What follows belongs to an exercise in optimizing a design on an open flow for small area and a short achievable clock period; a production flow would make more cautious choices. RTL that was checked went through simulation tests only; none was proved equivalent to the original. Not every run is shown, and edits may drop behaviour that the tests do not exercise. Only the layout flow was run in runs 3, 4 and 11; the RTL was not checked for function there.

Figure 1. Sequential cells grouped by signal name (run 1).
Drawn at 1 px/um. Other sequential cells in the stronger gray, the rest of the logic in the fainter gray.
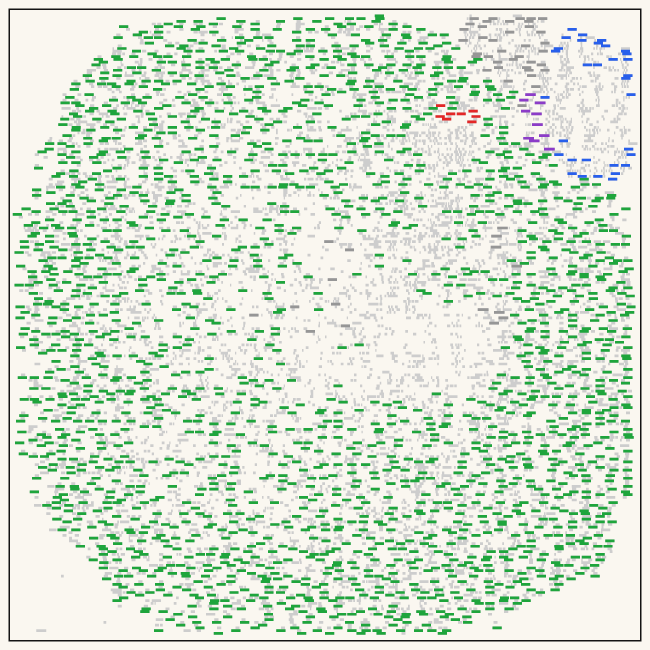
Figure 2. Clock network drawn from the DEF (run 1).
Drawn at 1 px/um.
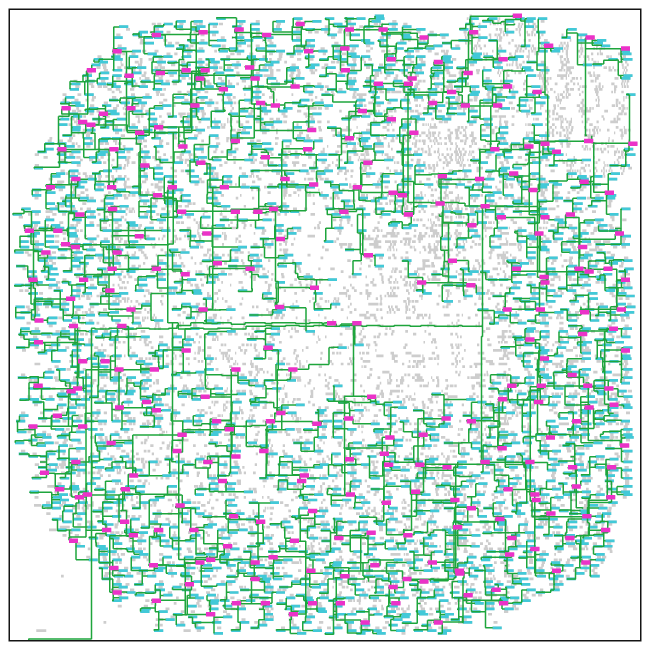
Figure 3. Zoomed window (run 1).
Region (143, 143) to (173, 173) um. Cells in gray, sequential cells in the stronger gray; small squares are vias.
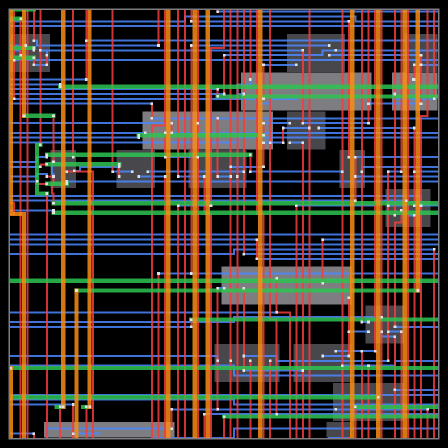
Figure 4. Signal wires on met4 (run 1).
Drawn at 1 px/um.
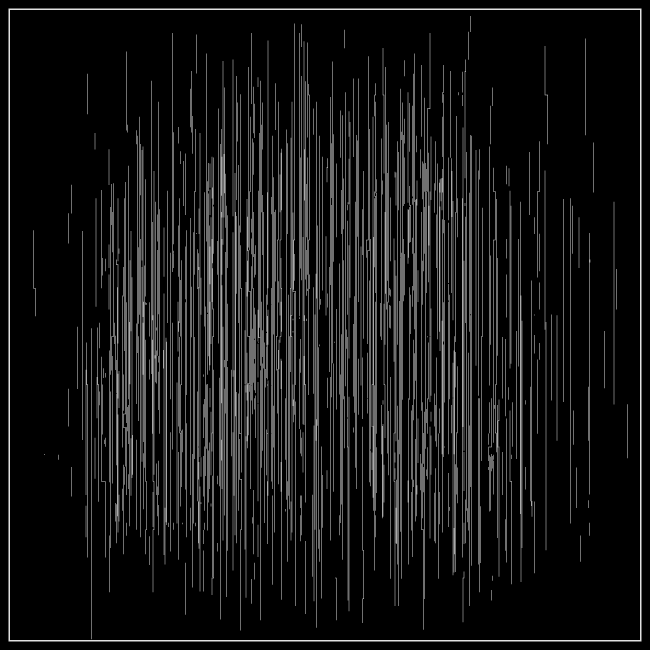
==> flow/design.v <==
module RAM_FINAL #( parameter MEM_DEPTH = 256 , ADDR_SIZE = 8)
(
    input clk , rst , rx_valid ,
    input [0:9] din , 
    output reg tx_valid , 
    output reg [0:7] dout
);
reg [0 : ADDR_SIZE -1 ] mem [0 : MEM_DEPTH -1];
reg [0:7] internal_address_write;
reg [0:7] internal_address_read;
integer k;
integer i;  
integer j;  
always @ (posedge clk or negedge rst)
begin
    if (!rst)
    begin
        for (j=0 ; j<MEM_DEPTH ; j = j+1)
        begin mem [j] <= 1'd0;
        end
        internal_address_read <= 1'd0;
        internal_address_write <= 1'd0;
        tx_valid <= 1'd0;
        dout <= 1'd0;
        k <= 0;
        i <= 0;
    end
    else if (rx_valid)
    begin
        case (din[0:1])
            2'b00: begin
                internal_address_write <= din[2:9];
                tx_valid <= 1'b0;
                k <= 0;
            end
            2'b01: begin
                mem [internal_address_write] <= din[2:9];
                tx_valid <= 1'b0;
                k <= 0;
            end
            2'b10: begin
                internal_address_read <= din[2:9];
                k <= 0;
            end
            2'b11: begin
                dout <= mem [internal_address_read];
                tx_valid <= 1'b1;
                i <= 1;
            end
        endcase
    end
    else if ( k<8 && i == 1)
    begin
    tx_valid <= 1'b1;
    k <= k+1;
    end
    else tx_valid <= 1'b0;
end
endmodule
module SPI_SLAVE_FINAL(
    input MOSI , clk , rst ,
    tx_valid , ss_n ,
    input [0:7] tx_data ,
    output reg MISO , rx_valid ,
    output reg [0:9] rx_data );
integer i;
reg [1:0] cs;
localparam IDLE = 2'b00, 
CHK_CMD = 2'b01, 
WRITE = 2'b10;
always @ (posedge clk or negedge rst)
begin
if (!rst)
    begin
        MISO <= 1'b0;
        rx_valid <= 1'b0;
        rx_data <= 10'b0;
        cs <= IDLE;
        i <= 0;
    end
else
    begin
        case(cs)
            IDLE:
            begin
                if (ss_n) begin
                cs <= IDLE;
                rx_valid <= 1'b0;
                rx_data <= 10'b0;
                i <= 0;
                MISO <= 1'b0;
                end
                else if (!ss_n)
                begin 
                cs <= CHK_CMD;
                rx_valid <= 1'b0;
                rx_data <= 10'b0;
                i <= 0;
                MISO <= 1'b0;
                end
            end
            CHK_CMD:
            begin
                if (ss_n) cs <= IDLE;
                else if (tx_valid)
                begin
                    MISO <= (i < 8) ? tx_data[i] : 1'b0;
                    if (i<8)
                    begin
                        i <= i+1;
                        cs <= CHK_CMD;
                    end
                    else cs <= IDLE;
                end
                else cs <= WRITE;
            end       
            WRITE:
            begin
                if (ss_n) 
                begin
                    if (i == 9)
                    begin
                    rx_data[i] <= MOSI;
                    rx_valid <= 1'b1;
                    cs <= IDLE;
                    end
                    else cs <= IDLE;
                end
                else
                begin
                    rx_data[i] <= MOSI;
                    if (i<9)
                    begin
                        i <= i+1;
                        cs <= WRITE;
                    end
                    else 
                    begin
                        rx_valid <= 1'b1;
                        i <= 0;
                        cs <= IDLE;
                    end
                end
            end
        endcase
    end
end
endmodule
module SPI_Wrapper_FINAL (
    input MOSI , clk , rst , ss_n ,
    output MISO );
wire [0:9] w1_rx_data;
wire [0:7] w2_tx_data;
wire tx_valid_w3;
wire rx_valid_w4;
SPI_SLAVE_FINAL SPI ( .MOSI(MOSI) , 
.clk(clk) , 
.rst(rst) , 
.tx_valid(tx_valid_w3) ,
.ss_n(ss_n) ,
.tx_data(w2_tx_data) , 
.MISO(MISO) , 
.rx_valid(rx_valid_w4) , 
.rx_data(w1_rx_data) );
RAM_FINAL u_Ram ( .clk(clk) ,
.rst(rst) , 
.rx_valid(rx_valid_w4) , 
.din(w1_rx_data) , 
.dout(w2_tx_data) , 
.tx_valid(tx_valid_w3) );
endmodule
==> flow/run.sh <==
#!/bin/bash
# synth_recipe.tcl (not shown) runs the flow's synth.tcl, then flattens the netlist and writes it again
# the make line also repeats each setting of config.mk as NAME=value (left out here)
make -C /OpenROAD-flow-scripts/flow DESIGN_CONFIG=/design/flow/config.mk WORK_HOME=/design/flow/orfs CLKGATE_MAP_FILE= SYNTH_SCRIPT=/design/flow/synth_recipe.tcl finish
==> flow/config.mk <==
export PLATFORM = sky130hd
export DESIGN_NAME = SPI_Wrapper_FINAL
export DESIGN_NICKNAME = SPI_Wrapper_FINAL
export VERILOG_FILES = /design/flow/design.v
export SDC_FILE = /design/flow/constraint.sdc
export NUM_CORES = 4
export LEC_CHECK = 0
export CAP_MARGIN = 20
export CELL_PAD_IN_SITES_DETAIL_PLACEMENT = 1
export CORE_MARGIN = 2
export CORE_UTILIZATION = 25
export PLACE_DENSITY = 0.35
export SLEW_MARGIN = 40
==> flow/constraint.sdc <==
create_clock -name core_clock -period 7.5 [get_ports {clk}]
set_input_delay 1.5000 -clock core_clock [delete_from_list [all_inputs] [get_ports {clk}]]
set_output_delay 1.5000 -clock core_clock [all_outputs]
set_load 0.01 [all_outputs]
==> impl_metrics.toml, run 1 <==
[run_status]
outcome = "finished clean"

[global_routing]
use_met1_pct = 51.02
use_met3_pct = 11.30
grt.met2_usage_pct = 55.80
grt-busiest-layer = "met2"
antenna_found_initial = 146
overflow = 0
grt_pass1_vias = 81260
grt_pass1_wl_mm = 1002
grt_max_degree = 127

[clock_network]
ctsHoldBuffers = 0
clk_latency_ns = 0.99
cts.repair.resized = 0
path_clk_slew_ns = 0.06
clkSinkCount = 2152
root_buffer = "clkbuf_16"
cts_tree = "yes"
cts_made_buffers = 286
h-tree-depth = 5

[cells_and_area]
largest_class = "sequential cells"
signal_buffers = 658
reg_top3 = "u_Ram.mem: 2048 flops, SPI.i: 32 flops, u_Ram.k: 32 flops"
stdcell_area_sq_um = 120100
design.seq.count = 2152
drive_gt1_share_pct = 42.93
regMostFlops = "u_Ram.mem"
clock_buffers = 439
diodes = 54
finalNetCount = 8047
multiInputGateArea_sq_um = 43530
nonClockInverterCount = 20
stdcell_count = 13510
fillers = 41280
multi_input_area_share_pct = 36.23
multi_input_cells = 4915
nonClkBufAreaFrac_pct = 5.264
clock_area_share_pct = 8.049

[critical_path]
cp_top_family = "simple AND/OR/NAND/NOR gates"
required_ns = 8.36
critPathLaunchType = "flip-flop"
crit_path_end_kind = "flip-flop"
max_stage_delay_ns = 0.77
crit_buf_inv = 5
arrival_ns = 6.40
crit_top_cell = "buf_4"
worst-setup-path-type = "flip-flop to flip-flop"
path_cells = "buf_4 -> and4b_4 -> buf_12 -> a22oi_1 -> o22ai_1 -> nor4_1 -> buf_4 -> nand3_1 -> nor3_1 -> buf_4 -> nand4_1 -> buf_4 -> o32a_1"
cp_slowest_cell = "nor4_1"

[sta]
setup_viol = 0
rsz0062_at_grt = "false"
clock-skew-final_ns = 0.05337
final_hold_viol_count = 0
worst_pin_slew_ns = 1.072
tns_ns = 0
finalCritPeriodShare_pct = 73.82
slew_viol_final = 0
slew_headroom_pct = 28.55
setup_slack_ns = 1.963
min_period_ns = 5.537

[hold_path]
hp-class = "primary input to asynchronous set/reset pin"

[place]
gp_congestion = 1.081
place_area_sq_um = 110000
dp_worst_setup_slack_ns = 2.082
dp_hpwl_mm = 577.8
dp.cells = 12930

[logic_synthesis]
ys_types = 88
avgSynthCellArea_sq_um = 12.69
synth_flop_cell = "dfrtp_1"
ys_seq_elements = 2152
synth_edf_count = 0
synthTopCellsByArea = "dfrtp_1, mux2_2, a22oi_1"
ys_seq_area_share_pct = 54.95
syn-num-nets = 7736
postSynth.asyncResetShare_pct = 100.0
synth_top_cell_by_area = "dfrtp_1"
synth_most_common_cell = "dfrtp_1"
synth_area_sq_um = 98000

[route]
avgRoutedWirePerCell_um = 59.58
firstDrtPassIters = 8
drc = 0
via_per_inst = 6.247
wirelength_mm = 804.9
antenna_left = 0
initialDrtViolationCount = 12900
via_count = 84400

[floorplan]
row_count = 229
tap_cells = 5197
ios = 5
fp.coreArea_sq_um = 389700
dieArea_sq_um = 397000
start_util_pct = 25.15
dieHeight_um = 630.1

[flow_run]
max_cap_viol_count = 0
-- Figure 1 (at the start) --
| netlist name | color | flops |
|---|---|---|
| SPI.i | blue | 32 |
| SPI.rx_data | purple | 10 |
| u_Ram.mem | green | 2048 |
Seq/total area: 44.87%
Reg area: 53910 sq um
utilization after layout: 30.83%

-- Figure 2 (at the start) --
[flip-flops] cyan | count: 2152
[clock-net drivers] magenta | count: 286
[clock wires] green | length: 37.7 mm
flops lie: widely spread

-- Figure 3 (at the start) --
| layer | color |
|---|---|
| M1 | blue |
| M4 | orange |
| M2 | red |
| M3 | green |
sequential cells in the window: 3
netlist names of flops here include: u_Ram.mem (3)
cells with their middle in the window: 16
most frequent: mux2_2 (4), a22oi_1 (3), dfrtp_1 (3)

-- Figure 4 (at the start) --
longest straight run: 475 um
nets with wire on the layer: 482
main direction: vertical
share of all routed wire: 9.1%
wire length on this layer: 73.2 mm

==> run 1: path summary, 6_finish.rpt <==
kind | to | slack (ns) | cells past startpoint | startpoint
hold / removal | u_Ram.mem[230][3] | 0.44 | 1 | rst
hold reg to reg | u_Ram.i[0] | 0.47 | 1 | u_Ram.i[0]
min in group core_clock | u_Ram.i[0] | 0.47 | 1 | u_Ram.i[0]
setup reg to reg | u_Ram.dout[3] | 1.96 | 13 | u_Ram.internal_address_read[4]
max in group asynchronous | u_Ram.internal_address_read[2] | 4.99 | 5 | rst
setup / recovery | u_Ram.dout[3] | 1.96 | 13 | u_Ram.internal_address_read[4]
==> run 1: logic make-up after synthesis <==
kind of cell	Yosys count	share of synthesized area (%)
multiplexers	2097	24.10
adder cells (fa/ha/maj)	10	0.1277
flip-flops	2152	54.95
buffers and inverters	655	2.579
XOR/XNOR	34	0.3039
AND/OR/NAND/NOR	1370	7.083
AO/OA/AOI/OAI	1404	10.86
==> run 1: layout by cell type, fill, tap and decap left out, types with 19 or more instances in the layout <==
cell       count
dfrtp_1     2136
mux2_2      2067
buf_4        523
a22oi_1      497
clkbuf_16    288
nor2_1       276
nand2_1      219
a32oi_1      213
nand3_1      186
o22ai_1      156
nand4_1      109
o21ai_0       85
a21oi_1       79
clkbuf_8      79
nor2_2        74
clkbuf_1      72
nor4_1        64
a22o_1        63
buf_12        59
nor3_1        55
a222oi_1      55
diode_2       54
nor2_4        52
a221oi_1      42
nand2_2       36
clkinv_2      33
and3_1        32
or4_1         30
or3_1         27
mux2i_1       27
buf_16        27
nand2_4       24
xor2_1        20
a31oi_1       20
inv_1         19
nand2b_1      19
nor4_2        19
==> run 1: worst register-to-register path, cell delays in order, from the launching register on <==
cell     delay [ns]
dfrtp_4        0.70
buf_4          0.37
and4b_4        0.41
buf_12         0.24
a22oi_1        0.57
o22ai_1        0.28
nor4_1         0.77
buf_4          0.29
nand3_1        0.38
nor3_1         0.49
buf_4          0.19
nand4_1        0.20
buf_4          0.24
o32a_1         0.32
==> run 1: per-layer routing <==
metal / part of all wire (%) / routed length [um]
met5: 0.033 / 268
met4: 9.1 / 73160
met3: 9.4 / 75530
met2: 41 / 328200
met1: 41 / 327700
==> run 2: changes to the inputs <==
==> flow/design.v (replaced) <==
module RAM_FINAL (
    input clk , rst , rx_valid ,
    input [0:9] din ,
    output reg tx_valid ,
    output reg [0:7] dout
);
reg [7:0] waddr, raddr;
reg [0:7] wdata;
reg [0:7] pf;
reg [2:0] q;
reg clearing;
reg wr_active;
reg [2:0] wcnt;
reg [3:0] k;
reg rd_seen;
wire [255:0] q7;
wire wbit = wdata[q] & ~clearing;
wire tap = q7[raddr];
genvar w;
generate
    for (w = 0; w < 256; w = w + 1) begin : g_word
        reg [7:0] r;
        wire sel = clearing | (wr_active & (waddr == w));
        always @ (posedge clk)
            r <= {r[6:0], sel ? wbit : r[7]};
        assign q7[w] = r[7];
    end
endgenerate
always @ (posedge clk or negedge rst)
begin
    if (!rst)
    begin
        q <= 3'd7;
        clearing <= 1'b1;
        pf <= 8'd0;
    end
    else
    begin
        q <= q - 3'd1;
        if (q == 3'd0) clearing <= 1'b0;
        pf[q] <= (clearing | (wr_active & (waddr == raddr))) ? wbit : tap;
    end
end
always @ (posedge clk)
    if (rx_valid && din[0:1] == 2'b01) wdata <= din[2:9];
always @ (posedge clk or negedge rst)
begin
    if (!rst)
    begin
        waddr <= 8'd0;
        raddr <= 8'd0;
        dout <= 8'd0;
        tx_valid <= 1'b0;
        k <= 4'd0;
        rd_seen <= 1'b0;
        wr_active <= 1'b0;
        wcnt <= 3'd0;
    end
    else
    begin
        if (wr_active)
        begin
            wcnt <= wcnt + 3'd1;
            if (wcnt == 3'd7) wr_active <= 1'b0;
        end
        if (rx_valid)
        begin
            case (din[0:1])
                2'b00: begin
                    waddr <= din[2:9];
                    tx_valid <= 1'b0;
                    k <= 4'd0;
                end
                2'b01: begin
                    wr_active <= 1'b1;
                    wcnt <= 3'd0;
                    tx_valid <= 1'b0;
                    k <= 4'd0;
                end
                2'b10: begin
                    raddr <= din[2:9];
                    k <= 4'd0;
                end
                2'b11: begin
                    dout <= pf;
                    tx_valid <= 1'b1;
                    rd_seen <= 1'b1;
                end
            endcase
        end
        else if (!k[3] && rd_seen)
        begin
            tx_valid <= 1'b1;
            k <= k + 4'd1;
        end
        else tx_valid <= 1'b0;
    end
end
endmodule
module SPI_SLAVE_FINAL(
    input MOSI , clk , rst ,
    tx_valid , ss_n ,
    input [0:7] tx_data ,
    output reg MISO , rx_valid ,
    output reg [0:9] rx_data );
reg [3:0] i;
reg [1:0] cs;
localparam IDLE = 2'b00,
CHK_CMD = 2'b01,
WRITE = 2'b10;
always @ (posedge clk or negedge rst)
begin
if (!rst)
    begin
        MISO <= 1'b0;
        rx_valid <= 1'b0;
        rx_data <= 10'b0;
        cs <= IDLE;
        i <= 4'd0;
    end
else
    begin
        case(cs)
            CHK_CMD:
            begin
                if (ss_n) cs <= IDLE;
                else if (tx_valid)
                begin
                    MISO <= (i < 4'd8) ? tx_data[i[2:0]] : 1'b0;
                    if (i < 4'd8)
                    begin
                        i <= i + 4'd1;
                        cs <= CHK_CMD;
                    end
                    else cs <= IDLE;
                end
                else cs <= WRITE;
            end
            WRITE:
            begin
                if (ss_n)
                begin
                    if (i == 4'd9)
                    begin
                        rx_data[9] <= MOSI;
                        rx_valid <= 1'b1;
                    end
                    cs <= IDLE;
                end
                else
                begin
                    rx_data[i] <= MOSI;
                    if (i < 4'd9)
                        i <= i + 4'd1;
                    else
                    begin
                        rx_valid <= 1'b1;
                        i <= 4'd0;
                        cs <= IDLE;
                    end
                end
            end
            default:
            begin
                cs <= ss_n ? IDLE : CHK_CMD;
                rx_valid <= 1'b0;
                rx_data <= 10'b0;
                i <= 4'd0;
                MISO <= 1'b0;
            end
        endcase
    end
end
endmodule
module SPI_Wrapper_FINAL (
    input MOSI , clk , rst , ss_n ,
    output MISO );
wire [0:9] w1_rx_data;
wire [0:7] w2_tx_data;
wire tx_valid_w3;
wire rx_valid_w4;
SPI_SLAVE_FINAL SPI ( .MOSI(MOSI) , 
.clk(clk) , 
.rst(rst) , 
.tx_valid(tx_valid_w3) ,
.ss_n(ss_n) ,
.tx_data(w2_tx_data) , 
.MISO(MISO) , 
.rx_valid(rx_valid_w4) , 
.rx_data(w1_rx_data) );
RAM_FINAL u_Ram ( .clk(clk) ,
.rst(rst) , 
.rx_valid(rx_valid_w4) , 
.din(w1_rx_data) , 
.dout(w2_tx_data) , 
.tx_valid(tx_valid_w3) );
endmodule
==> impl_metrics.toml, run 2 <==
[global_routing]
grt.met2_usage_pct = 16.32
antenna_found_initial = 2
overflow = 0
grt_pass1_wl_mm = 167.8

[logic_synthesis]
syn-num-nets = 3392
synth-simple-area-share_pct = 3.324
synth_adder_area_share_pct = 0.5564
synth_top_family_by_area = "compound AO/OA/AOI/OAI gates"
synthTopCellsByArea = "dfxtp_1, dfrtp_1, o211ai_1"
synth_flop_cell = "dfxtp_1"
ys_seq_area_share_pct = 82.84
ys_types = 67
synth_area_sq_um = 51720
synthXorXnorAreaFrac_pct = 0.2540
ys_seq_elements = 2120

[clock_network]
cts_made_buffers = 208
cts.repair.resized = 0
root_buffer = "clkbuf_16"
ctsHoldBuffers = 0
path_clk_slew_ns = 0.06

[sta]
final_hold_viol_count = 0
slew_headroom_pct = 43.38
rsz0062_at_grt = "false"
min_period_ns = 4.155
tns_ns = 0
worst_pin_slew_ns = 0.8493
slew_viol_final = 0

[cells_and_area]
fin_util_pct = 30.17
finalNetCount = 3475
stdcell_count = 6316
final_cell_mix = "dfxtp_1, clkbuf_16, o211ai_1"
regMostFlops = "u_Ram.g_word.r"

[place]
dp_hpwl_mm = 64.19
gp_congestion = 0.7050
dp.cells = 5926

[critical_path]
ff2ff_path_depth = 14
crit_path_end_kind = "flip-flop"
r2r-end = "SPI.rx_data[0]"
arrival_ns = 4.87

[floorplan]
ios = 5
dieHeight_um = 458.8
row_count = 166

[route]
avgRoutedWirePerCell_um = 17.43
firstDrtPassIters = 4
wl_met3_mm = 4.605

[run_status]
outcome = "finished clean"

[hold_path]
min_from = "u_Ram.g_word[165].r[0]"
worst_hold_path.num_cells = 0

[flow_run]
max_cap_viol_count = 0
-- run 2: cell types whose count changed after synthesis, sizes merged, moves of 180 or more --
| cell | change |
|---|---|
| mux2 | -2034 |
| clkbuf | -397 |
| nor2 | -359 |
| a32oi | -223 |
| o31ai | +180 |
| dfxtp | +2048 |
| a22oi | -503 |
| dfrtp | -2092 |
-- run 2: final cells by class --
| cell class | count | area (sq um) | area share (%) |
|---|---|---|---|
| inverter | 25 | 101.3 | 0.1637 |
| timing repair buffer | 46 | 374.1 | 0.6044 |
| antenna | 3 | 7.507 | 0.01213 |
| sequential | 2120 | 42860 | 69.23 |
| clock buffer | 312 | 6097 | 9.850 |
| multi-input combinational | 1047 | 8147 | 13.16 |
| clock inverter | 75 | 954.7 | 1.542 |
| tap | 2688 | 3363 | 5.433 |
-- run 2: stage by stage --
step	hold slack, ns	setup slack (ns)	area [sq um]
floorplan	0.3096	3.671	51720
global placement	0.3095	3.307	54780
detailed placement	0.3132	3.265	54840
CTS	0.2846	3.252	61890
global route	0.2999	2.985	61900
finish	0.2898	3.345	61900
-- run 2: worst max-delay path: stages (launching register included) --
cell	delay, ns
dfrtp_1	0.48
inv_1	0.12
ha_1	0.22
ha_1	0.37
or3b_2	0.48
nand2b_1	0.16
ha_1	0.31
or4b_1	0.50
nor4_1	0.25
o21bai_1	0.17
nor3_2	0.20
and2_1	0.20
nand3_1	0.09
mux2_1	0.33
a22o_1	0.17
-- run 2: worst max path at each step --
stage                     endpoint  startpoint  slack, ns  cells after the start
floorplan           SPI.rx_data[0]    SPI.i[1]       3.67                     14
global placement    SPI.rx_data[0]    SPI.i[1]       3.31                     14
finish              SPI.rx_data[0]    SPI.i[1]       3.35                     14
detailed placement  SPI.rx_data[0]    SPI.i[1]       3.26                     13
global route        SPI.rx_data[0]    SPI.i[1]       2.98                     14
CTS                 SPI.rx_data[0]    SPI.i[1]       3.25                     13
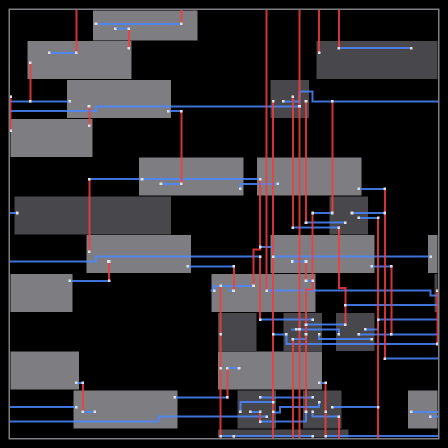
Figure 5: run 2, zoomed window.
Region (100, 100) to (130, 130) um. Cells in gray, sequential cells in the stronger gray; small squares are vias.
| layer | color |
|---|---|
| M2 | red |
| M1 | blue |
cells with their middle in the window: 22
sequential cells in the window: 13
most frequent: dfxtp_1 (13), o211ai_1 (3), o31ai_1 (3)
netlist names of flops here include: u_Ram.g_word.r (13)

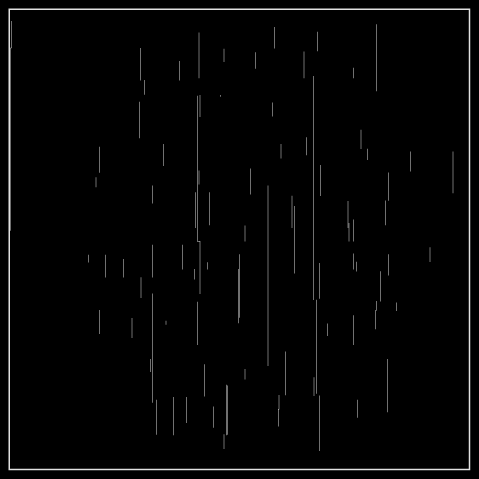
Figure 6: run 2, signal wires on met4.
Drawn at 1 px/um.
longest straight run: 224 um
main direction: vertical
total number of vias: 24580
drt total wl: 110.1 mm

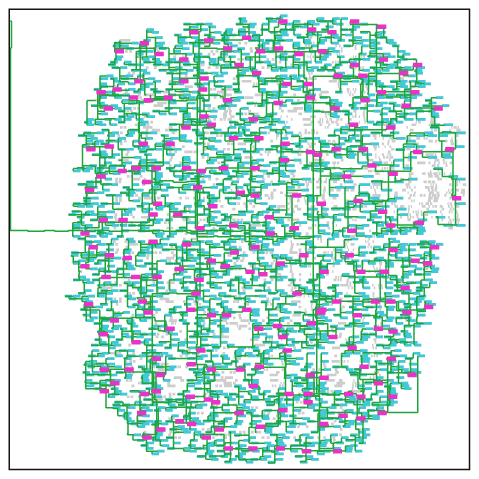
Figure 7: run 2, clock network drawn from the DEF.
Drawn at 1 px/um.
[flip-flops] cyan | count: 2120
[clock-net drivers] magenta | count: 208
[clock wires] green | length: 24.5 mm
routed clock nets: 209

==> run 3: changes to the inputs <==
--- a/flow/design.v
+++ b/flow/design.v
@@ -13,6 +13,9 @@
 reg [2:0] wcnt;
 reg [3:0] k;
 reg rd_seen;
+wire [2:0] q_next = {q[2] ^ ~(q[1] | q[0]), q[1] ^ ~q[0], ~q[0]};
+wire [2:0] wcnt_next = {wcnt[2] ^ (wcnt[1] & wcnt[0]), wcnt[1] ^ wcnt[0], ~wcnt[0]};
+wire [3:0] k_next = {k[2] & k[1] & k[0], k[2] ^ (k[1] & k[0]), k[1] ^ k[0], ~k[0]};
 wire [255:0] q7;
 wire wbit = wdata[q] & ~clearing;
 wire tap = q7[raddr];
@@ -36,7 +39,7 @@
     end
     else
     begin
-        q <= q - 3'd1;
+        q <= q_next;
         if (q == 3'd0) clearing <= 1'b0;
         pf[q] <= (clearing | (wr_active & (waddr == raddr))) ? wbit : tap;
     end
@@ -60,7 +63,7 @@
     begin
         if (wr_active)
         begin
-            wcnt <= wcnt + 3'd1;
+            wcnt <= wcnt_next;
             if (wcnt == 3'd7) wr_active <= 1'b0;
         end
         if (rx_valid)
@@ -91,7 +94,7 @@
         else if (!k[3] && rd_seen)
         begin
             tx_valid <= 1'b1;
-            k <= k + 4'd1;
+            k <= k_next;
         end
         else tx_valid <= 1'b0;
     end
@@ -108,6 +111,24 @@
 localparam IDLE = 2'b00,
 CHK_CMD = 2'b01,
 WRITE = 2'b10;
+function [3:0] inc;
+    input [3:0] v;
+    case (v)
+        4'd0: inc = 4'd1;
+        4'd1: inc = 4'd2;
+        4'd2: inc = 4'd3;
+        4'd3: inc = 4'd4;
+        4'd4: inc = 4'd5;
+        4'd5: inc = 4'd6;
+        4'd6: inc = 4'd7;
+        4'd7: inc = 4'd8;
+        4'd8: inc = 4'd9;
+        default: inc = 4'd0;
+    endcase
+endfunction
+wire send = (cs == CHK_CMD) & ~ss_n & tx_valid;
+wire recv = (cs == WRITE) & (~ss_n | (i == 4'd9));
+integer j;
 always @ (posedge clk or negedge rst)
 begin
 if (!rst)
@@ -120,54 +141,18 @@
     end
 else
     begin
-        case(cs)
-            CHK_CMD:
-            begin
-                if (ss_n) cs <= IDLE;
-                else if (tx_valid)
-                begin
-                    MISO <= (i < 4'd8) ? tx_data[i[2:0]] : 1'b0;
-                    if (i < 4'd8)
-                    begin
-                        i <= i + 4'd1;
-                        cs <= CHK_CMD;
-                    end
-                    else cs <= IDLE;
-                end
-                else cs <= WRITE;
-            end
-            WRITE:
-            begin
-                if (ss_n)
-                begin
-                    if (i == 4'd9)
-                    begin
-                        rx_data[9] <= MOSI;
-                        rx_valid <= 1'b1;
-                    end
-                    cs <= IDLE;
-                end
-                else
-                begin
-                    rx_data[i] <= MOSI;
-                    if (i < 4'd9)
-                        i <= i + 4'd1;
-                    else
-                    begin
-                        rx_valid <= 1'b1;
-                        i <= 4'd0;
-                        cs <= IDLE;
-                    end
-                end
-            end
-            default:
-            begin
-                cs <= ss_n ? IDLE : CHK_CMD;
-                rx_valid <= 1'b0;
-                rx_data <= 10'b0;
-                i <= 4'd0;
-                MISO <= 1'b0;
-            end
+        if (cs == IDLE) i <= 4'd0;
+        else if (send | (recv & ~ss_n)) i <= inc(i);
+        for (j = 0; j < 10; j = j + 1)
+            if (cs == IDLE) rx_data[j] <= 1'b0;
+            else if (recv && i == j) rx_data[j] <= MOSI;
+        rx_valid <= recv & (i == 4'd9);
+        if (cs == IDLE) MISO <= 1'b0;
+        else if (send) MISO <= ~i[3] & tx_data[i[2:0]];
+        case (cs)
+            CHK_CMD: cs <= ss_n ? IDLE : (tx_valid ? (i[3] ? IDLE : CHK_CMD) : WRITE);
+            WRITE:   cs <= (ss_n | (i == 4'd9)) ? IDLE : WRITE;
+            default: cs <= ss_n ? IDLE : CHK_CMD;
         endcase
     end
 end
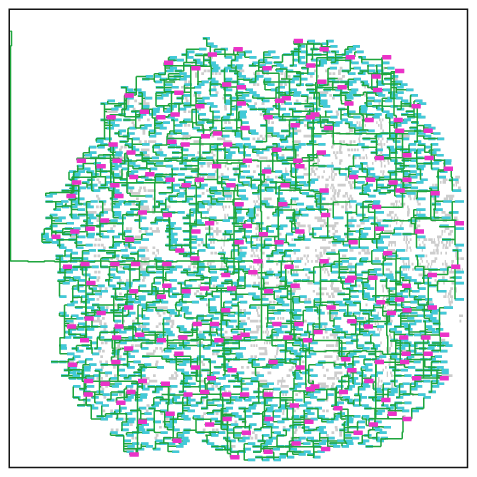
Figure 8: run 3, clock network drawn from the DEF.
Drawn at 1 px/um.
[flip-flops] cyan | count: 2120
[clock-net drivers] magenta | count: 213
[clock wires] green | length: 24.7 mm
routed clock nets: 214

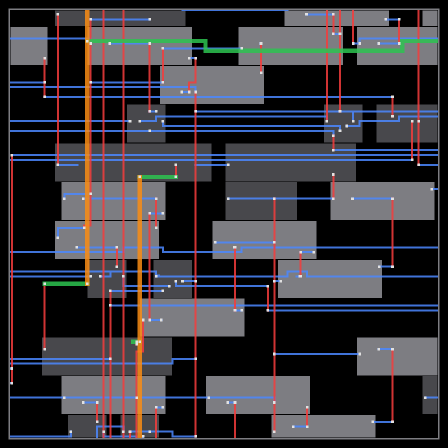
Figure 9: run 3, zoomed window.
Region (99, 99) to (129, 129) um. Cells in gray, sequential cells in the stronger gray; small squares are vias.
| layer | color |
|---|---|
| M2 | red |
| M3 | green |
| M4 | orange |
| M1 | blue |
cells with their middle in the window: 25
netlist names of flops here include: u_Ram.g_word.r (14)
sequential cells in the window: 14
most frequent: dfxtp_1 (14), o211ai_1 (3), o31ai_1 (3)

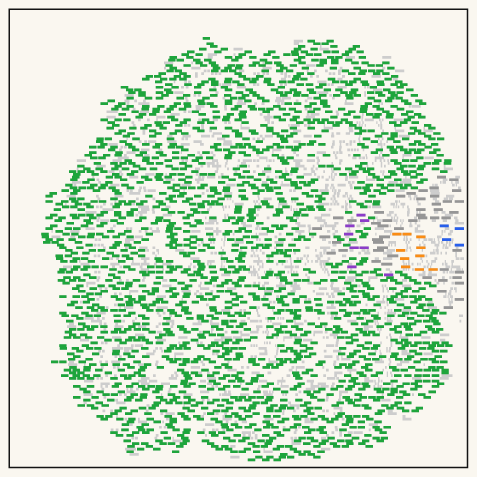
Figure 10: run 3, sequential cells grouped by signal name.
Drawn at 1 px/um. Other sequential cells in the stronger gray, the rest of the logic in the fainter gray.
| netlist name | color | flops | where |
|---|---|---|---|
| u_Ram.waddr | purple | 8 | right middle |
| SPI.rx_data | orange | 10 | right middle |
| SPI.i | blue | 4 | right middle |
| u_Ram.g_word.r | green | 2048 | widely spread |
not colored: 50
utilization after layout: 30.18%
Reg area: 42850 sq um
Seq/total area: 69.56%

==> impl_metrics.toml, run 3 <==
[run_status]
outcome = "finished clean"

[clock_network]
clk_latency_ns = 0.82
cts_tree = "yes"
clockBufferDepth = 3
clkSinkCount = 2120
ctsHoldBuffers = 0
cts_setup_buffers = 0
h-tree-depth = 4
path_clk_slew_ns = 0.06
cts.repair.resized = 0
cts_made_buffers = 213
root_buffer = "clkbuf_16"

[floorplan]
fp.coreArea_sq_um = 204200
start_util_pct = 25.09
dieArea_sq_um = 208600
die_width_um = 456.7
ios = 5
row_count = 166
dieHeight_um = 456.7

[global_routing]
overflow = 0
antenna_found_initial = 3
grt_pass1_wl_mm = 163.2
grt_usage_pct = 10.48
grt_pass1_vias = 24880
grt_max_degree = 140

[sta]
min_period_ns = 3.816
slew_viol_final = 0
fmax_mhz = 262.0
setup_viol = 0
clock-skew-final_ns = 0.04765
tns_ns = 0
final_hold_viol_count = 0
slew_headroom_pct = 41.95
rsz0062_at_grt = "false"
finalCritPeriodShare_pct = 50.88
worst_pin_slew_ns = 0.8668

[logic_synthesis]
postSynth.asyncResetShare_pct = 3.019
synth_flop_cell = "dfxtp_1"
synthTopCellsByArea = "dfxtp_1, dfrtp_1, o211ai_1"
synth_area_sq_um = 51230
synth_top_cell_by_area = "dfxtp_1"
synthCells = 3314
ys_seq_area_share_pct = 83.63
avgSynthCellArea_sq_um = 15.46
synth_edf_count = 8
ys_seq_elements = 2120
ys_warn_count = 2
synth_most_common_cell = "dfxtp_1"
syn-num-nets = 3335
synth_top_area_share_pct = 80.02
ys_types = 59

[critical_path]
arrival_ns = 4.51
crit_path_end_kind = "flip-flop"
path_cells = "buf_4 -> mux4_2 -> mux2i_1 -> mux2i_1 -> a31oi_1 -> a32oi_1 -> and3_4 -> a41oi_4 -> o41ai_1"
crit_start = "u_Ram.raddr[2]"
crit_buf_inv = 1
cp_top_family = "compound AO/OA/AOI/OAI gates"
critPathLaunchType = "flip-flop"
cp_slowest_cell = "dfrtp_4"
worst-setup-path-type = "flip-flop to flip-flop"
crit-reg2reg-launch = "u_Ram.raddr[2]"
crit_top_cell = "mux2i_1"
max_stage_delay_ns = 0.90
required_ns = 8.20

[route]
avgRoutedWirePerCell_um = 17.35
initialDrtViolationCount = 1015
drc = 0
via_per_inst = 3.845
wirelength_mm = 108.8
antenna_left = 0
firstDrtPassIters = 4
via_count = 24120

[place]
dp_hpwl_mm = 63.16
portBuffers = 4
gp_congestion = 0.6880
place_area_sq_um = 54320
dp.cells = 5870

[cells_and_area]
reg_top3 = "u_Ram.g_word.r: 2048 flops, SPI.rx_data: 10 flops"
drive_gt1_share_pct = 14.21
largest_reg_flops = 2048
syn_to_final_growth_pct = 20.25
stdcell_count = 6272
stdcell_area_sq_um = 61610
regMostFlops = "u_Ram.g_word.r"
finalNetCount = 3419
final_cell_mix = "dfxtp_1, clkbuf_16, o31ai_1, o211ai_1, nand2_1"
mostFrequentLayoutCell = "dfxtp_1"

[flow_run]
max_cap_viol_count = 0

[hold_path]
min_from = "u_Ram.g_word[38].r[2]"
hp-class = "flip-flop to flip-flop"
[run 3: cell types whose count changed after synthesis, moves of 9 or more]
cell / previous run / this run
mux4_1: 13 / 0
nor2_1: 43 / 30
clkbuf_1: 142 / 153
mux4_2: 52 / 63
a21oi_1: 13 / 23
mux2i_1: 22 / 12
nor3_1: 19 / 9
o21ai_0: 86 / 76
a22oi_1: 7 / 16
[run 3: kinds of logic after synthesis]
logic type                 share of synthesized area, %
adders and majority gates                        0.4152
buffers and inverters                             1.626
xor gates and xnor gates                         0.1709
DFF                                               83.63
muxes                                             3.641
and+or+nand+nor                                   2.957
AOI/OAI and AO/OA                                 7.561
[run 3: worst paths after layout]
path	depth (start not counted)	slack, ns	end
max in group asynchronous	2	6.21	u_Ram.raddr[2]
worst min-delay path	0	0.28	u_Ram.g_word[38].r[3]
worst max-delay path	9	3.68	u_Ram.pf[1]
worst max register to register	9	3.68	u_Ram.pf[1]
min in group asynchronous	2	0.79	u_Ram.k[1]
worst min register to register	0	0.28	u_Ram.g_word[38].r[3]
[run 3: per-stage QoR]
stage | hold slack (ns) | utilization, % | setup WS, ns
floorplan | 0.3096 | - | 4.682
global placement | 0.3095 | 26.58 | 3.587
detailed placement | 0.3132 | 26.60 | 3.493
CTS | 0.2679 | 30.15 | 3.452
global route | 0.2716 | 30.17 | 3.414
finish | 0.2837 | 30.18 | 3.684
[run 3: per-layer routing]
layer / up-vias / track usage (%) / wire length (um)
met3: 212 / 2.316 / 3877
li1: 11610 / - / -
met5: - / 0 / 0
met1: 11970 / 14.58 / 54800
met4: 0 / 4.104 / 3150
met2: 323 / 15.73 / 46990
[run 3: final cells by class]
cell class | instances | area [sq um]
antenna | 3 | 7.507
clock buffer | 315 | 6236
clock inverter | 83 | 1005
fill | 21170 | 142600
inverter | 18 | 80.08
multi-input combinational | 996 | 7640
sequential | 2120 | 42850
tap | 2688 | 3363
timing repair buffer | 49 | 421.7
==> run 4: changes to the inputs <==
--- a/flow/config.mk
+++ b/flow/config.mk
@@ -8,6 +8,7 @@
 export CAP_MARGIN = 20
 export CELL_PAD_IN_SITES_DETAIL_PLACEMENT = 1
 export CORE_MARGIN = 2
-export CORE_UTILIZATION = 25
-export PLACE_DENSITY = 0.35
+export CORE_UTILIZATION = 50
+export CTS_CLUSTER_SIZE = 30
+export PLACE_DENSITY = 0.6
 export SLEW_MARGIN = 40
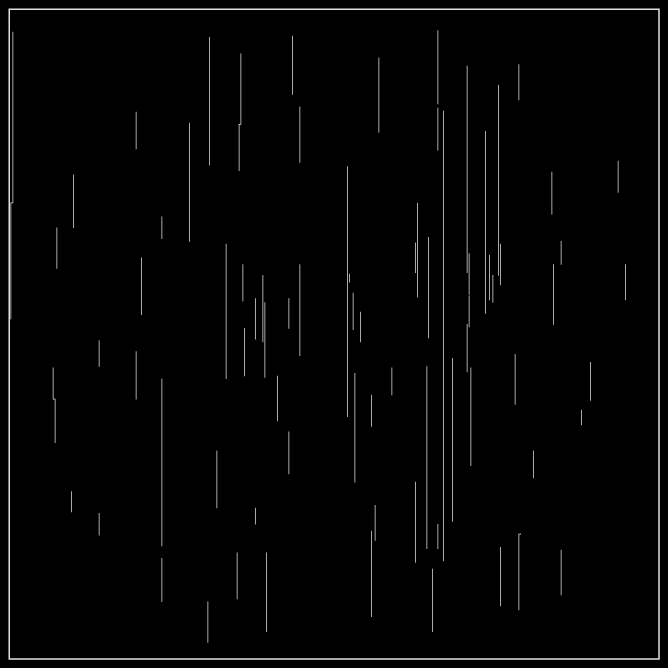
Figure 11: run 4, signal wires on met4.
Drawn at 2 px/um.
share of all routed wire: 2.7%
main direction: vertical
wire length on this layer: 2830 um

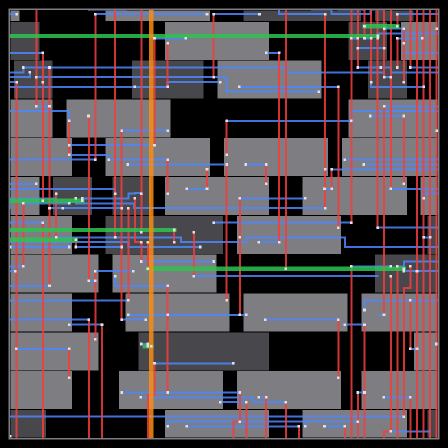
Figure 12: run 4, zoomed window.
Region (66, 66) to (96, 96) um. Cells in gray, sequential cells in the stronger gray; small squares are vias.
| layer | color |
|---|---|
| M3 | green |
| M1 | blue |
| M4 | orange |
| M2 | red |
netlist names of flops here include: u_Ram.g_word.r (25)
cells with their middle in the window: 34
most frequent: dfxtp_1 (25), o211ai_1 (4), mux4_2 (2)
sequential cells in the window: 25

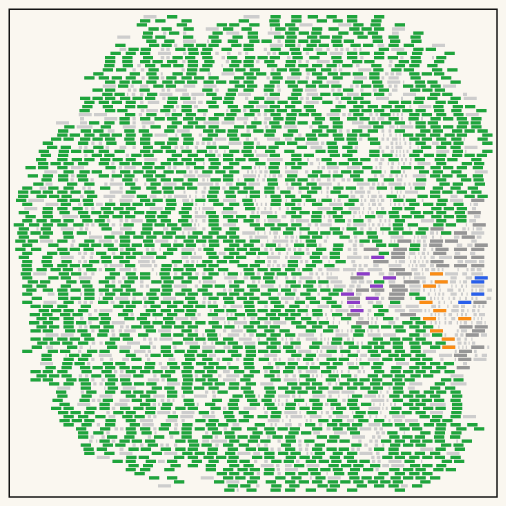
Figure 13: run 4, sequential cells grouped by signal name.
Drawn at 1.5 px/um. Other sequential cells in the stronger gray, the rest of the logic in the fainter gray.
| netlist name | color | flops |
|---|---|---|
| u_Ram.g_word.r | green | 2048 |
| SPI.i | blue | 4 |
| u_Ram.waddr | purple | 8 |
| SPI.rx_data | orange | 10 |
not colored: 50

==> impl_metrics.toml, run 4 <==
[run_status]
outcome = "finished clean"

[cells_and_area]
syn_to_final_growth_pct = 15.26
fillers = 9128
drive_gt1_share_pct = 13.23
register_area_sq_um = 42850
reg_top3 = "u_Ram.g_word.r: 2048 flops, SPI.rx_data: 10 flops"
largest_reg_flops = 2048
diodes = 0
mostFrequentLayoutCell = "dfxtp_1"
final_cell_mix = "dfxtp_1, o31ai_1, o211ai_1"
regMostFlops = "u_Ram.g_word.r"
multiInputGateArea_sq_um = 7650
finalNetCount = 3379

[sta]
finalCritPeriodShare_pct = 51.76
tns_ns = 0
fmax_mhz = 257.6
whs_ns = 0.3071
setup_viol = 0
min_period_ns = 3.882
clock-skew-final_ns = 0.01883
slew_viol_final = 0
worst_pin_slew_ns = 0.8273
rsz0062_at_grt = "false"
final_hold_viol_count = 0
slew_headroom_pct = 44.60

[clock_network]
cts_made_buffers = 189
cts.repair.resized = 0
cts_setup_buffers = 0
ctsHoldBuffers = 0
h-tree-depth = 4
clkSinkCount = 2120
cts_tree = "yes"
clockBufferDepth = 3
clk_latency_ns = 0.78
root_buffer = "clkbuf_16"
path_clk_slew_ns = 0.07

[logic_synthesis]
synth_top_cell_by_area = "dfxtp_1"
synthCells = 3314
synth_top_area_share_pct = 80.02
postSynth.asyncResetShare_pct = 3.019
avgSynthCellArea_sq_um = 15.46
synth_edf_count = 8
synthTopCellsByCount = "dfxtp_1, o211ai_1, o31ai_1"
ys_warn_count = 2
synthTopCellsByArea = "dfxtp_1, dfrtp_1, o211ai_1"
ys_types = 59
ys_seq_elements = 2120
ys_seq_area_share_pct = 83.63
synth_most_common_cell = "dfxtp_1"
syn-num-nets = 3335
synth_area_sq_um = 51230
synth_flop_cell = "dfxtp_1"

[critical_path]
critPathLaunchType = "flip-flop"
critPathMaxFanout = 32
required_ns = 8.13
path_cells = "buf_4 -> mux4_2 -> mux2i_1 -> mux2i_1 -> a31oi_1 -> a32oi_1 -> and3_4 -> a41oi_4 -> o41ai_1"
max_stage_delay_ns = 0.78
cp_slowest_cell = "dfrtp_4"
cp_top_family = "compound AO/OA/AOI/OAI gates"
crit_buf_inv = 1
crit_path_end_kind = "flip-flop"
crit_top_cell = "mux2i_1"
arrival_ns = 4.52
worst-setup-path-type = "flip-flop to flip-flop"

[route]
via_count = 24910
initialDrtViolationCount = 1547
antenna_left = 0
avgRoutedWirePerCell_um = 21.93
via_per_inst = 5.110
drc = 0
wirelength_mm = 106.9
firstDrtPassIters = 5

[global_routing]
grt_pass1_vias = 27360
grt_pass1_wl_mm = 165.4
grt_max_degree = 123
antenna_found_initial = 0
overflow = 0
grt_usage_pct = 20.78

[hold_path]
hp-class = "flip-flop to flip-flop"

[floorplan]
start_util_pct = 50.36
row_count = 117
fp.coreArea_sq_um = 101700
dieArea_sq_um = 105000
ios = 5
dieHeight_um = 324.1
die_width_um = 324.1

[place]
gp_congestion = 0.7898
dp_hpwl_mm = 57.76
portBuffers = 4

[flow_run]
max_cap_viol_count = 0
run 4: cell counts after synthesis:
Identical to the previous run, type by type.
run 4: worst register-to-register path, stage by stage (launching register included):
cell and delay, ns:
dfrtp_4 0.78, buf_4 0.66, mux4_2 0.36, mux2i_1 0.09
mux2i_1 0.42, a31oi_1 0.20, a32oi_1 0.39, and3_4 0.27
a41oi_4 0.07, o41ai_1 0.51
run 4: area by class of cell:
type / count / area share [%]
Multi-Input combinational cell: 996 / 12.95
Clock buffer: 274 / 9.611
Timing Repair Buffer: 33 / 0.4810
Sequential cell: 2120 / 72.57
Clock inverter: 65 / 1.358
Tap cell: 1368 / 2.899
Inverter: 18 / 0.1271
run 4: cell families after synthesis:
| kind of cell | synth area share (%) |
|---|---|
| compound gates | 7.561 |
| xor+xnor | 0.1709 |
| fa+ha+maj | 0.4152 |
| flops | 83.63 |
| mux | 3.641 |
| buf+inv | 1.626 |
| simple gates | 2.957 |
run 4: routing by layer:
metal	share of wire [%]	wire length, um	global-route usage (%)
met2	48	50800	34.24
met4	2.7	2834	7.130
met5	0	0	0
met1	46	49090	27.62
met3	3.9	4158	3.890
run 4: path summary, 6_finish.rpt:
path | from | to | slack [ns] | depth (start not counted)
setup / recovery | u_Ram.raddr[2] | u_Ram.pf[3] | 3.62 | 9
hold / removal | u_Ram.g_word[253].r[6] | u_Ram.g_word[253].r[7] | 0.31 | 0
setup reg to reg | u_Ram.raddr[2] | u_Ram.pf[3] | 3.62 | 9
hold reg to reg | u_Ram.g_word[253].r[6] | u_Ram.g_word[253].r[7] | 0.31 | 0
max in group asynchronous | rst | u_Ram.raddr[0] | 6.21 | 2
min in group asynchronous | rst | u_Ram.rd_seen | 0.80 | 2
run 4: stage by stage:
stage | instances | setup slack (ns) | util, % | cell area (sq um)
CTS | 4873 | 3.681 | 58.00 | 59010
finish | 4874 | 3.618 | 58.04 | 59050
global placement | 4534 | 3.901 | 51.56 | 52460
floorplan | 3314 | 4.682 | - | 51230
global route | 4874 | 3.530 | 58.04 | 59050
detailed placement | 4534 | 3.771 | 51.64 | 52540
==> run 5: changes to the inputs <==
--- a/flow/design.v
+++ b/flow/design.v
@@ -18,7 +18,10 @@
 wire [3:0] k_next = {k[2] & k[1] & k[0], k[2] ^ (k[1] & k[0]), k[1] ^ k[0], ~k[0]};
 wire [255:0] q7;
 wire wbit = wdata[q] & ~clearing;
-wire tap = q7[raddr];
+reg [3:0] t4;
+reg [2:0] qd;
+reg fd;
+wire fwd = clearing | (wr_active & (waddr == raddr));
 genvar w;
 generate
     for (w = 0; w < 256; w = w + 1) begin : g_word
@@ -35,24 +38,38 @@
     begin
         q <= 3'd7;
         clearing <= 1'b1;
-        pf <= 8'd0;
+        fd <= 1'b1;
     end
     else
     begin
         q <= q_next;
         if (q == 3'd0) clearing <= 1'b0;
-        pf[q] <= (clearing | (wr_active & (waddr == raddr))) ? wbit : tap;
+        fd <= fwd;
     end
 end
+integer b;
 always @ (posedge clk)
+begin
+    t4[0] <= q7[{2'd0, raddr[5:0]}];
+    t4[1] <= q7[{2'd1, raddr[5:0]}];
+    t4[2] <= q7[{2'd2, raddr[5:0]}];
+    t4[3] <= q7[{2'd3, raddr[5:0]}];
+    qd <= q;
+    for (b = 0; b < 8; b = b + 1)
+        if (fwd && q == b) pf[b] <= wbit;
+        else if (!fd && qd == b) pf[b] <= t4[raddr[7:6]];
+end
+always @ (posedge clk)
+begin
     if (rx_valid && din[0:1] == 2'b01) wdata <= din[2:9];
+    if (rx_valid && din[0:1] == 2'b11) dout <= pf;
+end
 always @ (posedge clk or negedge rst)
 begin
     if (!rst)
     begin
         waddr <= 8'd0;
         raddr <= 8'd0;
-        dout <= 8'd0;
         tx_valid <= 1'b0;
         k <= 4'd0;
         rd_seen <= 1'b0;
@@ -85,7 +102,6 @@
                     k <= 4'd0;
                 end
                 2'b11: begin
-                    dout <= pf;
                     tx_valid <= 1'b1;
                     rd_seen <= 1'b1;
                 end
@@ -129,23 +145,24 @@
 wire send = (cs == CHK_CMD) & ~ss_n & tx_valid;
 wire recv = (cs == WRITE) & (~ss_n | (i == 4'd9));
 integer j;
+always @ (posedge clk)
+begin
+    if (cs == IDLE) i <= 4'd0;
+    else if (send | (recv & ~ss_n)) i <= inc(i);
+    for (j = 0; j < 10; j = j + 1)
+        if (cs == IDLE) rx_data[j] <= 1'b0;
+        else if (recv && i == j) rx_data[j] <= MOSI;
+end
 always @ (posedge clk or negedge rst)
 begin
 if (!rst)
     begin
         MISO <= 1'b0;
         rx_valid <= 1'b0;
-        rx_data <= 10'b0;
         cs <= IDLE;
-        i <= 4'd0;
     end
 else
     begin
-        if (cs == IDLE) i <= 4'd0;
-        else if (send | (recv & ~ss_n)) i <= inc(i);
-        for (j = 0; j < 10; j = j + 1)
-            if (cs == IDLE) rx_data[j] <= 1'b0;
-            else if (recv && i == j) rx_data[j] <= MOSI;
         rx_valid <= recv & (i == 4'd9);
         if (cs == IDLE) MISO <= 1'b0;
         else if (send) MISO <= ~i[3] & tx_data[i[2:0]];
--- a/flow/config.mk
+++ b/flow/config.mk
@@ -11,4 +11,5 @@
 export CORE_UTILIZATION = 50
 export CTS_CLUSTER_SIZE = 30
 export PLACE_DENSITY = 0.6
+export SETUP_SLACK_MARGIN = 4.6
 export SLEW_MARGIN = 40
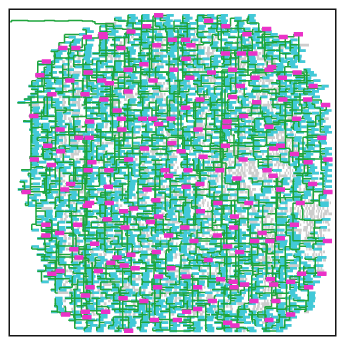
Figure 14: run 5, clock network drawn from the DEF.
Drawn at 1 px/um.
[clock-net drivers] magenta | count: 189
[clock wires] green | length: 21.5 mm
[flip-flops] cyan | count: 2128
routed clock nets: 190
flops lie: widely spread
Clk Latency, worst-skew pair: 0.78 ns

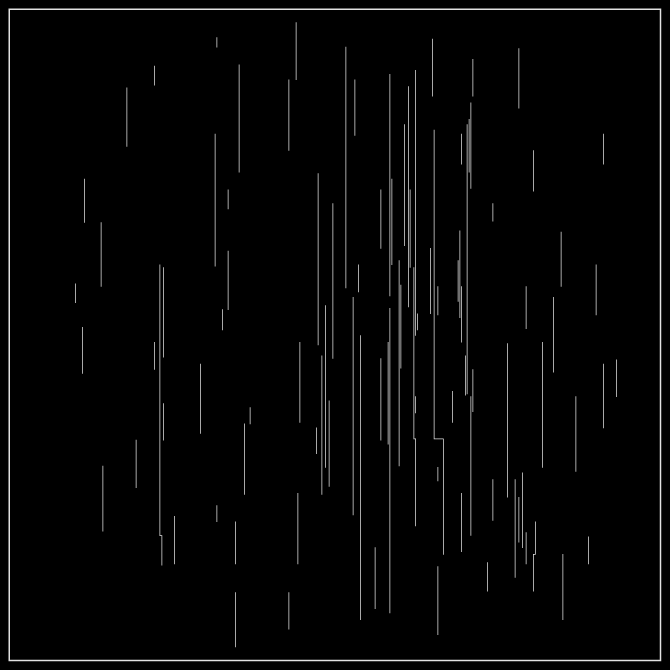
Figure 15: run 5, signal wires on met4.
Drawn at 2 px/um.
wire length on this layer: 4240 um
share of all routed wire: 3.9%
longest straight run: 155 um
nets with wire on the layer: 44

==> impl_metrics.toml, run 5 <==
[run_status]
outcome = "finished clean"

[logic_synthesis]
ys_types = 60
synth_edf_count = 24
avgSynthCellArea_sq_um = 15.57
syn-num-nets = 3327
ys_warn_count = 2
synthTopCellsByArea = "dfxtp_1, mux4_2, o211ai_1"
synthCells = 3306
synthTopCellsByCount = "dfxtp_1, o211ai_1, o31ai_1"
postSynth.asyncResetShare_pct = 1.645
synth_most_common_cell = "dfxtp_1"
ys_seq_area_share_pct = 83.56
synth_top_area_share_pct = 80.45
ys_seq_elements = 2128
synth_top_cell_by_area = "dfxtp_1"
synth_area_sq_um = 51490

[critical_path]
ff2ff_path_depth = 6
crit_buf_inv = 1
critPathLaunchType = "flip-flop"
max_stage_delay_ns = 0.85
path_cells = "buf_4 -> mux4_2 -> a31oi_1 -> o211ai_1 -> nand4_1 -> o21ai_0"
arrival_ns = 3.46
crit_start = "u_Ram.raddr[2]"
r2r-end = "u_Ram.t4[0]"
crit_path_end_kind = "flip-flop"
required_ns = 8.15
rrSetupSlack_ns = 4.69
worst-setup-path-type = "flip-flop to flip-flop"
cp_slowest_cell = "dfrtp_2"
cp_top_family = "flip-flops"
critPathMaxFanout = 27

[clock_network]
ctsHoldBuffers = 0
h-tree-depth = 4
root_buffer = "clkbuf_16"
path_clk_slew_ns = 0.06
clkSinkCount = 2128
cts_tree = "yes"
cts_made_buffers = 189
clockBufferDepth = 3

[flow_run]
max_cap_viol_count = 0

[cells_and_area]
final_cell_mix = "dfxtp_1, o211ai_1, o31ai_1"
syn_to_final_growth_pct = 15.82
mostFrequentLayoutCell = "dfxtp_1"
regMostFlops = "u_Ram.g_word.r"
largest_reg_flops = 2048
reg_top3 = "u_Ram.g_word.r: 2048 flops, SPI.rx_data: 10 flops"
finalNetCount = 3395

[global_routing]
grt_pass1_wl_mm = 168.9
grt_usage_pct = 20.78
grt_pass1_vias = 27920
overflow = 0

[sta]
slew_viol_final = 0
min_period_ns = 2.809
rsz0062_at_grt = "false"
final_hold_viol_count = 0
tns_ns = 0
clock-skew-final_ns = 0.02470
setup_viol = 0
finalCritPeriodShare_pct = 37.45
whs_ns = 0.3066
fmax_mhz = 356.1
slew_headroom_pct = 42.67

[hold_path]
min_from = "u_Ram.g_word[60].r[3]"
hp-class = "flip-flop to flip-flop"
worst_hold_path.num_cells = 0
whs_endpoint = "u_Ram.g_word[60].r[4]"

[place]
dp_hpwl_mm = 57.54
gp_congestion = 0.7863
portBuffers = 4

[floorplan]
start_util_pct = 50.53
ios = 5
dieHeight_um = 324.9
die_width_um = 324.9
row_count = 117
fp.coreArea_sq_um = 101900

[route]
avgRoutedWirePerCell_um = 22.13
initialDrtViolationCount = 1442
drc = 0
via_count = 24930
firstDrtPassIters = 5
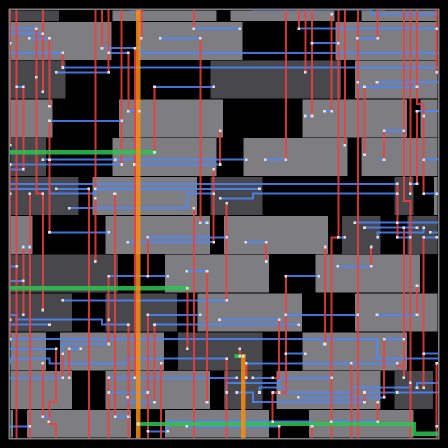
Figure 16: run 5, zoomed window.
Region (66, 66) to (96, 96) um. Cells in gray, sequential cells in the stronger gray; small squares are vias.
| layer | color |
|---|---|
| M2 | red |
| M1 | blue |
| M4 | orange |
| M3 | green |
cells with their middle in the window: 36
sequential cells in the window: 24
netlist names of flops here include: u_Ram.g_word.r (24)
most frequent: dfxtp_1 (24)

==> run 5: what timing repair did <==
action,4_1_cts,5_1_grt
setup endpoints to repair,94,84
resized for setup,11,7
cloned,0,0
setup buffers,0,13
==> run 5: area by class of cell <==
class                      count  area, sq um
sequential                  2128        43030
fill                        9217        42250
multi-input combinational    983         7680
clock buffer                 268         5543
tap                         1368         1712
clock inverter                85         1122
timing repair buffer          54        471.7
inverter                      18        75.07
==> run 5: kinds of logic (layout without fill, tap and decap cells) <==
kind of cell | after synthesis | in the layout | synth area share [%]
muxes | 122 | 122 | 4.087
AOI/OAI and AO/OA | 510 | 510 | 7.086
and+or+nand+nor | 324 | 324 | 2.979
DFF | 2128 | 2128 | 83.56
buffers and inverters | 195 | 425 | 1.706
adders and majority gates | 17 | 17 | 0.4131
xor gates and xnor gates | 10 | 10 | 0.1701
==> run 5: worst max path at each step <==
stage / to / slack (ns) / cells after the start
detailed placement: SPI.rx_data[2] / 4.28 / 5
finish: u_Ram.t4[0] / 4.69 / 6
floorplan: SPI.rx_data[0] / 5.03 / 5
global placement: SPI.rx_data[5] / 4.14 / 5
global route: u_Ram.t4[0] / 4.62 / 6
CTS: u_Ram.pf[3] / 4.62 / 7
==> run 5: worst register-to-register path: stages, from the launching register on <==
cell	delay (ns)
dfrtp_2	0.85
buf_4	0.63
mux4_2	0.42
a31oi_1	0.25
o211ai_1	0.25
nand4_1	0.17
o21ai_0	0.11
==> run 5: through the flow <==
step                utilization, %  cells  setup slack, ns  cell area [sq um]
global route                 58.53   4904            4.624              59630
finish                       58.53   4904            4.691              59630
global placement             51.73   4532            4.143              52710
CTS                          58.41   4891            4.615              59520
detailed placement           51.85   4538            4.276              52830
floorplan                        -   3306            5.026              51490
==> run 5: routing by layer <==
metal	wire [um]	vias to the layer above	track usage (%)
li1	-	11470	-
met1	48330	12720	26.76
met2	52240	483	34.87
met3	3731	249	3.519
met4	4241	0	8.575
met5	0	-	0
==> run 6: changes to the inputs <==
--- a/flow/config.mk
+++ b/flow/config.mk
@@ -9,6 +9,7 @@
 export CELL_PAD_IN_SITES_DETAIL_PLACEMENT = 1
 export CORE_MARGIN = 2
 export CORE_UTILIZATION = 50
+export CTS_BUF_LIST = sky130_fd_sc_hd__clkbuf_8 sky130_fd_sc_hd__clkbuf_4
 export CTS_CLUSTER_SIZE = 30
 export PLACE_DENSITY = 0.6
 export SETUP_SLACK_MARGIN = 4.6
==> impl_metrics.toml, run 6 <==
[cells_and_area]
finalNetCount = 3532
fin_util_pct = 58.53
reg_top3 = "u_Ram.g_word.r: 2048 flops, SPI.rx_data: 10 flops"
regMostFlops = "u_Ram.g_word.r"
fillers = 9379
drive_gt1_share_pct = 19.24

[sta]
tns_ns = 0
setup_slack_ns = 4.581
finalCritPeriodShare_pct = 38.92
fmax_mhz = 342.6
min_period_ns = 2.919
final_hold_viol_count = 0
setup_viol = 0
whs_ns = 0.2658
worst_pin_slew_ns = 0.8929

[clock_network]
clkSinkCount = 2128
h-tree-depth = 5
path_clk_slew_ns = 0.06
cts_tree = "yes"
ctsHoldBuffers = 0

[logic_synthesis]
ys_seq_elements = 2128
syn-num-nets = 3327
synthTopCellsByArea = "dfxtp_1, mux4_2, o211ai_1"
avgSynthCellArea_sq_um = 15.57
synth_edf_count = 24
ys_seq_area_share_pct = 83.56
synthTopCellsByCount = "dfxtp_1, o211ai_1, o31ai_1"
synth_flop_cell = "dfxtp_1"
ys_warn_count = 2
synth_top_cell_by_area = "dfxtp_1"

[route]
initialDrtViolationCount = 1155
drc = 0

[floorplan]
ios = 5
start_util_pct = 50.53
dieHeight_um = 324.9
dieArea_sq_um = 105600
row_count = 117

[place]
dp_worst_setup_slack_ns = 4.276
gp_congestion = 0.7863
portBuffers = 4

[global_routing]
antenna_found_initial = 2
grt_pass1_vias = 28070
grt.met2_usage_pct = 32.42
use_met1_pct = 25.47
grt-busiest-layer = "met2"
grt_max_degree = 114
grt_usage_pct = 19.87

[flow_run]
max_cap_viol_count = 0

[critical_path]
max_stage_delay_ns = 0.38
critPathLaunchType = "flip-flop"
cp_slowest_cell = "dfrtp_1"
cp_top_family = "flip-flops"
crit_path_end_kind = "output pin"
critPathMaxFanout = 2
path_cells = "buf_2"

[run_status]
outcome = "finished clean"
-- run 6: cell type report --
cell class | instances | area share [%]
clock buffer | 496 | 10.45
sequential | 2128 | 72.16
tap | 1368 | 2.870
clock inverter | 51 | 0.7427
antenna | 2 | 0.008392
inverter | 18 | 0.1259
timing repair buffer | 55 | 0.7889
multi-input combinational | 983 | 12.86
-- run 6: kinds of logic (layout without fill, tap and decap cells) --
| family | count (synthesis) | count (layout) | synth area share, % |
|---|---|---|---|
| AOI/OAI and AO/OA | 510 | 510 | 7.086 |
| xor gates and xnor gates | 10 | 10 | 0.1701 |
| adders and majority gates | 17 | 17 | 0.4131 |
| buffers and inverters | 195 | 620 | 1.706 |
| DFF | 2128 | 2128 | 83.56 |
| muxes | 122 | 122 | 4.087 |
| other | 0 | 2 | 0 |
| and+or+nand+nor | 324 | 324 | 2.979 |
-- run 6: final timing paths --
path,slack [ns],startpoint,cells past startpoint,end
setup reg to reg,4.72,u_Ram.raddr[4],7,u_Ram.pf[2]
hold reg to reg,0.27,u_Ram.g_word[37].r[1],0,u_Ram.g_word[37].r[2]
setup / recovery,4.58,SPI.MISO,1,MISO
min in group asynchronous,1.02,rst,2,SPI.cs[1]
hold / removal,0.27,u_Ram.g_word[37].r[1],0,u_Ram.g_word[37].r[2]
max in group asynchronous,6.06,rst,2,u_Ram.raddr[0]
-- run 6: what timing repair did --
item | in CTS | in global routing
setup buffers | 0 | 14
gates resized for setup | 10 | 2
endpoints found under the setup margin | 33 | 16
-- run 6: layer usage --
metal	routed length [um]	up-vias
li1	-	11800
met1	46760	12770
met2	49590	526
met3	4648	230
met4	3111	0
met5	0	-
-- run 6: through the flow --
step | std cells | area [sq um]
6_report | 5101 | 59640
5_1_grt | 5100 | 59630
4_1_cts | 5085 | 59520
3_5_place_dp | 4538 | 52830
3_3_place_gp | 4532 | 52710
2_1_floorplan | 3306 | 51490
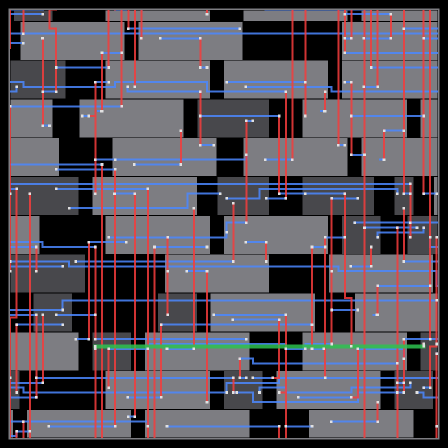
Figure 17: run 6, zoomed window.
Region (66, 66) to (96, 96) um. Cells in gray, sequential cells in the stronger gray; small squares are vias.
| layer | color |
|---|---|
| M2 | red |
| M1 | blue |
| M3 | green |
most frequent: dfxtp_1 (26), o211ai_1 (3)
netlist names of flops here include: u_Ram.g_word.r (26)
sequential cells in the window: 26
cells with their middle in the window: 39

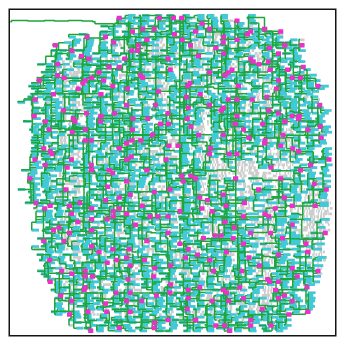
Figure 18: run 6, clock network drawn from the DEF.
Drawn at 1 px/um.
[clock-net drivers] magenta | count: 325
[clock wires] green | length: 22.9 mm
[flip-flops] cyan | count: 2128
routed clock nets: 326
flops lie: widely spread
Clk Latency, worst-skew pair: 0.96 ns
Clock Skew: 0.07090 ns

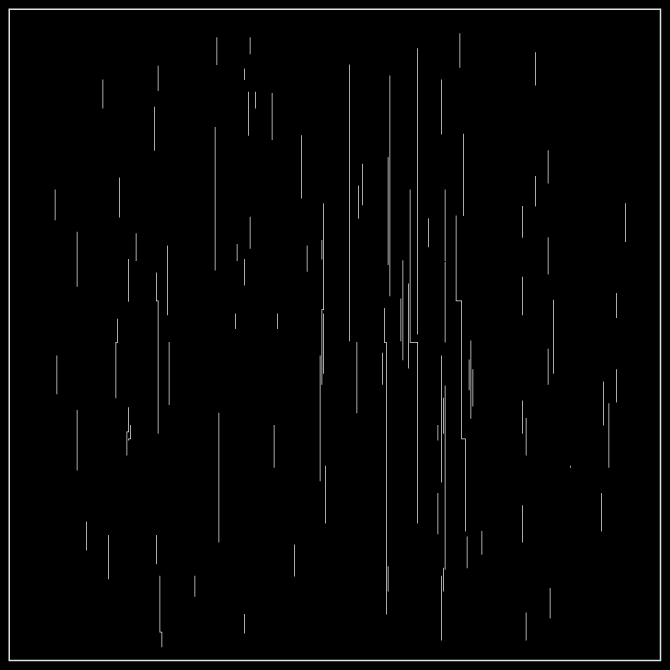
Figure 19: run 6, signal wires on met4.
Drawn at 2 px/um.
main direction: vertical
share of all routed wire: 3.0%
drt total wl: 104.1 mm
total number of vias: 25330

Figure 20. Sequential cells grouped by signal name (run 6).
Drawn at 1.5 px/um. Other sequential cells in the stronger gray, the rest of the logic in the fainter gray.
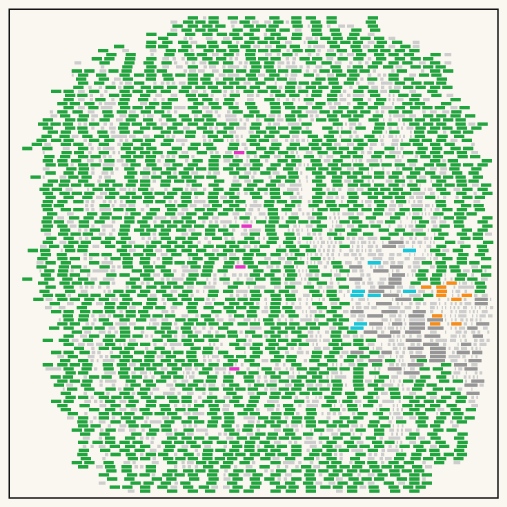

==> run 7: changes to the inputs <==
--- a/flow/config.mk
+++ b/flow/config.mk
@@ -9,8 +9,8 @@
 export CELL_PAD_IN_SITES_DETAIL_PLACEMENT = 1
 export CORE_MARGIN = 2
 export CORE_UTILIZATION = 50
-export CTS_BUF_LIST = sky130_fd_sc_hd__clkbuf_8 sky130_fd_sc_hd__clkbuf_4
+export CTS_CLUSTER_DIAMETER = 60
 export CTS_CLUSTER_SIZE = 30
 export PLACE_DENSITY = 0.6
-export SETUP_SLACK_MARGIN = 4.6
+export SETUP_SLACK_MARGIN = 4.85
 export SLEW_MARGIN = 40
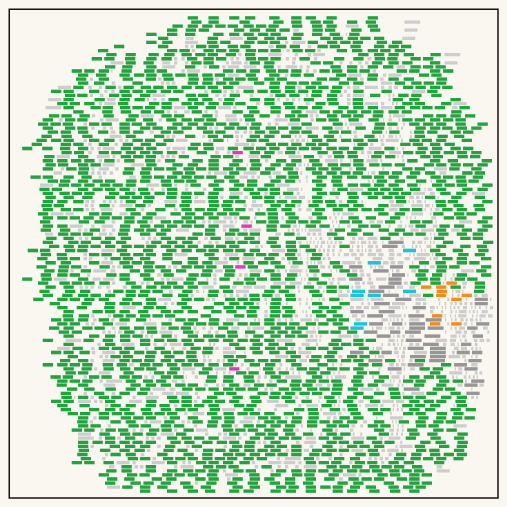
Figure 21: run 7, sequential cells grouped by signal name.
Drawn at 1.5 px/um. Other sequential cells in the stronger gray, the rest of the logic in the fainter gray.
| netlist name | color | flops | where |
|---|---|---|---|
| u_Ram.g_word.r | green | 2048 | widely spread |
| u_Ram.t4 | magenta | 4 | middle |
| u_Ram.waddr | cyan | 8 | right middle |
| SPI.rx_data | orange | 10 | right middle |
not colored: 58

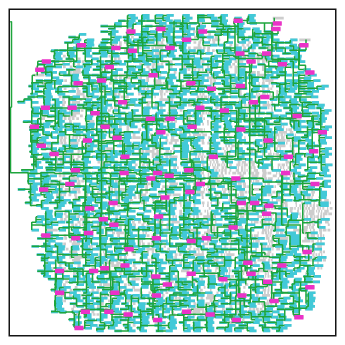
Figure 22: run 7, clock network drawn from the DEF.
Drawn at 1 px/um.
[clock wires] green | length: 18900 um
[flip-flops] cyan | count: 2128
[clock-net drivers] magenta | count: 111
routed clock nets: 112
flops lie: widely spread

==> impl_metrics.toml, run 7 <==
[hold_path]
worst_hold_path.num_cells = 0
hp-class = "flip-flop to flip-flop"

[global_routing]
overflow = 0
grt_pass1_wl_mm = 156.5
grt_max_degree = 114

[cells_and_area]
regMostFlops = "u_Ram.g_word.r"
diodes = 0
syn_to_final_growth_pct = 11.01

[logic_synthesis]
ys_seq_elements = 2128
synthCells = 3306
synthTopCellsByArea = "dfxtp_1, mux4_2, o211ai_1"
synth_area_sq_um = 51490
synth_top_cell_by_area = "dfxtp_1"
ys_warn_count = 2
ys_types = 60

[clock_network]
clockBufferDepth = 3
ctsHoldBuffers = 0
clk_latency_ns = 0.72
root_buffer = "clkbuf_16"
h-tree-depth = 3
path_clk_slew_ns = 0.11

[place]
dp_worst_setup_slack_ns = 4.276
portBuffers = 4
dp_hpwl_mm = 57.54
dp.cells = 4538

[critical_path]
cp_top_family = "flip-flops"
crit_start = "SPI.MISO"
rrSetupSlack_ns = 4.99
required_ns = 6.00
worst-setup-path-type = "flip-flop to output pin"

[sta]
min_period_ns = 2.755
slew_headroom_pct = 43.38
fmax_mhz = 362.9
worst_pin_slew_ns = 0.8429
setup_viol = 0
tns_ns = 0

[route]
routed.top_layer = "met4"
avgRoutedWirePerCell_um = 21.21
firstDrtPassIters = 5
wl_met1_mm = 46.96
antenna_left = 0
via_count = 23880
dr_wl_met2_mm = 48.07

[run_status]
outcome = "finished clean"

[flow_run]
max_cap_viol_count = 0

[floorplan]
ios = 5
dieArea_sq_um = 105600
start_util_pct = 50.53
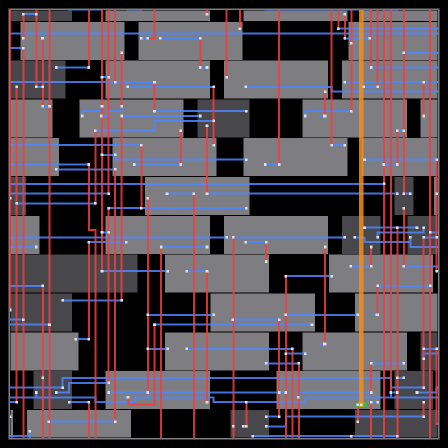
Figure 23: run 7, zoomed window.
Region (66, 66) to (96, 96) um. Cells in gray, sequential cells in the stronger gray; small squares are vias.
| layer | color |
|---|---|
| M2 | red |
| M3 | green |
| M4 | orange |
| M1 | blue |
sequential cells in the window: 24
cells with their middle in the window: 34
netlist names of flops here include: u_Ram.g_word.r (24)
most frequent: dfxtp_1 (24), o211ai_1 (3), o31ai_1 (2)

[run 7: cell counts after synthesis]
No cell type changed its count.
[run 7: cells by family after synthesis]
| group | share of synthesized area [%] |
|---|---|
| AOI/OAI and AO/OA | 7.086 |
| and+or+nand+nor | 2.979 |
| xor gates and xnor gates | 0.1701 |
| muxes | 4.087 |
| DFF | 83.56 |
| adders and majority gates | 0.4131 |
| buffers and inverters | 1.706 |
[run 7: area by class of cell]
class | instances | area (sq um)
Multi-Input combinational cell | 983 | 7689
Tap cell | 1368 | 1712
Clock inverter | 83 | 1205
Fill cell | 9332 | 44730
Clock buffer | 123 | 2937
Timing Repair Buffer | 47 | 499.2
Inverter | 18 | 80.08
Sequential cell | 2128 | 43040
[run 7: per-layer routing]
| layer | GRT usage, % | vias up |
|---|---|---|
| met1 | 25.60 | 12170 |
| met3 | 2.647 | 150 |
| met5 | 0 | - |
| met4 | 5.888 | 0 |
| met2 | 32.25 | 306 |
| li1 | - | 11250 |
[run 7: repair_timing]
item | 4_1_cts | 5_1_grt
buffers inserted | 3 | 2
resized for setup | 20 | 11
cloned | 0 | 1
endpoints found under the setup margin | 251 | 116
[run 7: how the worst min path moves through the flow]
| stage | from | to |
|---|---|---|
| 4_1_cts | u_Ram.g_word[42].r[5] | u_Ram.g_word[42].r[6] |
| 6_report | u_Ram.g_word[42].r[5] | u_Ram.g_word[42].r[6] |
| 3_3_place_gp | u_Ram.g_word[43].r[6] | u_Ram.g_word[43].r[7] |
| 5_1_grt | u_Ram.g_word[170].r[3] | u_Ram.g_word[170].r[4] |
| 3_5_place_dp | u_Ram.g_word[105].r[0] | u_Ram.g_word[105].r[1] |
| 2_1_floorplan | u_Ram.g_word[0].r[0] | u_Ram.g_word[0].r[1] |
==> run 8: changes to the inputs <==
--- a/flow/config.mk
+++ b/flow/config.mk
@@ -9,8 +9,8 @@
 export CELL_PAD_IN_SITES_DETAIL_PLACEMENT = 1
 export CORE_MARGIN = 2
 export CORE_UTILIZATION = 50
-export CTS_CLUSTER_DIAMETER = 60
-export CTS_CLUSTER_SIZE = 30
+export CTS_CLUSTER_DIAMETER = 80
+export CTS_CLUSTER_SIZE = 26
 export PLACE_DENSITY = 0.6
 export SETUP_SLACK_MARGIN = 4.85
 export SLEW_MARGIN = 40
==> impl_metrics.toml, run 8 <==
[run_status]
outcome = "finished clean"

[floorplan]
row_count = 117
start_util_pct = 50.53
dieArea_sq_um = 105600
dieHeight_um = 324.9
die_width_um = 324.9
fp.coreArea_sq_um = 101900
ios = 5

[place]
portBuffers = 4
gp_congestion = 0.7863
dp_hpwl_mm = 57.54

[global_routing]
grt_pass1_vias = 25620
grt_max_degree = 114
grt_pass1_wl_mm = 155.0
overflow = 0
antenna_found_initial = 0

[route]
avgRoutedWirePerCell_um = 21.42
via_count = 23540
drc = 0
wirelength_mm = 99.62
firstDrtPassIters = 5
antenna_left = 0

[logic_synthesis]
syn-num-nets = 3327
ys_seq_elements = 2128
synth_area_sq_um = 51490
synth_top_cell_by_area = "dfxtp_1"
ys_warn_count = 2
avgSynthCellArea_sq_um = 15.57
synth_flop_cell = "dfxtp_1"
synth_most_common_cell = "dfxtp_1"
synth_edf_count = 24

[clock_network]
clockBufferDepth = 3
cts_tree = "yes"
path_clk_slew_ns = 0.09
cts_made_buffers = 92
root_buffer = "clkbuf_16"
clkSinkCount = 2128
h-tree-depth = 3

[cells_and_area]
mostFrequentLayoutCell = "dfxtp_1"
multiInputGateArea_sq_um = 7701
drive_gt1_share_pct = 8.044
fillers = 9398
final_cell_mix = "dfxtp_1, o211ai_1, o31ai_1"
syn_to_final_growth_pct = 7.745
stdcell_area_sq_um = 55480
fin_util_pct = 54.45
register_area_sq_um = 43040
regMostFlops = "u_Ram.g_word.r"
diodes = 0
finalNetCount = 3289
stdcell_count = 4650

[critical_path]
path_cells = "buf_2"
crit_start = "SPI.MISO"
arrival_ns = 1.21
crit-reg2reg-launch = "u_Ram.raddr[1]"
crit_buf_inv = 1
cp_top_family = "flip-flops"
critPathMaxFanout = 2
worst-setup-path-type = "flip-flop to output pin"
critPathLaunchType = "flip-flop"
ff2ff_path_depth = 7

[sta]
final_hold_viol_count = 0
rsz0062_at_grt = "true"
fmax_mhz = 369.2
slew_viol_final = 0
finalCritPeriodShare_pct = 36.11
setup_viol = 0

[hold_path]
min_from = "u_Ram.g_word[185].r[5]"
worst_hold_path.num_cells = 0
hp-class = "flip-flop to flip-flop"

[flow_run]
max_cap_viol_count = 0
==> run 8: cell counts after synthesis <==
Identical to the previous run, type by type.
==> run 8: cell families (layout without fill, tap and decap cells) <==
group / count (synthesis) / count (layout) / synth area share, %
flops: 2128 / 2128 / 83.56
compound gates: 510 / 510 / 7.086
simple gates: 324 / 324 / 2.979
buf+inv: 195 / 171 / 1.706
mux: 122 / 122 / 4.087
fa+ha+maj: 17 / 17 / 0.4131
xor+xnor: 10 / 10 / 0.1701
==> run 8: area by class of cell <==
cell class,count,area share (%)
inverters,18,0.1443
multi-input cells,983,13.88
clock inverters,3,0.06541
repair buffers,45,0.8187
flip-flops and latches,2128,77.57
well taps,1368,3.085
clock buffers,105,4.430
==> run 8: worst paths after layout <==
check	to	slack [ns]
setup / recovery	MISO	4.79
hold / removal	u_Ram.g_word[185].r[6]	0.32
setup reg to reg	u_Ram.pf[3]	4.95
hold reg to reg	u_Ram.g_word[185].r[6]	0.32
max in group asynchronous	u_Ram.raddr[0]	5.84
min in group asynchronous	SPI.MISO	1.25
==> run 8: routing by layer <==
layer | vias to the layer above | wire, um | global-route usage (%)
li1 | 11120 | - | -
met1 | 12020 | 46770 | 25.54
met2 | 264 | 47570 | 31.95
met3 | 139 | 2782 | 2.537
met4 | 0 | 2497 | 5.737
met5 | - | 0 | 0
==> run 8: timing repair <==
action	CTS	global route
setup buffers	3	1
endpoints found under the setup margin	251	138
gates resized for setup	18	13
==> run 8: per-stage QoR <==
step                      hold WS [ns]  setup slack, ns
after floorplan                 0.3096            5.026
after global placement          0.3095            4.143
after detailed placement        0.3132            4.276
after CTS                       0.3234            4.741
after global routing            0.3322            4.730
final                           0.3181            4.791
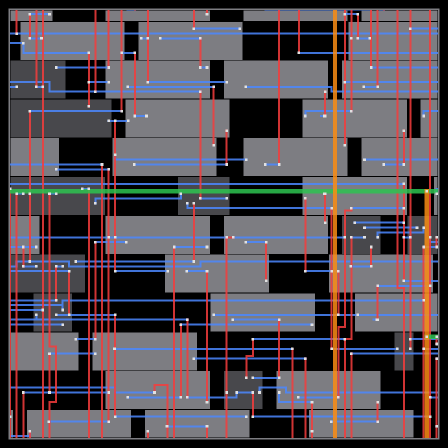
Figure 24: run 8, zoomed window.
Region (66, 66) to (96, 96) um. Cells in gray, sequential cells in the stronger gray; small squares are vias.
| layer | color |
|---|---|
| M1 | blue |
| M3 | green |
| M2 | red |
| M4 | orange |
netlist names of flops here include: u_Ram.g_word.r (25)
cells with their middle in the window: 34
most frequent: dfxtp_1 (25)
sequential cells in the window: 25

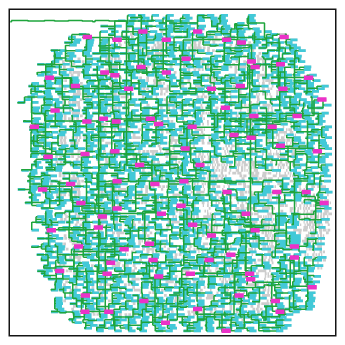
Figure 25: run 8, clock network drawn from the DEF.
Drawn at 1 px/um.
[clock wires] green | length: 18400 um
[clock-net drivers] magenta | count: 92
[flip-flops] cyan | count: 2128
flops lie: widely spread
routed clock nets: 93

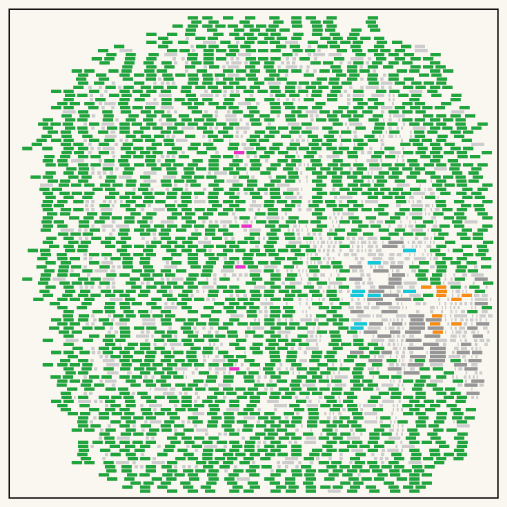
Figure 26: run 8, sequential cells grouped by signal name.
Drawn at 1.5 px/um. Other sequential cells in the stronger gray, the rest of the logic in the fainter gray.
| netlist name | color | flops | where |
|---|---|---|---|
| u_Ram.g_word.r | green | 2048 | widely spread |
| SPI.rx_data | orange | 10 | right middle |
| u_Ram.t4 | magenta | 4 | middle |
| u_Ram.waddr | cyan | 8 | right middle |
not colored: 58

==> run 9: changes to the inputs <==
--- a/flow/config.mk
+++ b/flow/config.mk
@@ -8,9 +8,9 @@
 export CAP_MARGIN = 20
 export CELL_PAD_IN_SITES_DETAIL_PLACEMENT = 1
 export CORE_MARGIN = 2
-export CORE_UTILIZATION = 50
+export CORE_UTILIZATION = 65
 export CTS_CLUSTER_DIAMETER = 80
 export CTS_CLUSTER_SIZE = 26
-export PLACE_DENSITY = 0.6
+export PLACE_DENSITY = 0.75
 export SETUP_SLACK_MARGIN = 4.85
 export SLEW_MARGIN = 40
==> impl_metrics.toml, run 9 <==
[run_status]
outcome = "finished clean"

[logic_synthesis]
synthTopCellsByArea = "dfxtp_1, mux4_2, o211ai_1"
ys_warn_count = 2
synthXorXnorAreaFrac_pct = 0.1701
synth_most_common_cell = "dfxtp_1"
synth_edf_count = 24
ys_seq_area_share_pct = 83.56
synth_top_cell_by_area = "dfxtp_1"
synth_compound_gate_area_share_pct = 7.086
synthCells = 3306
syn-num-nets = 3327
synth_adder_area_share_pct = 0.4131
synth-simple-area-share_pct = 2.979
ys_types = 60
avgSynthCellArea_sq_um = 15.57
synth_flop_cell = "dfxtp_1"
synth_top_family_by_area = "compound AO/OA/AOI/OAI gates"
synth_area_sq_um = 51490
postSynth.asyncResetShare_pct = 1.645

[floorplan]
row_count = 103
start_util_pct = 65.39
die_width_um = 285.4
dieHeight_um = 285.4
ios = 5
fp.coreArea_sq_um = 78740
dieArea_sq_um = 81480

[clock_network]
cts_setup_buffers = 9
root_buffer = "clkbuf_16"
clk_latency_ns = 0.69
cts_tree = "yes"
path_clk_slew_ns = 0.11
clockBufferDepth = 3
cts_made_buffers = 91
ctsHoldBuffers = 0

[sta]
setup_viol = 0
worst_pin_slew_ns = 0.9722
finalCritPeriodShare_pct = 36.24
fmax_mhz = 367.9
tns_ns = 0
slew_viol_final = 0
clock-skew-final_ns = 0.02333
slew_headroom_pct = 34.69

[route]
wl_met3_mm = 7.601
routed.top_layer = "met5"
via_count = 26130
firstDrtPassIters = 5
wl_met1_mm = 52.90
dr_wl_met2_mm = 67.03
initialDrtViolationCount = 2379
via_per_inst = 6.032
avgRoutedWirePerCell_um = 31.07

[cells_and_area]
largest_reg_flops = 2048
stdcell_area_sq_um = 55110
final_cell_mix = "dfxtp_1, o211ai_1, o31ai_1"
diodes = 0
regMostFlops = "u_Ram.g_word.r"
drive_gt1_share_pct = 8.504
finalNetCount = 3291
syn_to_final_growth_pct = 7.030
fillers = 6496

[critical_path]
arrival_ns = 3.24
crit_path_end_kind = "flip-flop"
critPathMaxFanout = 5
path_cells = "buf_4 -> mux4_2 -> nor3b_1 -> a21oi_1 -> a21oi_1 -> o21ai_0"
crit_buf_inv = 1
required_ns = 8.02
max_stage_delay_ns = 0.59
r2r-end = "u_Ram.t4[0]"
critPathLaunchType = "flip-flop"
cp_top_family = "compound AO/OA/AOI/OAI gates"
crit-reg2reg-launch = "u_Ram.raddr[0]"
cp_slowest_cell = "dfrtp_4"
rrSetupSlack_ns = 4.78

[hold_path]
hp-class = "flip-flop to flip-flop"
min_from = "u_Ram.g_word[221].r[4]"
worst_hold_path.num_cells = 0

[global_routing]
overflow = 0
grt-busiest-layer = "met2"
grt_usage_pct = 32.90
antenna_found_initial = 4
grt.met2_usage_pct = 56.19
grt_pass1_wl_mm = 197.8
grt_max_degree = 94

[flow_run]
max_cap_viol_count = 0

[place]
dp_hpwl_mm = 67.29
gp_congestion = 0.8116
place_area_sq_um = 52350
==> run 9: cell families (layout without fill, tap and decap cells) <==
group	Yosys count	in the layout
buffers and inverters	195	168
adders and majority gates	17	17
and+or+nand+nor	324	326
AOI/OAI and AO/OA	510	510
muxes	122	122
xor gates and xnor gates	10	10
DFF	2128	2128
==> run 9: worst max path at each step <==
stage | start | to | slack, ns | cells after the start
final | u_Ram.raddr[0] | u_Ram.t4[0] | 4.78 | 6
after detailed placement | u_Ram.raddr[0] | u_Ram.pf[7] | 4.07 | 7
after global placement | ss_n | SPI.rx_data[7] | 4.13 | 5
after CTS | SPI.MISO | MISO | 4.77 | 1
after floorplan | ss_n | SPI.rx_data[0] | 5.03 | 5
after global routing | SPI.MISO | MISO | 4.77 | 1
==> run 9: layout make-up <==
type | count | area, sq um | area share [%]
tap | 1050 | 1314 | 2.384
inverter | 18 | 78.83 | 0.1430
clock inverter | 2 | 17.52 | 0.03179
sequential | 2128 | 43040 | 78.09
timing repair buffer | 46 | 509.2 | 0.9241
multi-input combinational | 985 | 7771 | 14.10
clock buffer | 102 | 2382 | 4.323
==> run 9: worst reg2reg max path, cell delays in order, from the launching register on <==
cell,delay [ns]
dfrtp_4,0.59
buf_4,0.20
mux4_2,0.50
nor3b_1,0.51
a21oi_1,0.26
a21oi_1,0.30
o21ai_0,0.20
==> run 9: per-stage QoR <==
step / cells / worst slack, ns / hold slack (ns) / utilization (%)
after floorplan: 3306 / 5.026 / 0.3096 / -
after global placement: 4210 / 4.126 / 0.3095 / 66.40
after detailed placement: 4211 / 4.067 / 0.3132 / 66.48
after CTS: 4325 / 4.772 / 0.3123 / 69.83
after global routing: 4331 / 4.767 / 0.3254 / 69.99
final: 4331 / 4.782 / 0.3225 / 69.99
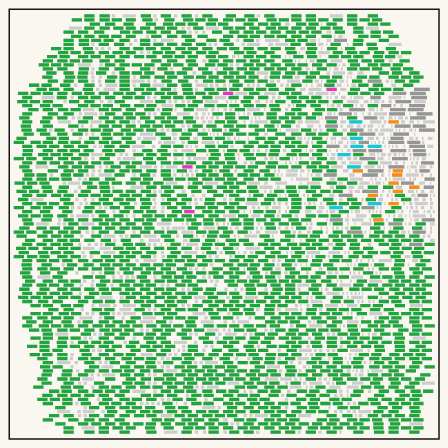
Figure 27: run 9, sequential cells grouped by signal name.
Drawn at 1.5 px/um. Other sequential cells in the stronger gray, the rest of the logic in the fainter gray.
| netlist name | color | flops |
|---|---|---|
| u_Ram.g_word.r | green | 2048 |
| u_Ram.waddr | cyan | 8 |
| u_Ram.t4 | magenta | 4 |
| SPI.rx_data | orange | 10 |
not colored: 58
Reg area: 43040 sq um
utilization after layout: 69.99%
Seq/total area: 78.09%

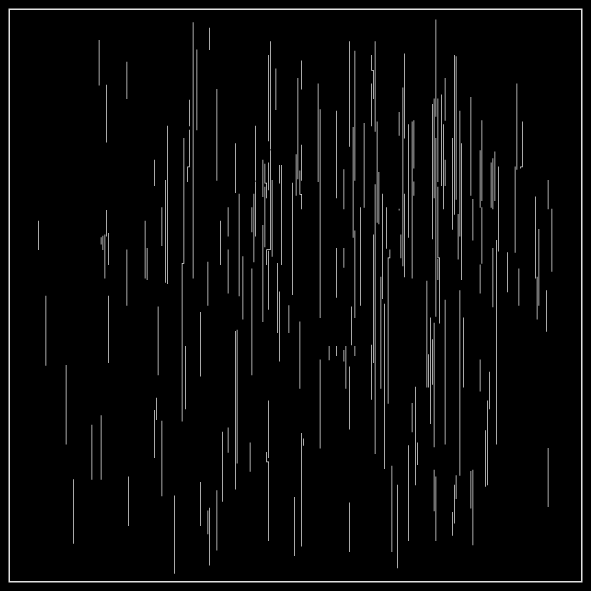
Figure 28: run 9, signal wires on met4.
Drawn at 2 px/um.
share of all routed wire: 5.2%
longest straight run: 135 um

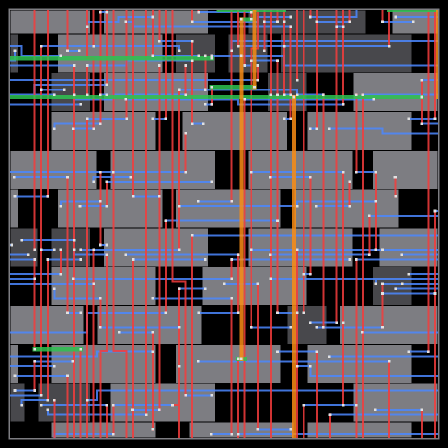
Figure 29: run 9, zoomed window.
Region (56, 56) to (86, 86) um. Cells in gray, sequential cells in the stronger gray; small squares are vias.
| layer | color |
|---|---|
| M3 | green |
| M4 | orange |
| M2 | red |
| M1 | blue |
cells with their middle in the window: 39
most frequent: dfxtp_1 (28), o211ai_1 (5), o31ai_1 (3)
sequential cells in the window: 28
netlist names of flops here include: u_Ram.g_word.r (28)

==> run 10: changes to the inputs <==
--- a/flow/config.mk
+++ b/flow/config.mk
@@ -8,9 +8,9 @@
 export CAP_MARGIN = 20
 export CELL_PAD_IN_SITES_DETAIL_PLACEMENT = 1
 export CORE_MARGIN = 2
-export CORE_UTILIZATION = 65
-export CTS_CLUSTER_DIAMETER = 80
-export CTS_CLUSTER_SIZE = 26
-export PLACE_DENSITY = 0.75
-export SETUP_SLACK_MARGIN = 4.85
+export CORE_UTILIZATION = 50
+export CTS_CLUSTER_DIAMETER = 120
+export CTS_CLUSTER_SIZE = 24
+export PLACE_DENSITY = 0.6
+export SETUP_SLACK_MARGIN = 4.9
 export SLEW_MARGIN = 40
==> impl_metrics.toml, run 10 <==
[run_status]
outcome = "finished clean"

[route]
dr_wl_met2_mm = 47.40
firstDrtPassIters = 4
routed.top_layer = "met4"
drc = 0
wl_met1_mm = 46.67
avgRoutedWirePerCell_um = 21.45
via_per_inst = 5.060

[cells_and_area]
drive_gt1_share_pct = 8.209
diodes = 0
syn_to_final_growth_pct = 8.014
finalNetCount = 3297
stdcell_count = 4657
final_cell_mix = "dfxtp_1, o211ai_1, o31ai_1"
largest_reg_flops = 2048
mostFrequentLayoutCell = "dfxtp_1"

[sta]
rsz0062_at_grt = "true"
worst_pin_slew_ns = 0.8482
fmax_mhz = 369.1
finalCritPeriodShare_pct = 36.12
final_hold_viol_count = 0
slew_viol_final = 0
whs_ns = 0.3188
clock-skew-final_ns = 0.02192
setup_viol = 0

[critical_path]
worst-path-stages = 1
crit-reg2reg-launch = "u_Ram.raddr[0]"
path_cells = "buf_2"
ff2ff_path_depth = 6
r2r-end = "u_Ram.t4[2]"
max_stage_delay_ns = 0.38
required_ns = 6.00
critPathMaxFanout = 2
cp_top_family = "flip-flops"
endpoint = "MISO"
critPathLaunchType = "flip-flop"
rrSetupSlack_ns = 4.96
crit_start = "SPI.MISO"

[logic_synthesis]
synth_top_area_share_pct = 80.45
synth_flop_cell = "dfxtp_1"
synth_top_cell_by_area = "dfxtp_1"
ys_warn_count = 2
synth_most_common_cell = "dfxtp_1"
synthCells = 3306
ys_seq_elements = 2128
postSynth.asyncResetShare_pct = 1.645
synthTopCellsByArea = "dfxtp_1, mux4_2, o211ai_1"
synth_edf_count = 24

[flow_run]
max_cap_viol_count = 0

[clock_network]
h-tree-depth = 3
cts_made_buffers = 98
clockBufferDepth = 3
path_clk_slew_ns = 0.09
root_buffer = "clkbuf_16"
ctsHoldBuffers = 0

[floorplan]
start_util_pct = 50.53
dieHeight_um = 324.9
ios = 5

[global_routing]
overflow = 0
antenna_found_initial = 0

[place]
dp_worst_setup_slack_ns = 4.276
portBuffers = 4
place_area_sq_um = 52830
dp_hpwl_mm = 57.54

[hold_path]
hp-class = "flip-flop to flip-flop"
## run 10: cell counts after synthesis
Identical to the previous run, type by type.
## run 10: final cells by class
| cell class | instances | area [sq um] | area share, % |
|---|---|---|---|
| clock buffers | 110 | 2561 | 4.605 |
| flip-flops and latches | 2128 | 43040 | 77.38 |
| repair buffers | 47 | 499.2 | 0.8977 |
| inverters | 18 | 80.08 | 0.1440 |
| well taps | 1368 | 1712 | 3.078 |
| clock inverters | 3 | 26.28 | 0.04725 |
| multi-input cells | 983 | 7701 | 13.85 |
## run 10: logic make-up (layout without fill, tap and decap cells)
group,count (synthesis),in the layout,synth area share [%]
AOI/OAI and AO/OA,510,510,7.086
xor gates and xnor gates,10,10,0.1701
adders and majority gates,17,17,0.4131
buffers and inverters,195,178,1.706
DFF,2128,2128,83.56
muxes,122,122,4.087
and+or+nand+nor,324,324,2.979
## run 10: worst min path at each step
stage	from	endpoint	slack, ns	cells past startpoint
detailed placement	u_Ram.g_word[105].r[0]	u_Ram.g_word[105].r[1]	0.31	0
global placement	u_Ram.g_word[43].r[6]	u_Ram.g_word[43].r[7]	0.31	0
floorplan	u_Ram.g_word[0].r[0]	u_Ram.g_word[0].r[1]	0.31	0
finish	u_Ram.g_word[128].r[4]	u_Ram.g_word[128].r[5]	0.32	0
CTS	u_Ram.g_word[227].r[5]	u_Ram.g_word[227].r[6]	0.32	0
global route	u_Ram.g_word[28].r[4]	u_Ram.g_word[28].r[5]	0.33	0
## run 10: what timing repair did
item                       CTS  global route
gates cloned                 0             1
setup endpoints to repair  251            82
resized for setup           22            11
buffers inserted             3             2
## run 10: metal layers
| layer | global-route usage (%) | vias up |
|---|---|---|
| met5 | 0 | - |
| met4 | 6.169 | 0 |
| met3 | 2.671 | 145 |
| met2 | 31.80 | 323 |
| met1 | 25.50 | 11960 |
| li1 | - | 11140 |
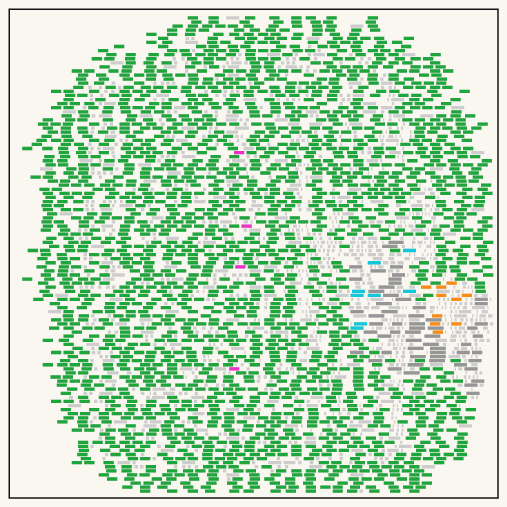
Figure 30: run 10, sequential cells grouped by signal name.
Drawn at 1.5 px/um. Other sequential cells in the stronger gray, the rest of the logic in the fainter gray.
| netlist name | color | flops | where |
|---|---|---|---|
| u_Ram.waddr | cyan | 8 | right middle |
| u_Ram.g_word.r | green | 2048 | widely spread |
| SPI.rx_data | orange | 10 | right middle |
| u_Ram.t4 | magenta | 4 | middle |
not colored: 58

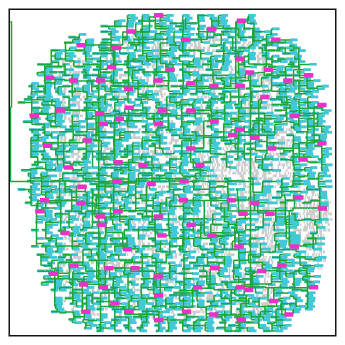
Figure 31: run 10, clock network drawn from the DEF.
Drawn at 1 px/um.
[clock wires] green | length: 18200 um
[clock-net drivers] magenta | count: 98
[flip-flops] cyan | count: 2128
routed clock nets: 99

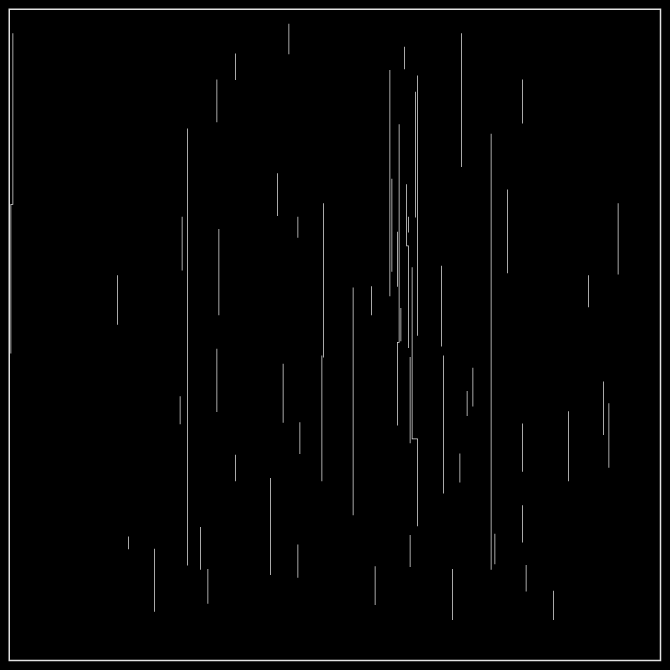
Figure 32: run 10, signal wires on met4.
Drawn at 2 px/um.
longest straight run: 218 um
main direction: vertical
share of all routed wire: 2.7%
total number of vias: 23570
drt total wl: 99.88 mm

==> run 11: changes to the inputs <==
--- a/flow/design.v
+++ b/flow/design.v
@@ -8,6 +8,7 @@
 reg [0:7] wdata;
 reg [0:7] pf;
 reg [2:0] q;
+reg r;
 reg clearing;
 reg wr_active;
 reg [2:0] wcnt;
@@ -16,33 +17,60 @@
 wire [2:0] q_next = {q[2] ^ ~(q[1] | q[0]), q[1] ^ ~q[0], ~q[0]};
 wire [2:0] wcnt_next = {wcnt[2] ^ (wcnt[1] & wcnt[0]), wcnt[1] ^ wcnt[0], ~wcnt[0]};
 wire [3:0] k_next = {k[2] & k[1] & k[0], k[2] ^ (k[1] & k[0]), k[1] ^ k[0], ~k[0]};
+wire wbit = wdata[q] & ~clearing;
+wire wx = wbit ^ r;
+wire [15:0] whi, wlo;
+genvar a;
+generate
+    for (a = 0; a < 16; a = a + 1) begin : g_wdec
+        assign whi[a] = clearing | (wr_active & (waddr[7:4] == a));
+        assign wlo[a] = clearing | (waddr[3:0] == a);
+    end
+endgenerate
 wire [255:0] q7;
-wire wbit = wdata[q] & ~clearing;
+genvar w;
+generate
+    for (w = 0; w < 256; w = w + 1) begin : g_word
+        reg [7:0] s;
+        wire sel = whi[w / 16] & wlo[w % 16];
+        always @ (posedge clk)
+            s <= {s[6:0], ~(sel ? wx : s[7])};
+        assign q7[w] = s[7];
+    end
+endgenerate
+wire [15:0] rlo;
+wire [3:0] rmid;
+generate
+    for (a = 0; a < 16; a = a + 1) begin : g_rlo
+        assign rlo[a] = (raddr[3:0] == a);
+    end
+    for (a = 0; a < 4; a = a + 1) begin : g_rmid
+        assign rmid[a] = (raddr[5:4] == a);
+    end
+endgenerate
+wire [15:0] grp;
+generate
+    for (a = 0; a < 16; a = a + 1) begin : g_grp
+        assign grp[a] = |(q7[16 * a +: 16] & rlo);
+    end
+endgenerate
 reg [3:0] t4;
 reg [2:0] qd;
-reg fd;
+reg rd, fd;
 wire fwd = clearing | (wr_active & (waddr == raddr));
-genvar w;
-generate
-    for (w = 0; w < 256; w = w + 1) begin : g_word
-        reg [7:0] r;
-        wire sel = clearing | (wr_active & (waddr == w));
-        always @ (posedge clk)
-            r <= {r[6:0], sel ? wbit : r[7]};
-        assign q7[w] = r[7];
-    end
-endgenerate
 always @ (posedge clk or negedge rst)
 begin
     if (!rst)
     begin
         q <= 3'd7;
+        r <= 1'b0;
         clearing <= 1'b1;
         fd <= 1'b1;
     end
     else
     begin
         q <= q_next;
+        if (q == 3'd0) r <= ~r;
         if (q == 3'd0) clearing <= 1'b0;
         fd <= fwd;
     end
@@ -50,14 +78,15 @@
 integer b;
 always @ (posedge clk)
 begin
-    t4[0] <= q7[{2'd0, raddr[5:0]}];
-    t4[1] <= q7[{2'd1, raddr[5:0]}];
-    t4[2] <= q7[{2'd2, raddr[5:0]}];
-    t4[3] <= q7[{2'd3, raddr[5:0]}];
+    t4[0] <= |(grp[3:0] & rmid);
+    t4[1] <= |(grp[7:4] & rmid);
+    t4[2] <= |(grp[11:8] & rmid);
+    t4[3] <= |(grp[15:12] & rmid);
     qd <= q;
+    rd <= r;
     for (b = 0; b < 8; b = b + 1)
         if (fwd && q == b) pf[b] <= wbit;
-        else if (!fd && qd == b) pf[b] <= t4[raddr[7:6]];
+        else if (!fd && qd == b) pf[b] <= t4[raddr[7:6]] ^ rd;
 end
 always @ (posedge clk)
 begin
--- a/flow/config.mk
+++ b/flow/config.mk
@@ -9,8 +9,8 @@
 export CELL_PAD_IN_SITES_DETAIL_PLACEMENT = 1
 export CORE_MARGIN = 2
 export CORE_UTILIZATION = 50
-export CTS_CLUSTER_DIAMETER = 120
-export CTS_CLUSTER_SIZE = 24
+export CTS_CLUSTER_DIAMETER = 80
+export CTS_CLUSTER_SIZE = 26
 export PLACE_DENSITY = 0.6
-export SETUP_SLACK_MARGIN = 4.9
+export SETUP_SLACK_MARGIN = 4.85
 export SLEW_MARGIN = 40
==> impl_metrics.toml, run 11 <==
[logic_synthesis]
ys_warn_count = 2
syn-num-nets = 3348
synth_top_area_share_pct = 80.87
synthTopCellsByArea = "dfxtp_1, mux2i_1, nand2_1"
synth_top_cell_by_area = "dfxtp_1"
ys_seq_area_share_pct = 84.04
synth_area_sq_um = 51250
avgSynthCellArea_sq_um = 15.40
synth_edf_count = 24
synth_flop_cell = "dfxtp_1"
ys_seq_elements = 2130
synthCells = 3327
synth_most_common_cell = "dfxtp_1"
postSynth.asyncResetShare_pct = 1.690

[global_routing]
grt_pass1_vias = 25010
grt_usage_pct = 21.26
grt_max_degree = 69
grt_pass1_wl_mm = 163.1
antenna_found_initial = 3

[route]
drc = 0
firstDrtPassIters = 5
via_count = 23550
dr_wl_met2_mm = 51.47
via_per_inst = 4.973
wl_met1_mm = 51.06
wl_met3_mm = 5.178
wirelength_mm = 111.1
initialDrtViolationCount = 1712

[clock_network]
h-tree-depth = 3
root_buffer = "clkbuf_16"
clkSinkCount = 2130
clk_latency_ns = 0.71
cts_made_buffers = 93
cts_tree = "yes"

[cells_and_area]
regMostFlops = "u_Ram.g_word.s"
reg_top3 = "u_Ram.g_word.s: 2048 flops, SPI.rx_data: 10 flops"
diodes = 0
final_cell_mix = "dfxtp_1, nand2_1, mux2i_1"
mostFrequentLayoutCell = "dfxtp_1"
drive_gt1_share_pct = 7.898
stdcell_area_sq_um = 55960
syn_to_final_growth_pct = 9.193
finalNetCount = 3371

[critical_path]
critPathMaxFanout = 2
cp_top_family = "flip-flops"
required_ns = 6.00
worst-setup-path-type = "flip-flop to output pin"
crit_buf_inv = 1
critPathLaunchType = "flip-flop"
crit_path_end_kind = "output pin"
cp_slowest_cell = "dfrtp_1"
path_cells = "buf_2"
arrival_ns = 1.21
max_stage_delay_ns = 0.38

[floorplan]
dieArea_sq_um = 105100
dieHeight_um = 324.1
fp.coreArea_sq_um = 101700
row_count = 117

[place]
dp_hpwl_mm = 64.18
portBuffers = 4
place_area_sq_um = 52930
gp_congestion = 0.8492

[sta]
slew_headroom_pct = 36.87
tns_ns = 0
rsz0062_at_grt = "true"
setup_viol = 0
finalCritPeriodShare_pct = 36.18
min_period_ns = 2.713
final_hold_viol_count = 0

[flow_run]
max_cap_viol_count = 0

[run_status]
outcome = "finished clean"
## run 11: metrics by stage
step                cells  setup slack (ns)  util (%)  hold WS [ns]
floorplan            3327             5.005         -        0.3096
global placement     4595             4.079     51.83        0.3095
detailed placement   4598             4.140     52.02        0.3132
CTS                  4730             4.732     54.85        0.3086
global route         4736             4.722     55.00        0.3196
finish               4736             4.787     55.00        0.3055
## run 11: final cells by class
type                            instances  area [sq um]
Clock inverter                         12         141.4
Multi-Input combinational cell       1050          7866
Fill cell                            9358         45790
Sequential cell                      2130         43080
Clock buffer                          101          2400
Tap cell                             1368          1712
Timing Repair Buffer                   50         659.4
Inverter                               25         97.59
## run 11: kinds of logic after synthesis
kind of cell             share of synthesized area (%)
adder cells (fa/ha/maj)                         0.4151
AND/OR/NAND/NOR                                  3.997
XOR/XNOR                                        0.2051
buffers and inverters                            1.211
AO/OA/AOI/OAI                                    2.954
multiplexers                                     7.176
flip-flops                                       84.04
## run 11: timing repair
item / 4_1_cts / 5_1_grt
setup buffers: 14 / 2
pin swaps: 2 / 0
setup endpoints to repair: 263 / 102
endpoints found under the hold margin: 0 / 0
resized for setup: 24 / 10
cloned: 5 / 3
## run 11: metal layers
metal  GRT usage [%]  up-vias
met4           7.551        0
li1                -    10880
met3           3.546      180
met5               0        -
met1           29.21    11980
met2           34.11      509
## run 11: worst paths after layout
kind	slack (ns)	end	start	cells past startpoint
worst max-delay path	4.79	MISO	SPI.MISO	1
worst min-delay path	0.31	u_Ram.g_word[32].s[4]	u_Ram.g_word[32].s[3]	0
worst max register to register	4.92	u_Ram.g_word[79].s[0]	u_Ram.q[0]	8
worst min register to register	0.31	u_Ram.g_word[32].s[4]	u_Ram.g_word[32].s[3]	0
max in group asynchronous	6.30	u_Ram.raddr[1]	rst	1
min in group asynchronous	0.77	u_Ram.k[3]	rst	1
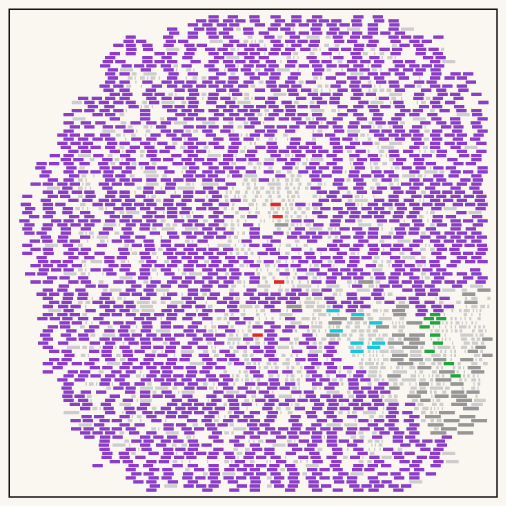
Figure 33: run 11, sequential cells grouped by signal name.
Drawn at 1.5 px/um. Other sequential cells in the stronger gray, the rest of the logic in the fainter gray.
| netlist name | color | flops |
|---|---|---|
| u_Ram.t4 | red | 4 |
| u_Ram.waddr | cyan | 8 |
| u_Ram.g_word.s | purple | 2048 |
| SPI.rx_data | green | 10 |
not colored: 60
Seq/total area: 76.99%
utilization after layout: 55.00%
Reg area: 43080 sq um

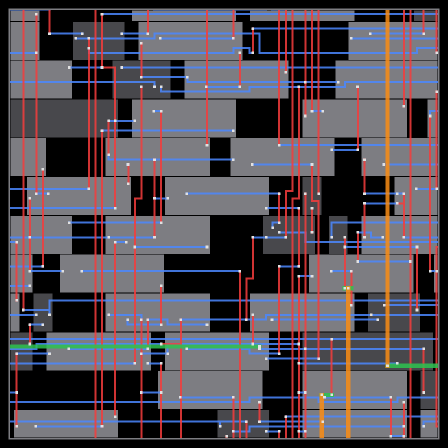
Figure 34: run 11, zoomed window.
Region (66, 66) to (96, 96) um. Cells in gray, sequential cells in the stronger gray; small squares are vias.
| layer | color |
|---|---|
| M1 | blue |
| M4 | orange |
| M2 | red |
| M3 | green |
netlist names of flops here include: u_Ram.g_word.s (25)
sequential cells in the window: 25
most frequent: dfxtp_1 (25), mux2i_1 (4), nand2_1 (3)
cells with their middle in the window: 35

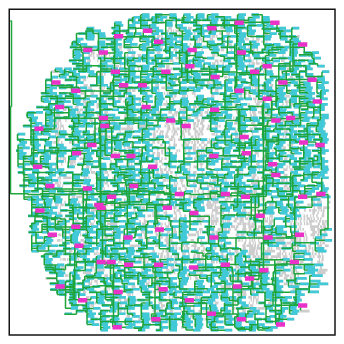
Figure 35: run 11, clock network drawn from the DEF.
Drawn at 1 px/um.
[clock wires] green | length: 18400 um
[clock-net drivers] magenta | count: 93
[flip-flops] cyan | count: 2130
routed clock nets: 94
flops lie: widely spread
Clock Skew: 0.02775 ns

Figure 36. Signal wires on met4 (run 11).
Drawn at 2 px/um.
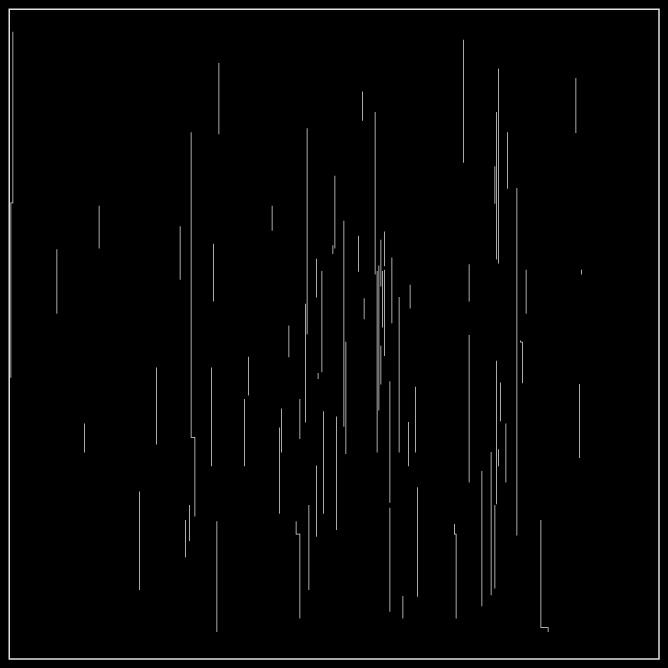

==> run 12: changes to the inputs <==
--- a/flow/design.v
+++ b/flow/design.v
@@ -8,81 +8,65 @@
 reg [0:7] wdata;
 reg [0:7] pf;
 reg [2:0] q;
-reg r;
 reg clearing;
-reg wr_active;
-reg [2:0] wcnt;
+reg wr_flag;
 reg [3:0] k;
 reg rd_seen;
 wire [2:0] q_next = {q[2] ^ ~(q[1] | q[0]), q[1] ^ ~q[0], ~q[0]};
-wire [2:0] wcnt_next = {wcnt[2] ^ (wcnt[1] & wcnt[0]), wcnt[1] ^ wcnt[0], ~wcnt[0]};
+wire wr_active = wr_flag & ~k[3];
 wire [3:0] k_next = {k[2] & k[1] & k[0], k[2] ^ (k[1] & k[0]), k[1] ^ k[0], ~k[0]};
+wire [255:0] q7;
 wire wbit = wdata[q] & ~clearing;
+reg [3:0] t4;
+reg rd;
+reg fd;
+wire [2:0] qd = {q[2] ^ (q[1] & q[0]), q[1] ^ q[0], ~q[0]};
+wire fwd = clearing | (wr_active & (waddr == raddr));
+reg r;
 wire wx = wbit ^ r;
-wire [15:0] whi, wlo;
+wire [15:0] whi, wlo, whx;
 genvar a;
 generate
     for (a = 0; a < 16; a = a + 1) begin : g_wdec
         assign whi[a] = clearing | (wr_active & (waddr[7:4] == a));
         assign wlo[a] = clearing | (waddr[3:0] == a);
+        assign whx[a] = whi[a] & wx;
     end
 endgenerate
-wire [255:0] q7;
 genvar w;
 generate
     for (w = 0; w < 256; w = w + 1) begin : g_word
         reg [7:0] s;
-        wire sel = whi[w / 16] & wlo[w % 16];
+        wire keep = ~(whi[w / 16] & wlo[w % 16]);
         always @ (posedge clk)
-            s <= {s[6:0], ~(sel ? wx : s[7])};
+            s <= {s[6:0], ~((s[7] & keep) | (whx[w / 16] & wlo[w % 16]))};
         assign q7[w] = s[7];
     end
 endgenerate
-wire [15:0] rlo;
-wire [3:0] rmid;
-generate
-    for (a = 0; a < 16; a = a + 1) begin : g_rlo
-        assign rlo[a] = (raddr[3:0] == a);
-    end
-    for (a = 0; a < 4; a = a + 1) begin : g_rmid
-        assign rmid[a] = (raddr[5:4] == a);
-    end
-endgenerate
-wire [15:0] grp;
-generate
-    for (a = 0; a < 16; a = a + 1) begin : g_grp
-        assign grp[a] = |(q7[16 * a +: 16] & rlo);
-    end
-endgenerate
-reg [3:0] t4;
-reg [2:0] qd;
-reg rd, fd;
-wire fwd = clearing | (wr_active & (waddr == raddr));
 always @ (posedge clk or negedge rst)
 begin
     if (!rst)
     begin
         q <= 3'd7;
-        r <= 1'b0;
         clearing <= 1'b1;
         fd <= 1'b1;
+        r <= 1'b0;
     end
     else
     begin
         q <= q_next;
+        if (q == 3'd0) clearing <= 1'b0;
         if (q == 3'd0) r <= ~r;
-        if (q == 3'd0) clearing <= 1'b0;
         fd <= fwd;
     end
 end
 integer b;
 always @ (posedge clk)
 begin
-    t4[0] <= |(grp[3:0] & rmid);
-    t4[1] <= |(grp[7:4] & rmid);
-    t4[2] <= |(grp[11:8] & rmid);
-    t4[3] <= |(grp[15:12] & rmid);
-    qd <= q;
+    t4[0] <= q7[{2'd0, raddr[5:0]}];
+    t4[1] <= q7[{2'd1, raddr[5:0]}];
+    t4[2] <= q7[{2'd2, raddr[5:0]}];
+    t4[3] <= q7[{2'd3, raddr[5:0]}];
     rd <= r;
     for (b = 0; b < 8; b = b + 1)
         if (fwd && q == b) pf[b] <= wbit;
@@ -102,18 +86,13 @@
         tx_valid <= 1'b0;
         k <= 4'd0;
         rd_seen <= 1'b0;
-        wr_active <= 1'b0;
-        wcnt <= 3'd0;
+        wr_flag <= 1'b0;
     end
     else
     begin
-        if (wr_active)
-        begin
-            wcnt <= wcnt_next;
-            if (wcnt == 3'd7) wr_active <= 1'b0;
-        end
         if (rx_valid)
         begin
+            wr_flag <= (din[0:1] == 2'b01);
             case (din[0:1])
                 2'b00: begin
                     waddr <= din[2:9];
@@ -121,8 +100,6 @@
                     k <= 4'd0;
                 end
                 2'b01: begin
-                    wr_active <= 1'b1;
-                    wcnt <= 3'd0;
                     tx_valid <= 1'b0;
                     k <= 4'd0;
                 end
@@ -133,12 +110,13 @@
                 2'b11: begin
                     tx_valid <= 1'b1;
                     rd_seen <= 1'b1;
+                    if (!rd_seen) k <= 4'd0;
                 end
             endcase
         end
-        else if (!k[3] && rd_seen)
+        else if (!k[3])
         begin
-            tx_valid <= 1'b1;
+            tx_valid <= rd_seen;
             k <= k_next;
         end
         else tx_valid <= 1'b0;
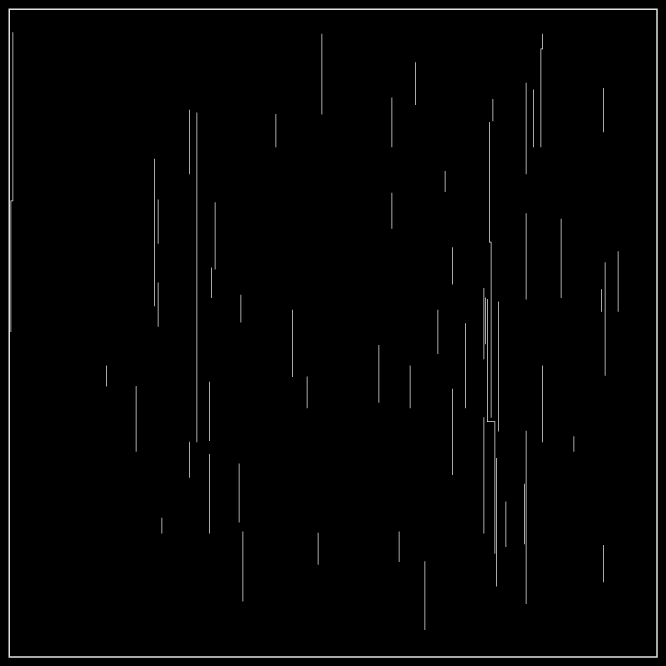
Figure 37: run 12, signal wires on met4.
Drawn at 2 px/um.
nets with wire on the layer: 27
longest straight run: 165 um

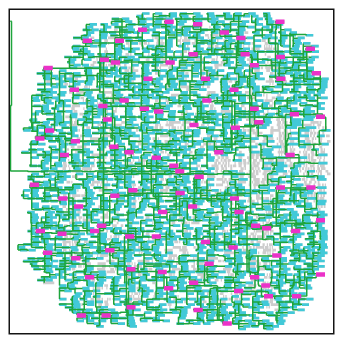
Figure 38: run 12, clock network drawn from the DEF.
Drawn at 1 px/um.
[clock wires] green | length: 18000 um
[flip-flops] cyan | count: 2124
[clock-net drivers] magenta | count: 92
flops lie: widely spread
routed clock nets: 93
Clk Latency, worst-skew pair: 0.68 ns

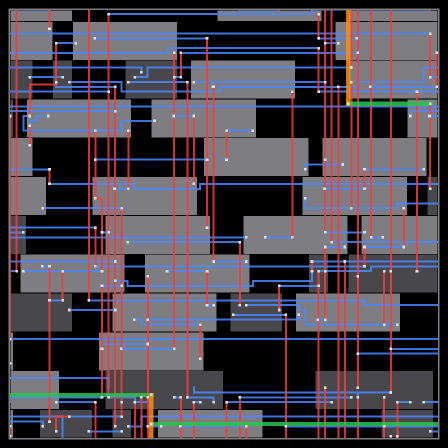
Figure 39: run 12, zoomed window.
Region (66, 66) to (96, 96) um. Cells in gray, sequential cells in the stronger gray; small squares are vias.
| layer | color |
|---|---|
| M2 | red |
| M1 | blue |
| M4 | orange |
| M3 | green |
netlist names of flops here include: u_Ram.g_word.s (19)
most frequent: dfxtp_1 (19), mux2i_1 (4)
sequential cells in the window: 19
cells with their middle in the window: 29

==> impl_metrics.toml, run 12 <==
[run_status]
outcome = "finished clean"

[global_routing]
antenna_found_initial = 6
grt_pass1_vias = 23060
overflow = 0
use_met3_pct = 2.799

[sta]
tns_ns = 0
fmax_mhz = 371.0
worst_pin_slew_ns = 0.8412
slew_headroom_pct = 43.92
clock-skew-final_ns = 0.01627
whs_ns = 0.3214

[logic_synthesis]
syn-num-nets = 3145
synthXorXnorAreaFrac_pct = 0.2212
synth_top_area_share_pct = 81.28
synth-simple-area-share_pct = 3.065
ys_types = 55
synthMuxAreaShare_pct = 9.111
synth_top_cell_by_area = "dfxtp_1"
synthCells = 3123
ys_seq_elements = 2124
synth_edf_count = 24
ys_seq_area_share_pct = 84.33

[floorplan]
dieArea_sq_um = 104400
die_width_um = 323.1

[cells_and_area]
finalNetCount = 3171
diodes = 1
final_cell_mix = "dfxtp_1, nand2_1, mux2i_1"
syn_to_final_growth_pct = 8.452
multiInputGateArea_sq_um = 7382
clock_buffers = 103
nonClockInverterCount = 19
multi_input_cells = 875
largest_reg_flops = 2048
regMostFlops = "u_Ram.g_word.s"
reg_top3 = "u_Ram.g_word.s: 2048 flops, SPI.rx_data: 10 flops"
multi_input_area_share_pct = 13.37

[route]
via_count = 21440
antenna_left = 0

[critical_path]
crit_buf_inv = 1
path_cells = "buf_2"
required_ns = 6.00
crit_path_end_kind = "output pin"
cp_top_family = "flip-flops"

[clock_network]
cts_made_buffers = 92
path_clk_slew_ns = 0.09
clkSinkCount = 2124

[place]
dp_hpwl_mm = 53.98
-- run 12: worst paths after layout --
path	from	to	slack, ns	cells past startpoint
worst max-delay path	SPI.MISO	MISO	4.80	1
worst min-delay path	u_Ram.g_word[47].s[6]	u_Ram.g_word[47].s[7]	0.32	0
worst max register to register	u_Ram.raddr[1]	u_Ram.t4[0]	4.92	6
worst min register to register	u_Ram.g_word[47].s[6]	u_Ram.g_word[47].s[7]	0.32	0
max in group asynchronous	rst	u_Ram.raddr[1]	5.90	2
min in group asynchronous	rst	SPI.cs[0]	1.24	2
-- run 12: kinds of logic after synthesis --
family	Yosys count
adders and majority gates	18
muxes	372
and+or+nand+nor	377
AOI/OAI and AO/OA	96
DFF	2124
buffers and inverters	124
xor gates and xnor gates	12
-- run 12: stage by stage --
| step | setup WS (ns) | instances | util [%] | instance area (sq um) |
|---|---|---|---|---|
| after detailed placement | 3.857 | 4409 | 51.59 | 52330 |
| after CTS | 4.755 | 4528 | 54.35 | 55130 |
| after global placement | 4.062 | 4405 | 51.42 | 52160 |
| final | 4.805 | 4533 | 54.42 | 55210 |
| after floorplan | 4.914 | 3123 | - | 50910 |
| after global routing | 4.752 | 4532 | 54.42 | 55210 |
-- run 12: layer usage --
metal	wire (um)	share of wire, %	up-vias
li1	-	-	10120
met2	44420	46	298
met3	3520	3.7	144
met4	2215	2.3	2
met5	12	0.012	-
met1	46080	48	10870

==> gallery <==
Signal wires on met4.
shot_01.png
Drawn at 2 px/um.
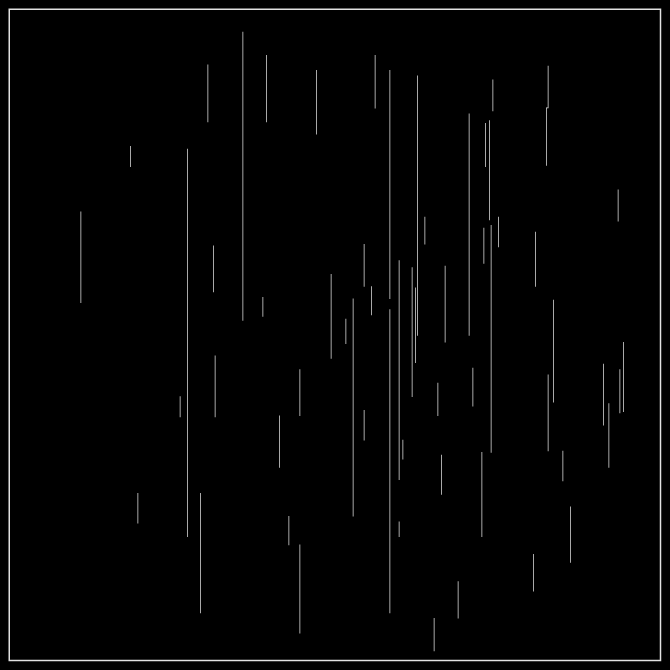
shot_02.png
Drawn at 1 px/um.
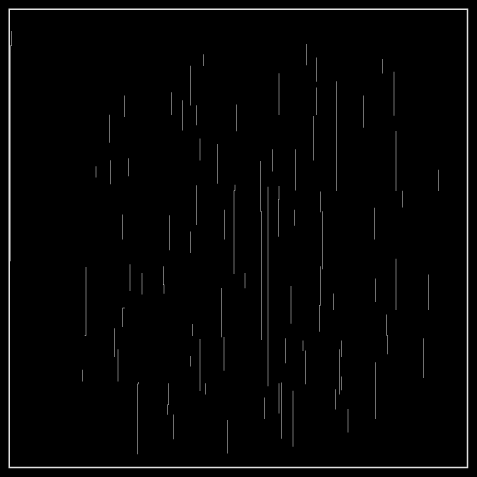
shot_01.png is run 8.
shot_02.png is run 3.
Of these, largest die: shot_02.png

Key to shot_01.png:
nets with wire on the layer: 26
wire length on this layer: 2500 um
longest straight run: 194 um
share of all routed wire: 2.5%


==> gallery <==
Sequential cells grouped by signal name.
image #1
Drawn at 1.5 px/um. Other sequential cells in the stronger gray, the rest of the logic in the fainter gray.
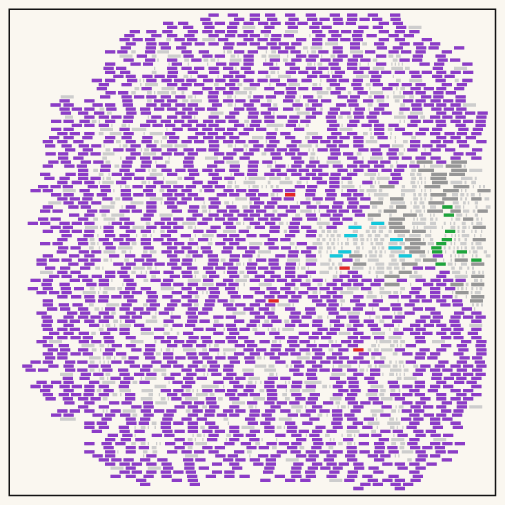
image #2
Drawn at 1 px/um. Other sequential cells in the stronger gray, the rest of the logic in the fainter gray.
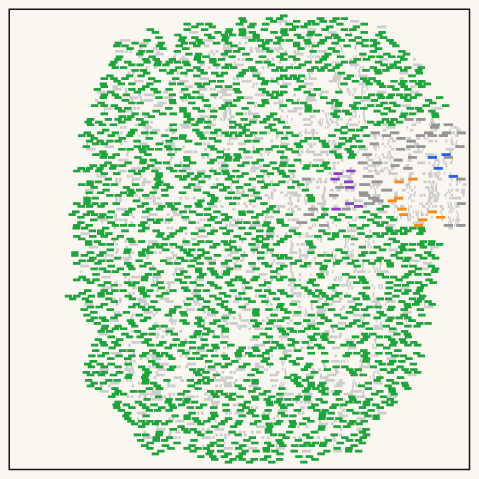
image #3
Drawn at 1.5 px/um. Other sequential cells in the stronger gray, the rest of the logic in the fainter gray.
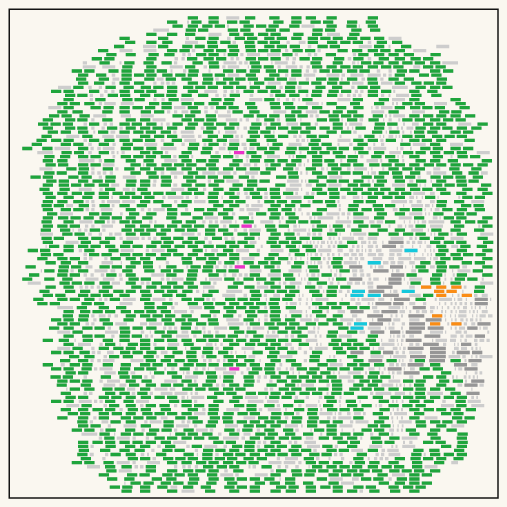
- run 12 = image #1
- run 5 = image #3
- run 2 = image #2

[what the ideal ports hide]
Ports are ideal in the flow. The routed layouts listed here were re-timed in OpenROAD. Step 1 assumes that a clkbuf_16 drives the clock port and a buf_2 every other input. Step 2 times the ports against the registers' clock, not the clock port: input delays grow and output delays shrink by t, the midpoint of the rising clock arrivals with the driver on. Three values: no drivers, after step 1, after step 2; two values: the first two.
run	t, ns	setup WS [ns]	slew at the worst register clock pin (ns)	worst slew at a driven data input, ns	cell pins on the clock port's net
run 1	1.095	1.963 / 1.963 / 1.963	0.07 / 0.07	0.08	1
run 2	0.883	3.345 / 3.345 / 3.345	0.07 / 0.07	0.03	1
run 3	0.881	3.684 / 3.684 / 3.684	0.06 / 0.06	0.04	1
run 4	0.830	3.618 / 3.618 / 3.618	0.07 / 0.07	0.03	1
run 5	0.837	4.691 / 4.637 / 4.215	0.07 / 0.07	0.04	1
run 6	0.988	4.581 / 4.511 / 4.236	0.07 / 0.07	0.04	1
run 7	0.757	4.745 / 4.684 / 4.218	0.11 / 0.11	0.04	1
run 8	0.748	4.791 / 4.719 / 4.371	0.11 / 0.11	0.04	1
run 9	0.743	4.782 / 4.730 / 4.246	0.11 / 0.11	0.03	1
run 10	0.750	4.791 / 4.725 / 4.372	0.09 / 0.09	0.04	1
run 11	0.760	4.787 / 4.720 / 4.276	0.10 / 0.10	0.04	1
run 12	0.736	4.805 / 4.742 / 4.328	0.10 / 0.10	0.03	1
After both steps every run listed still meets setup and hold. For run 9, which loses most, drivers alone change the setup slack by -0.052 ns; drivers and shift together by -0.536 ns.
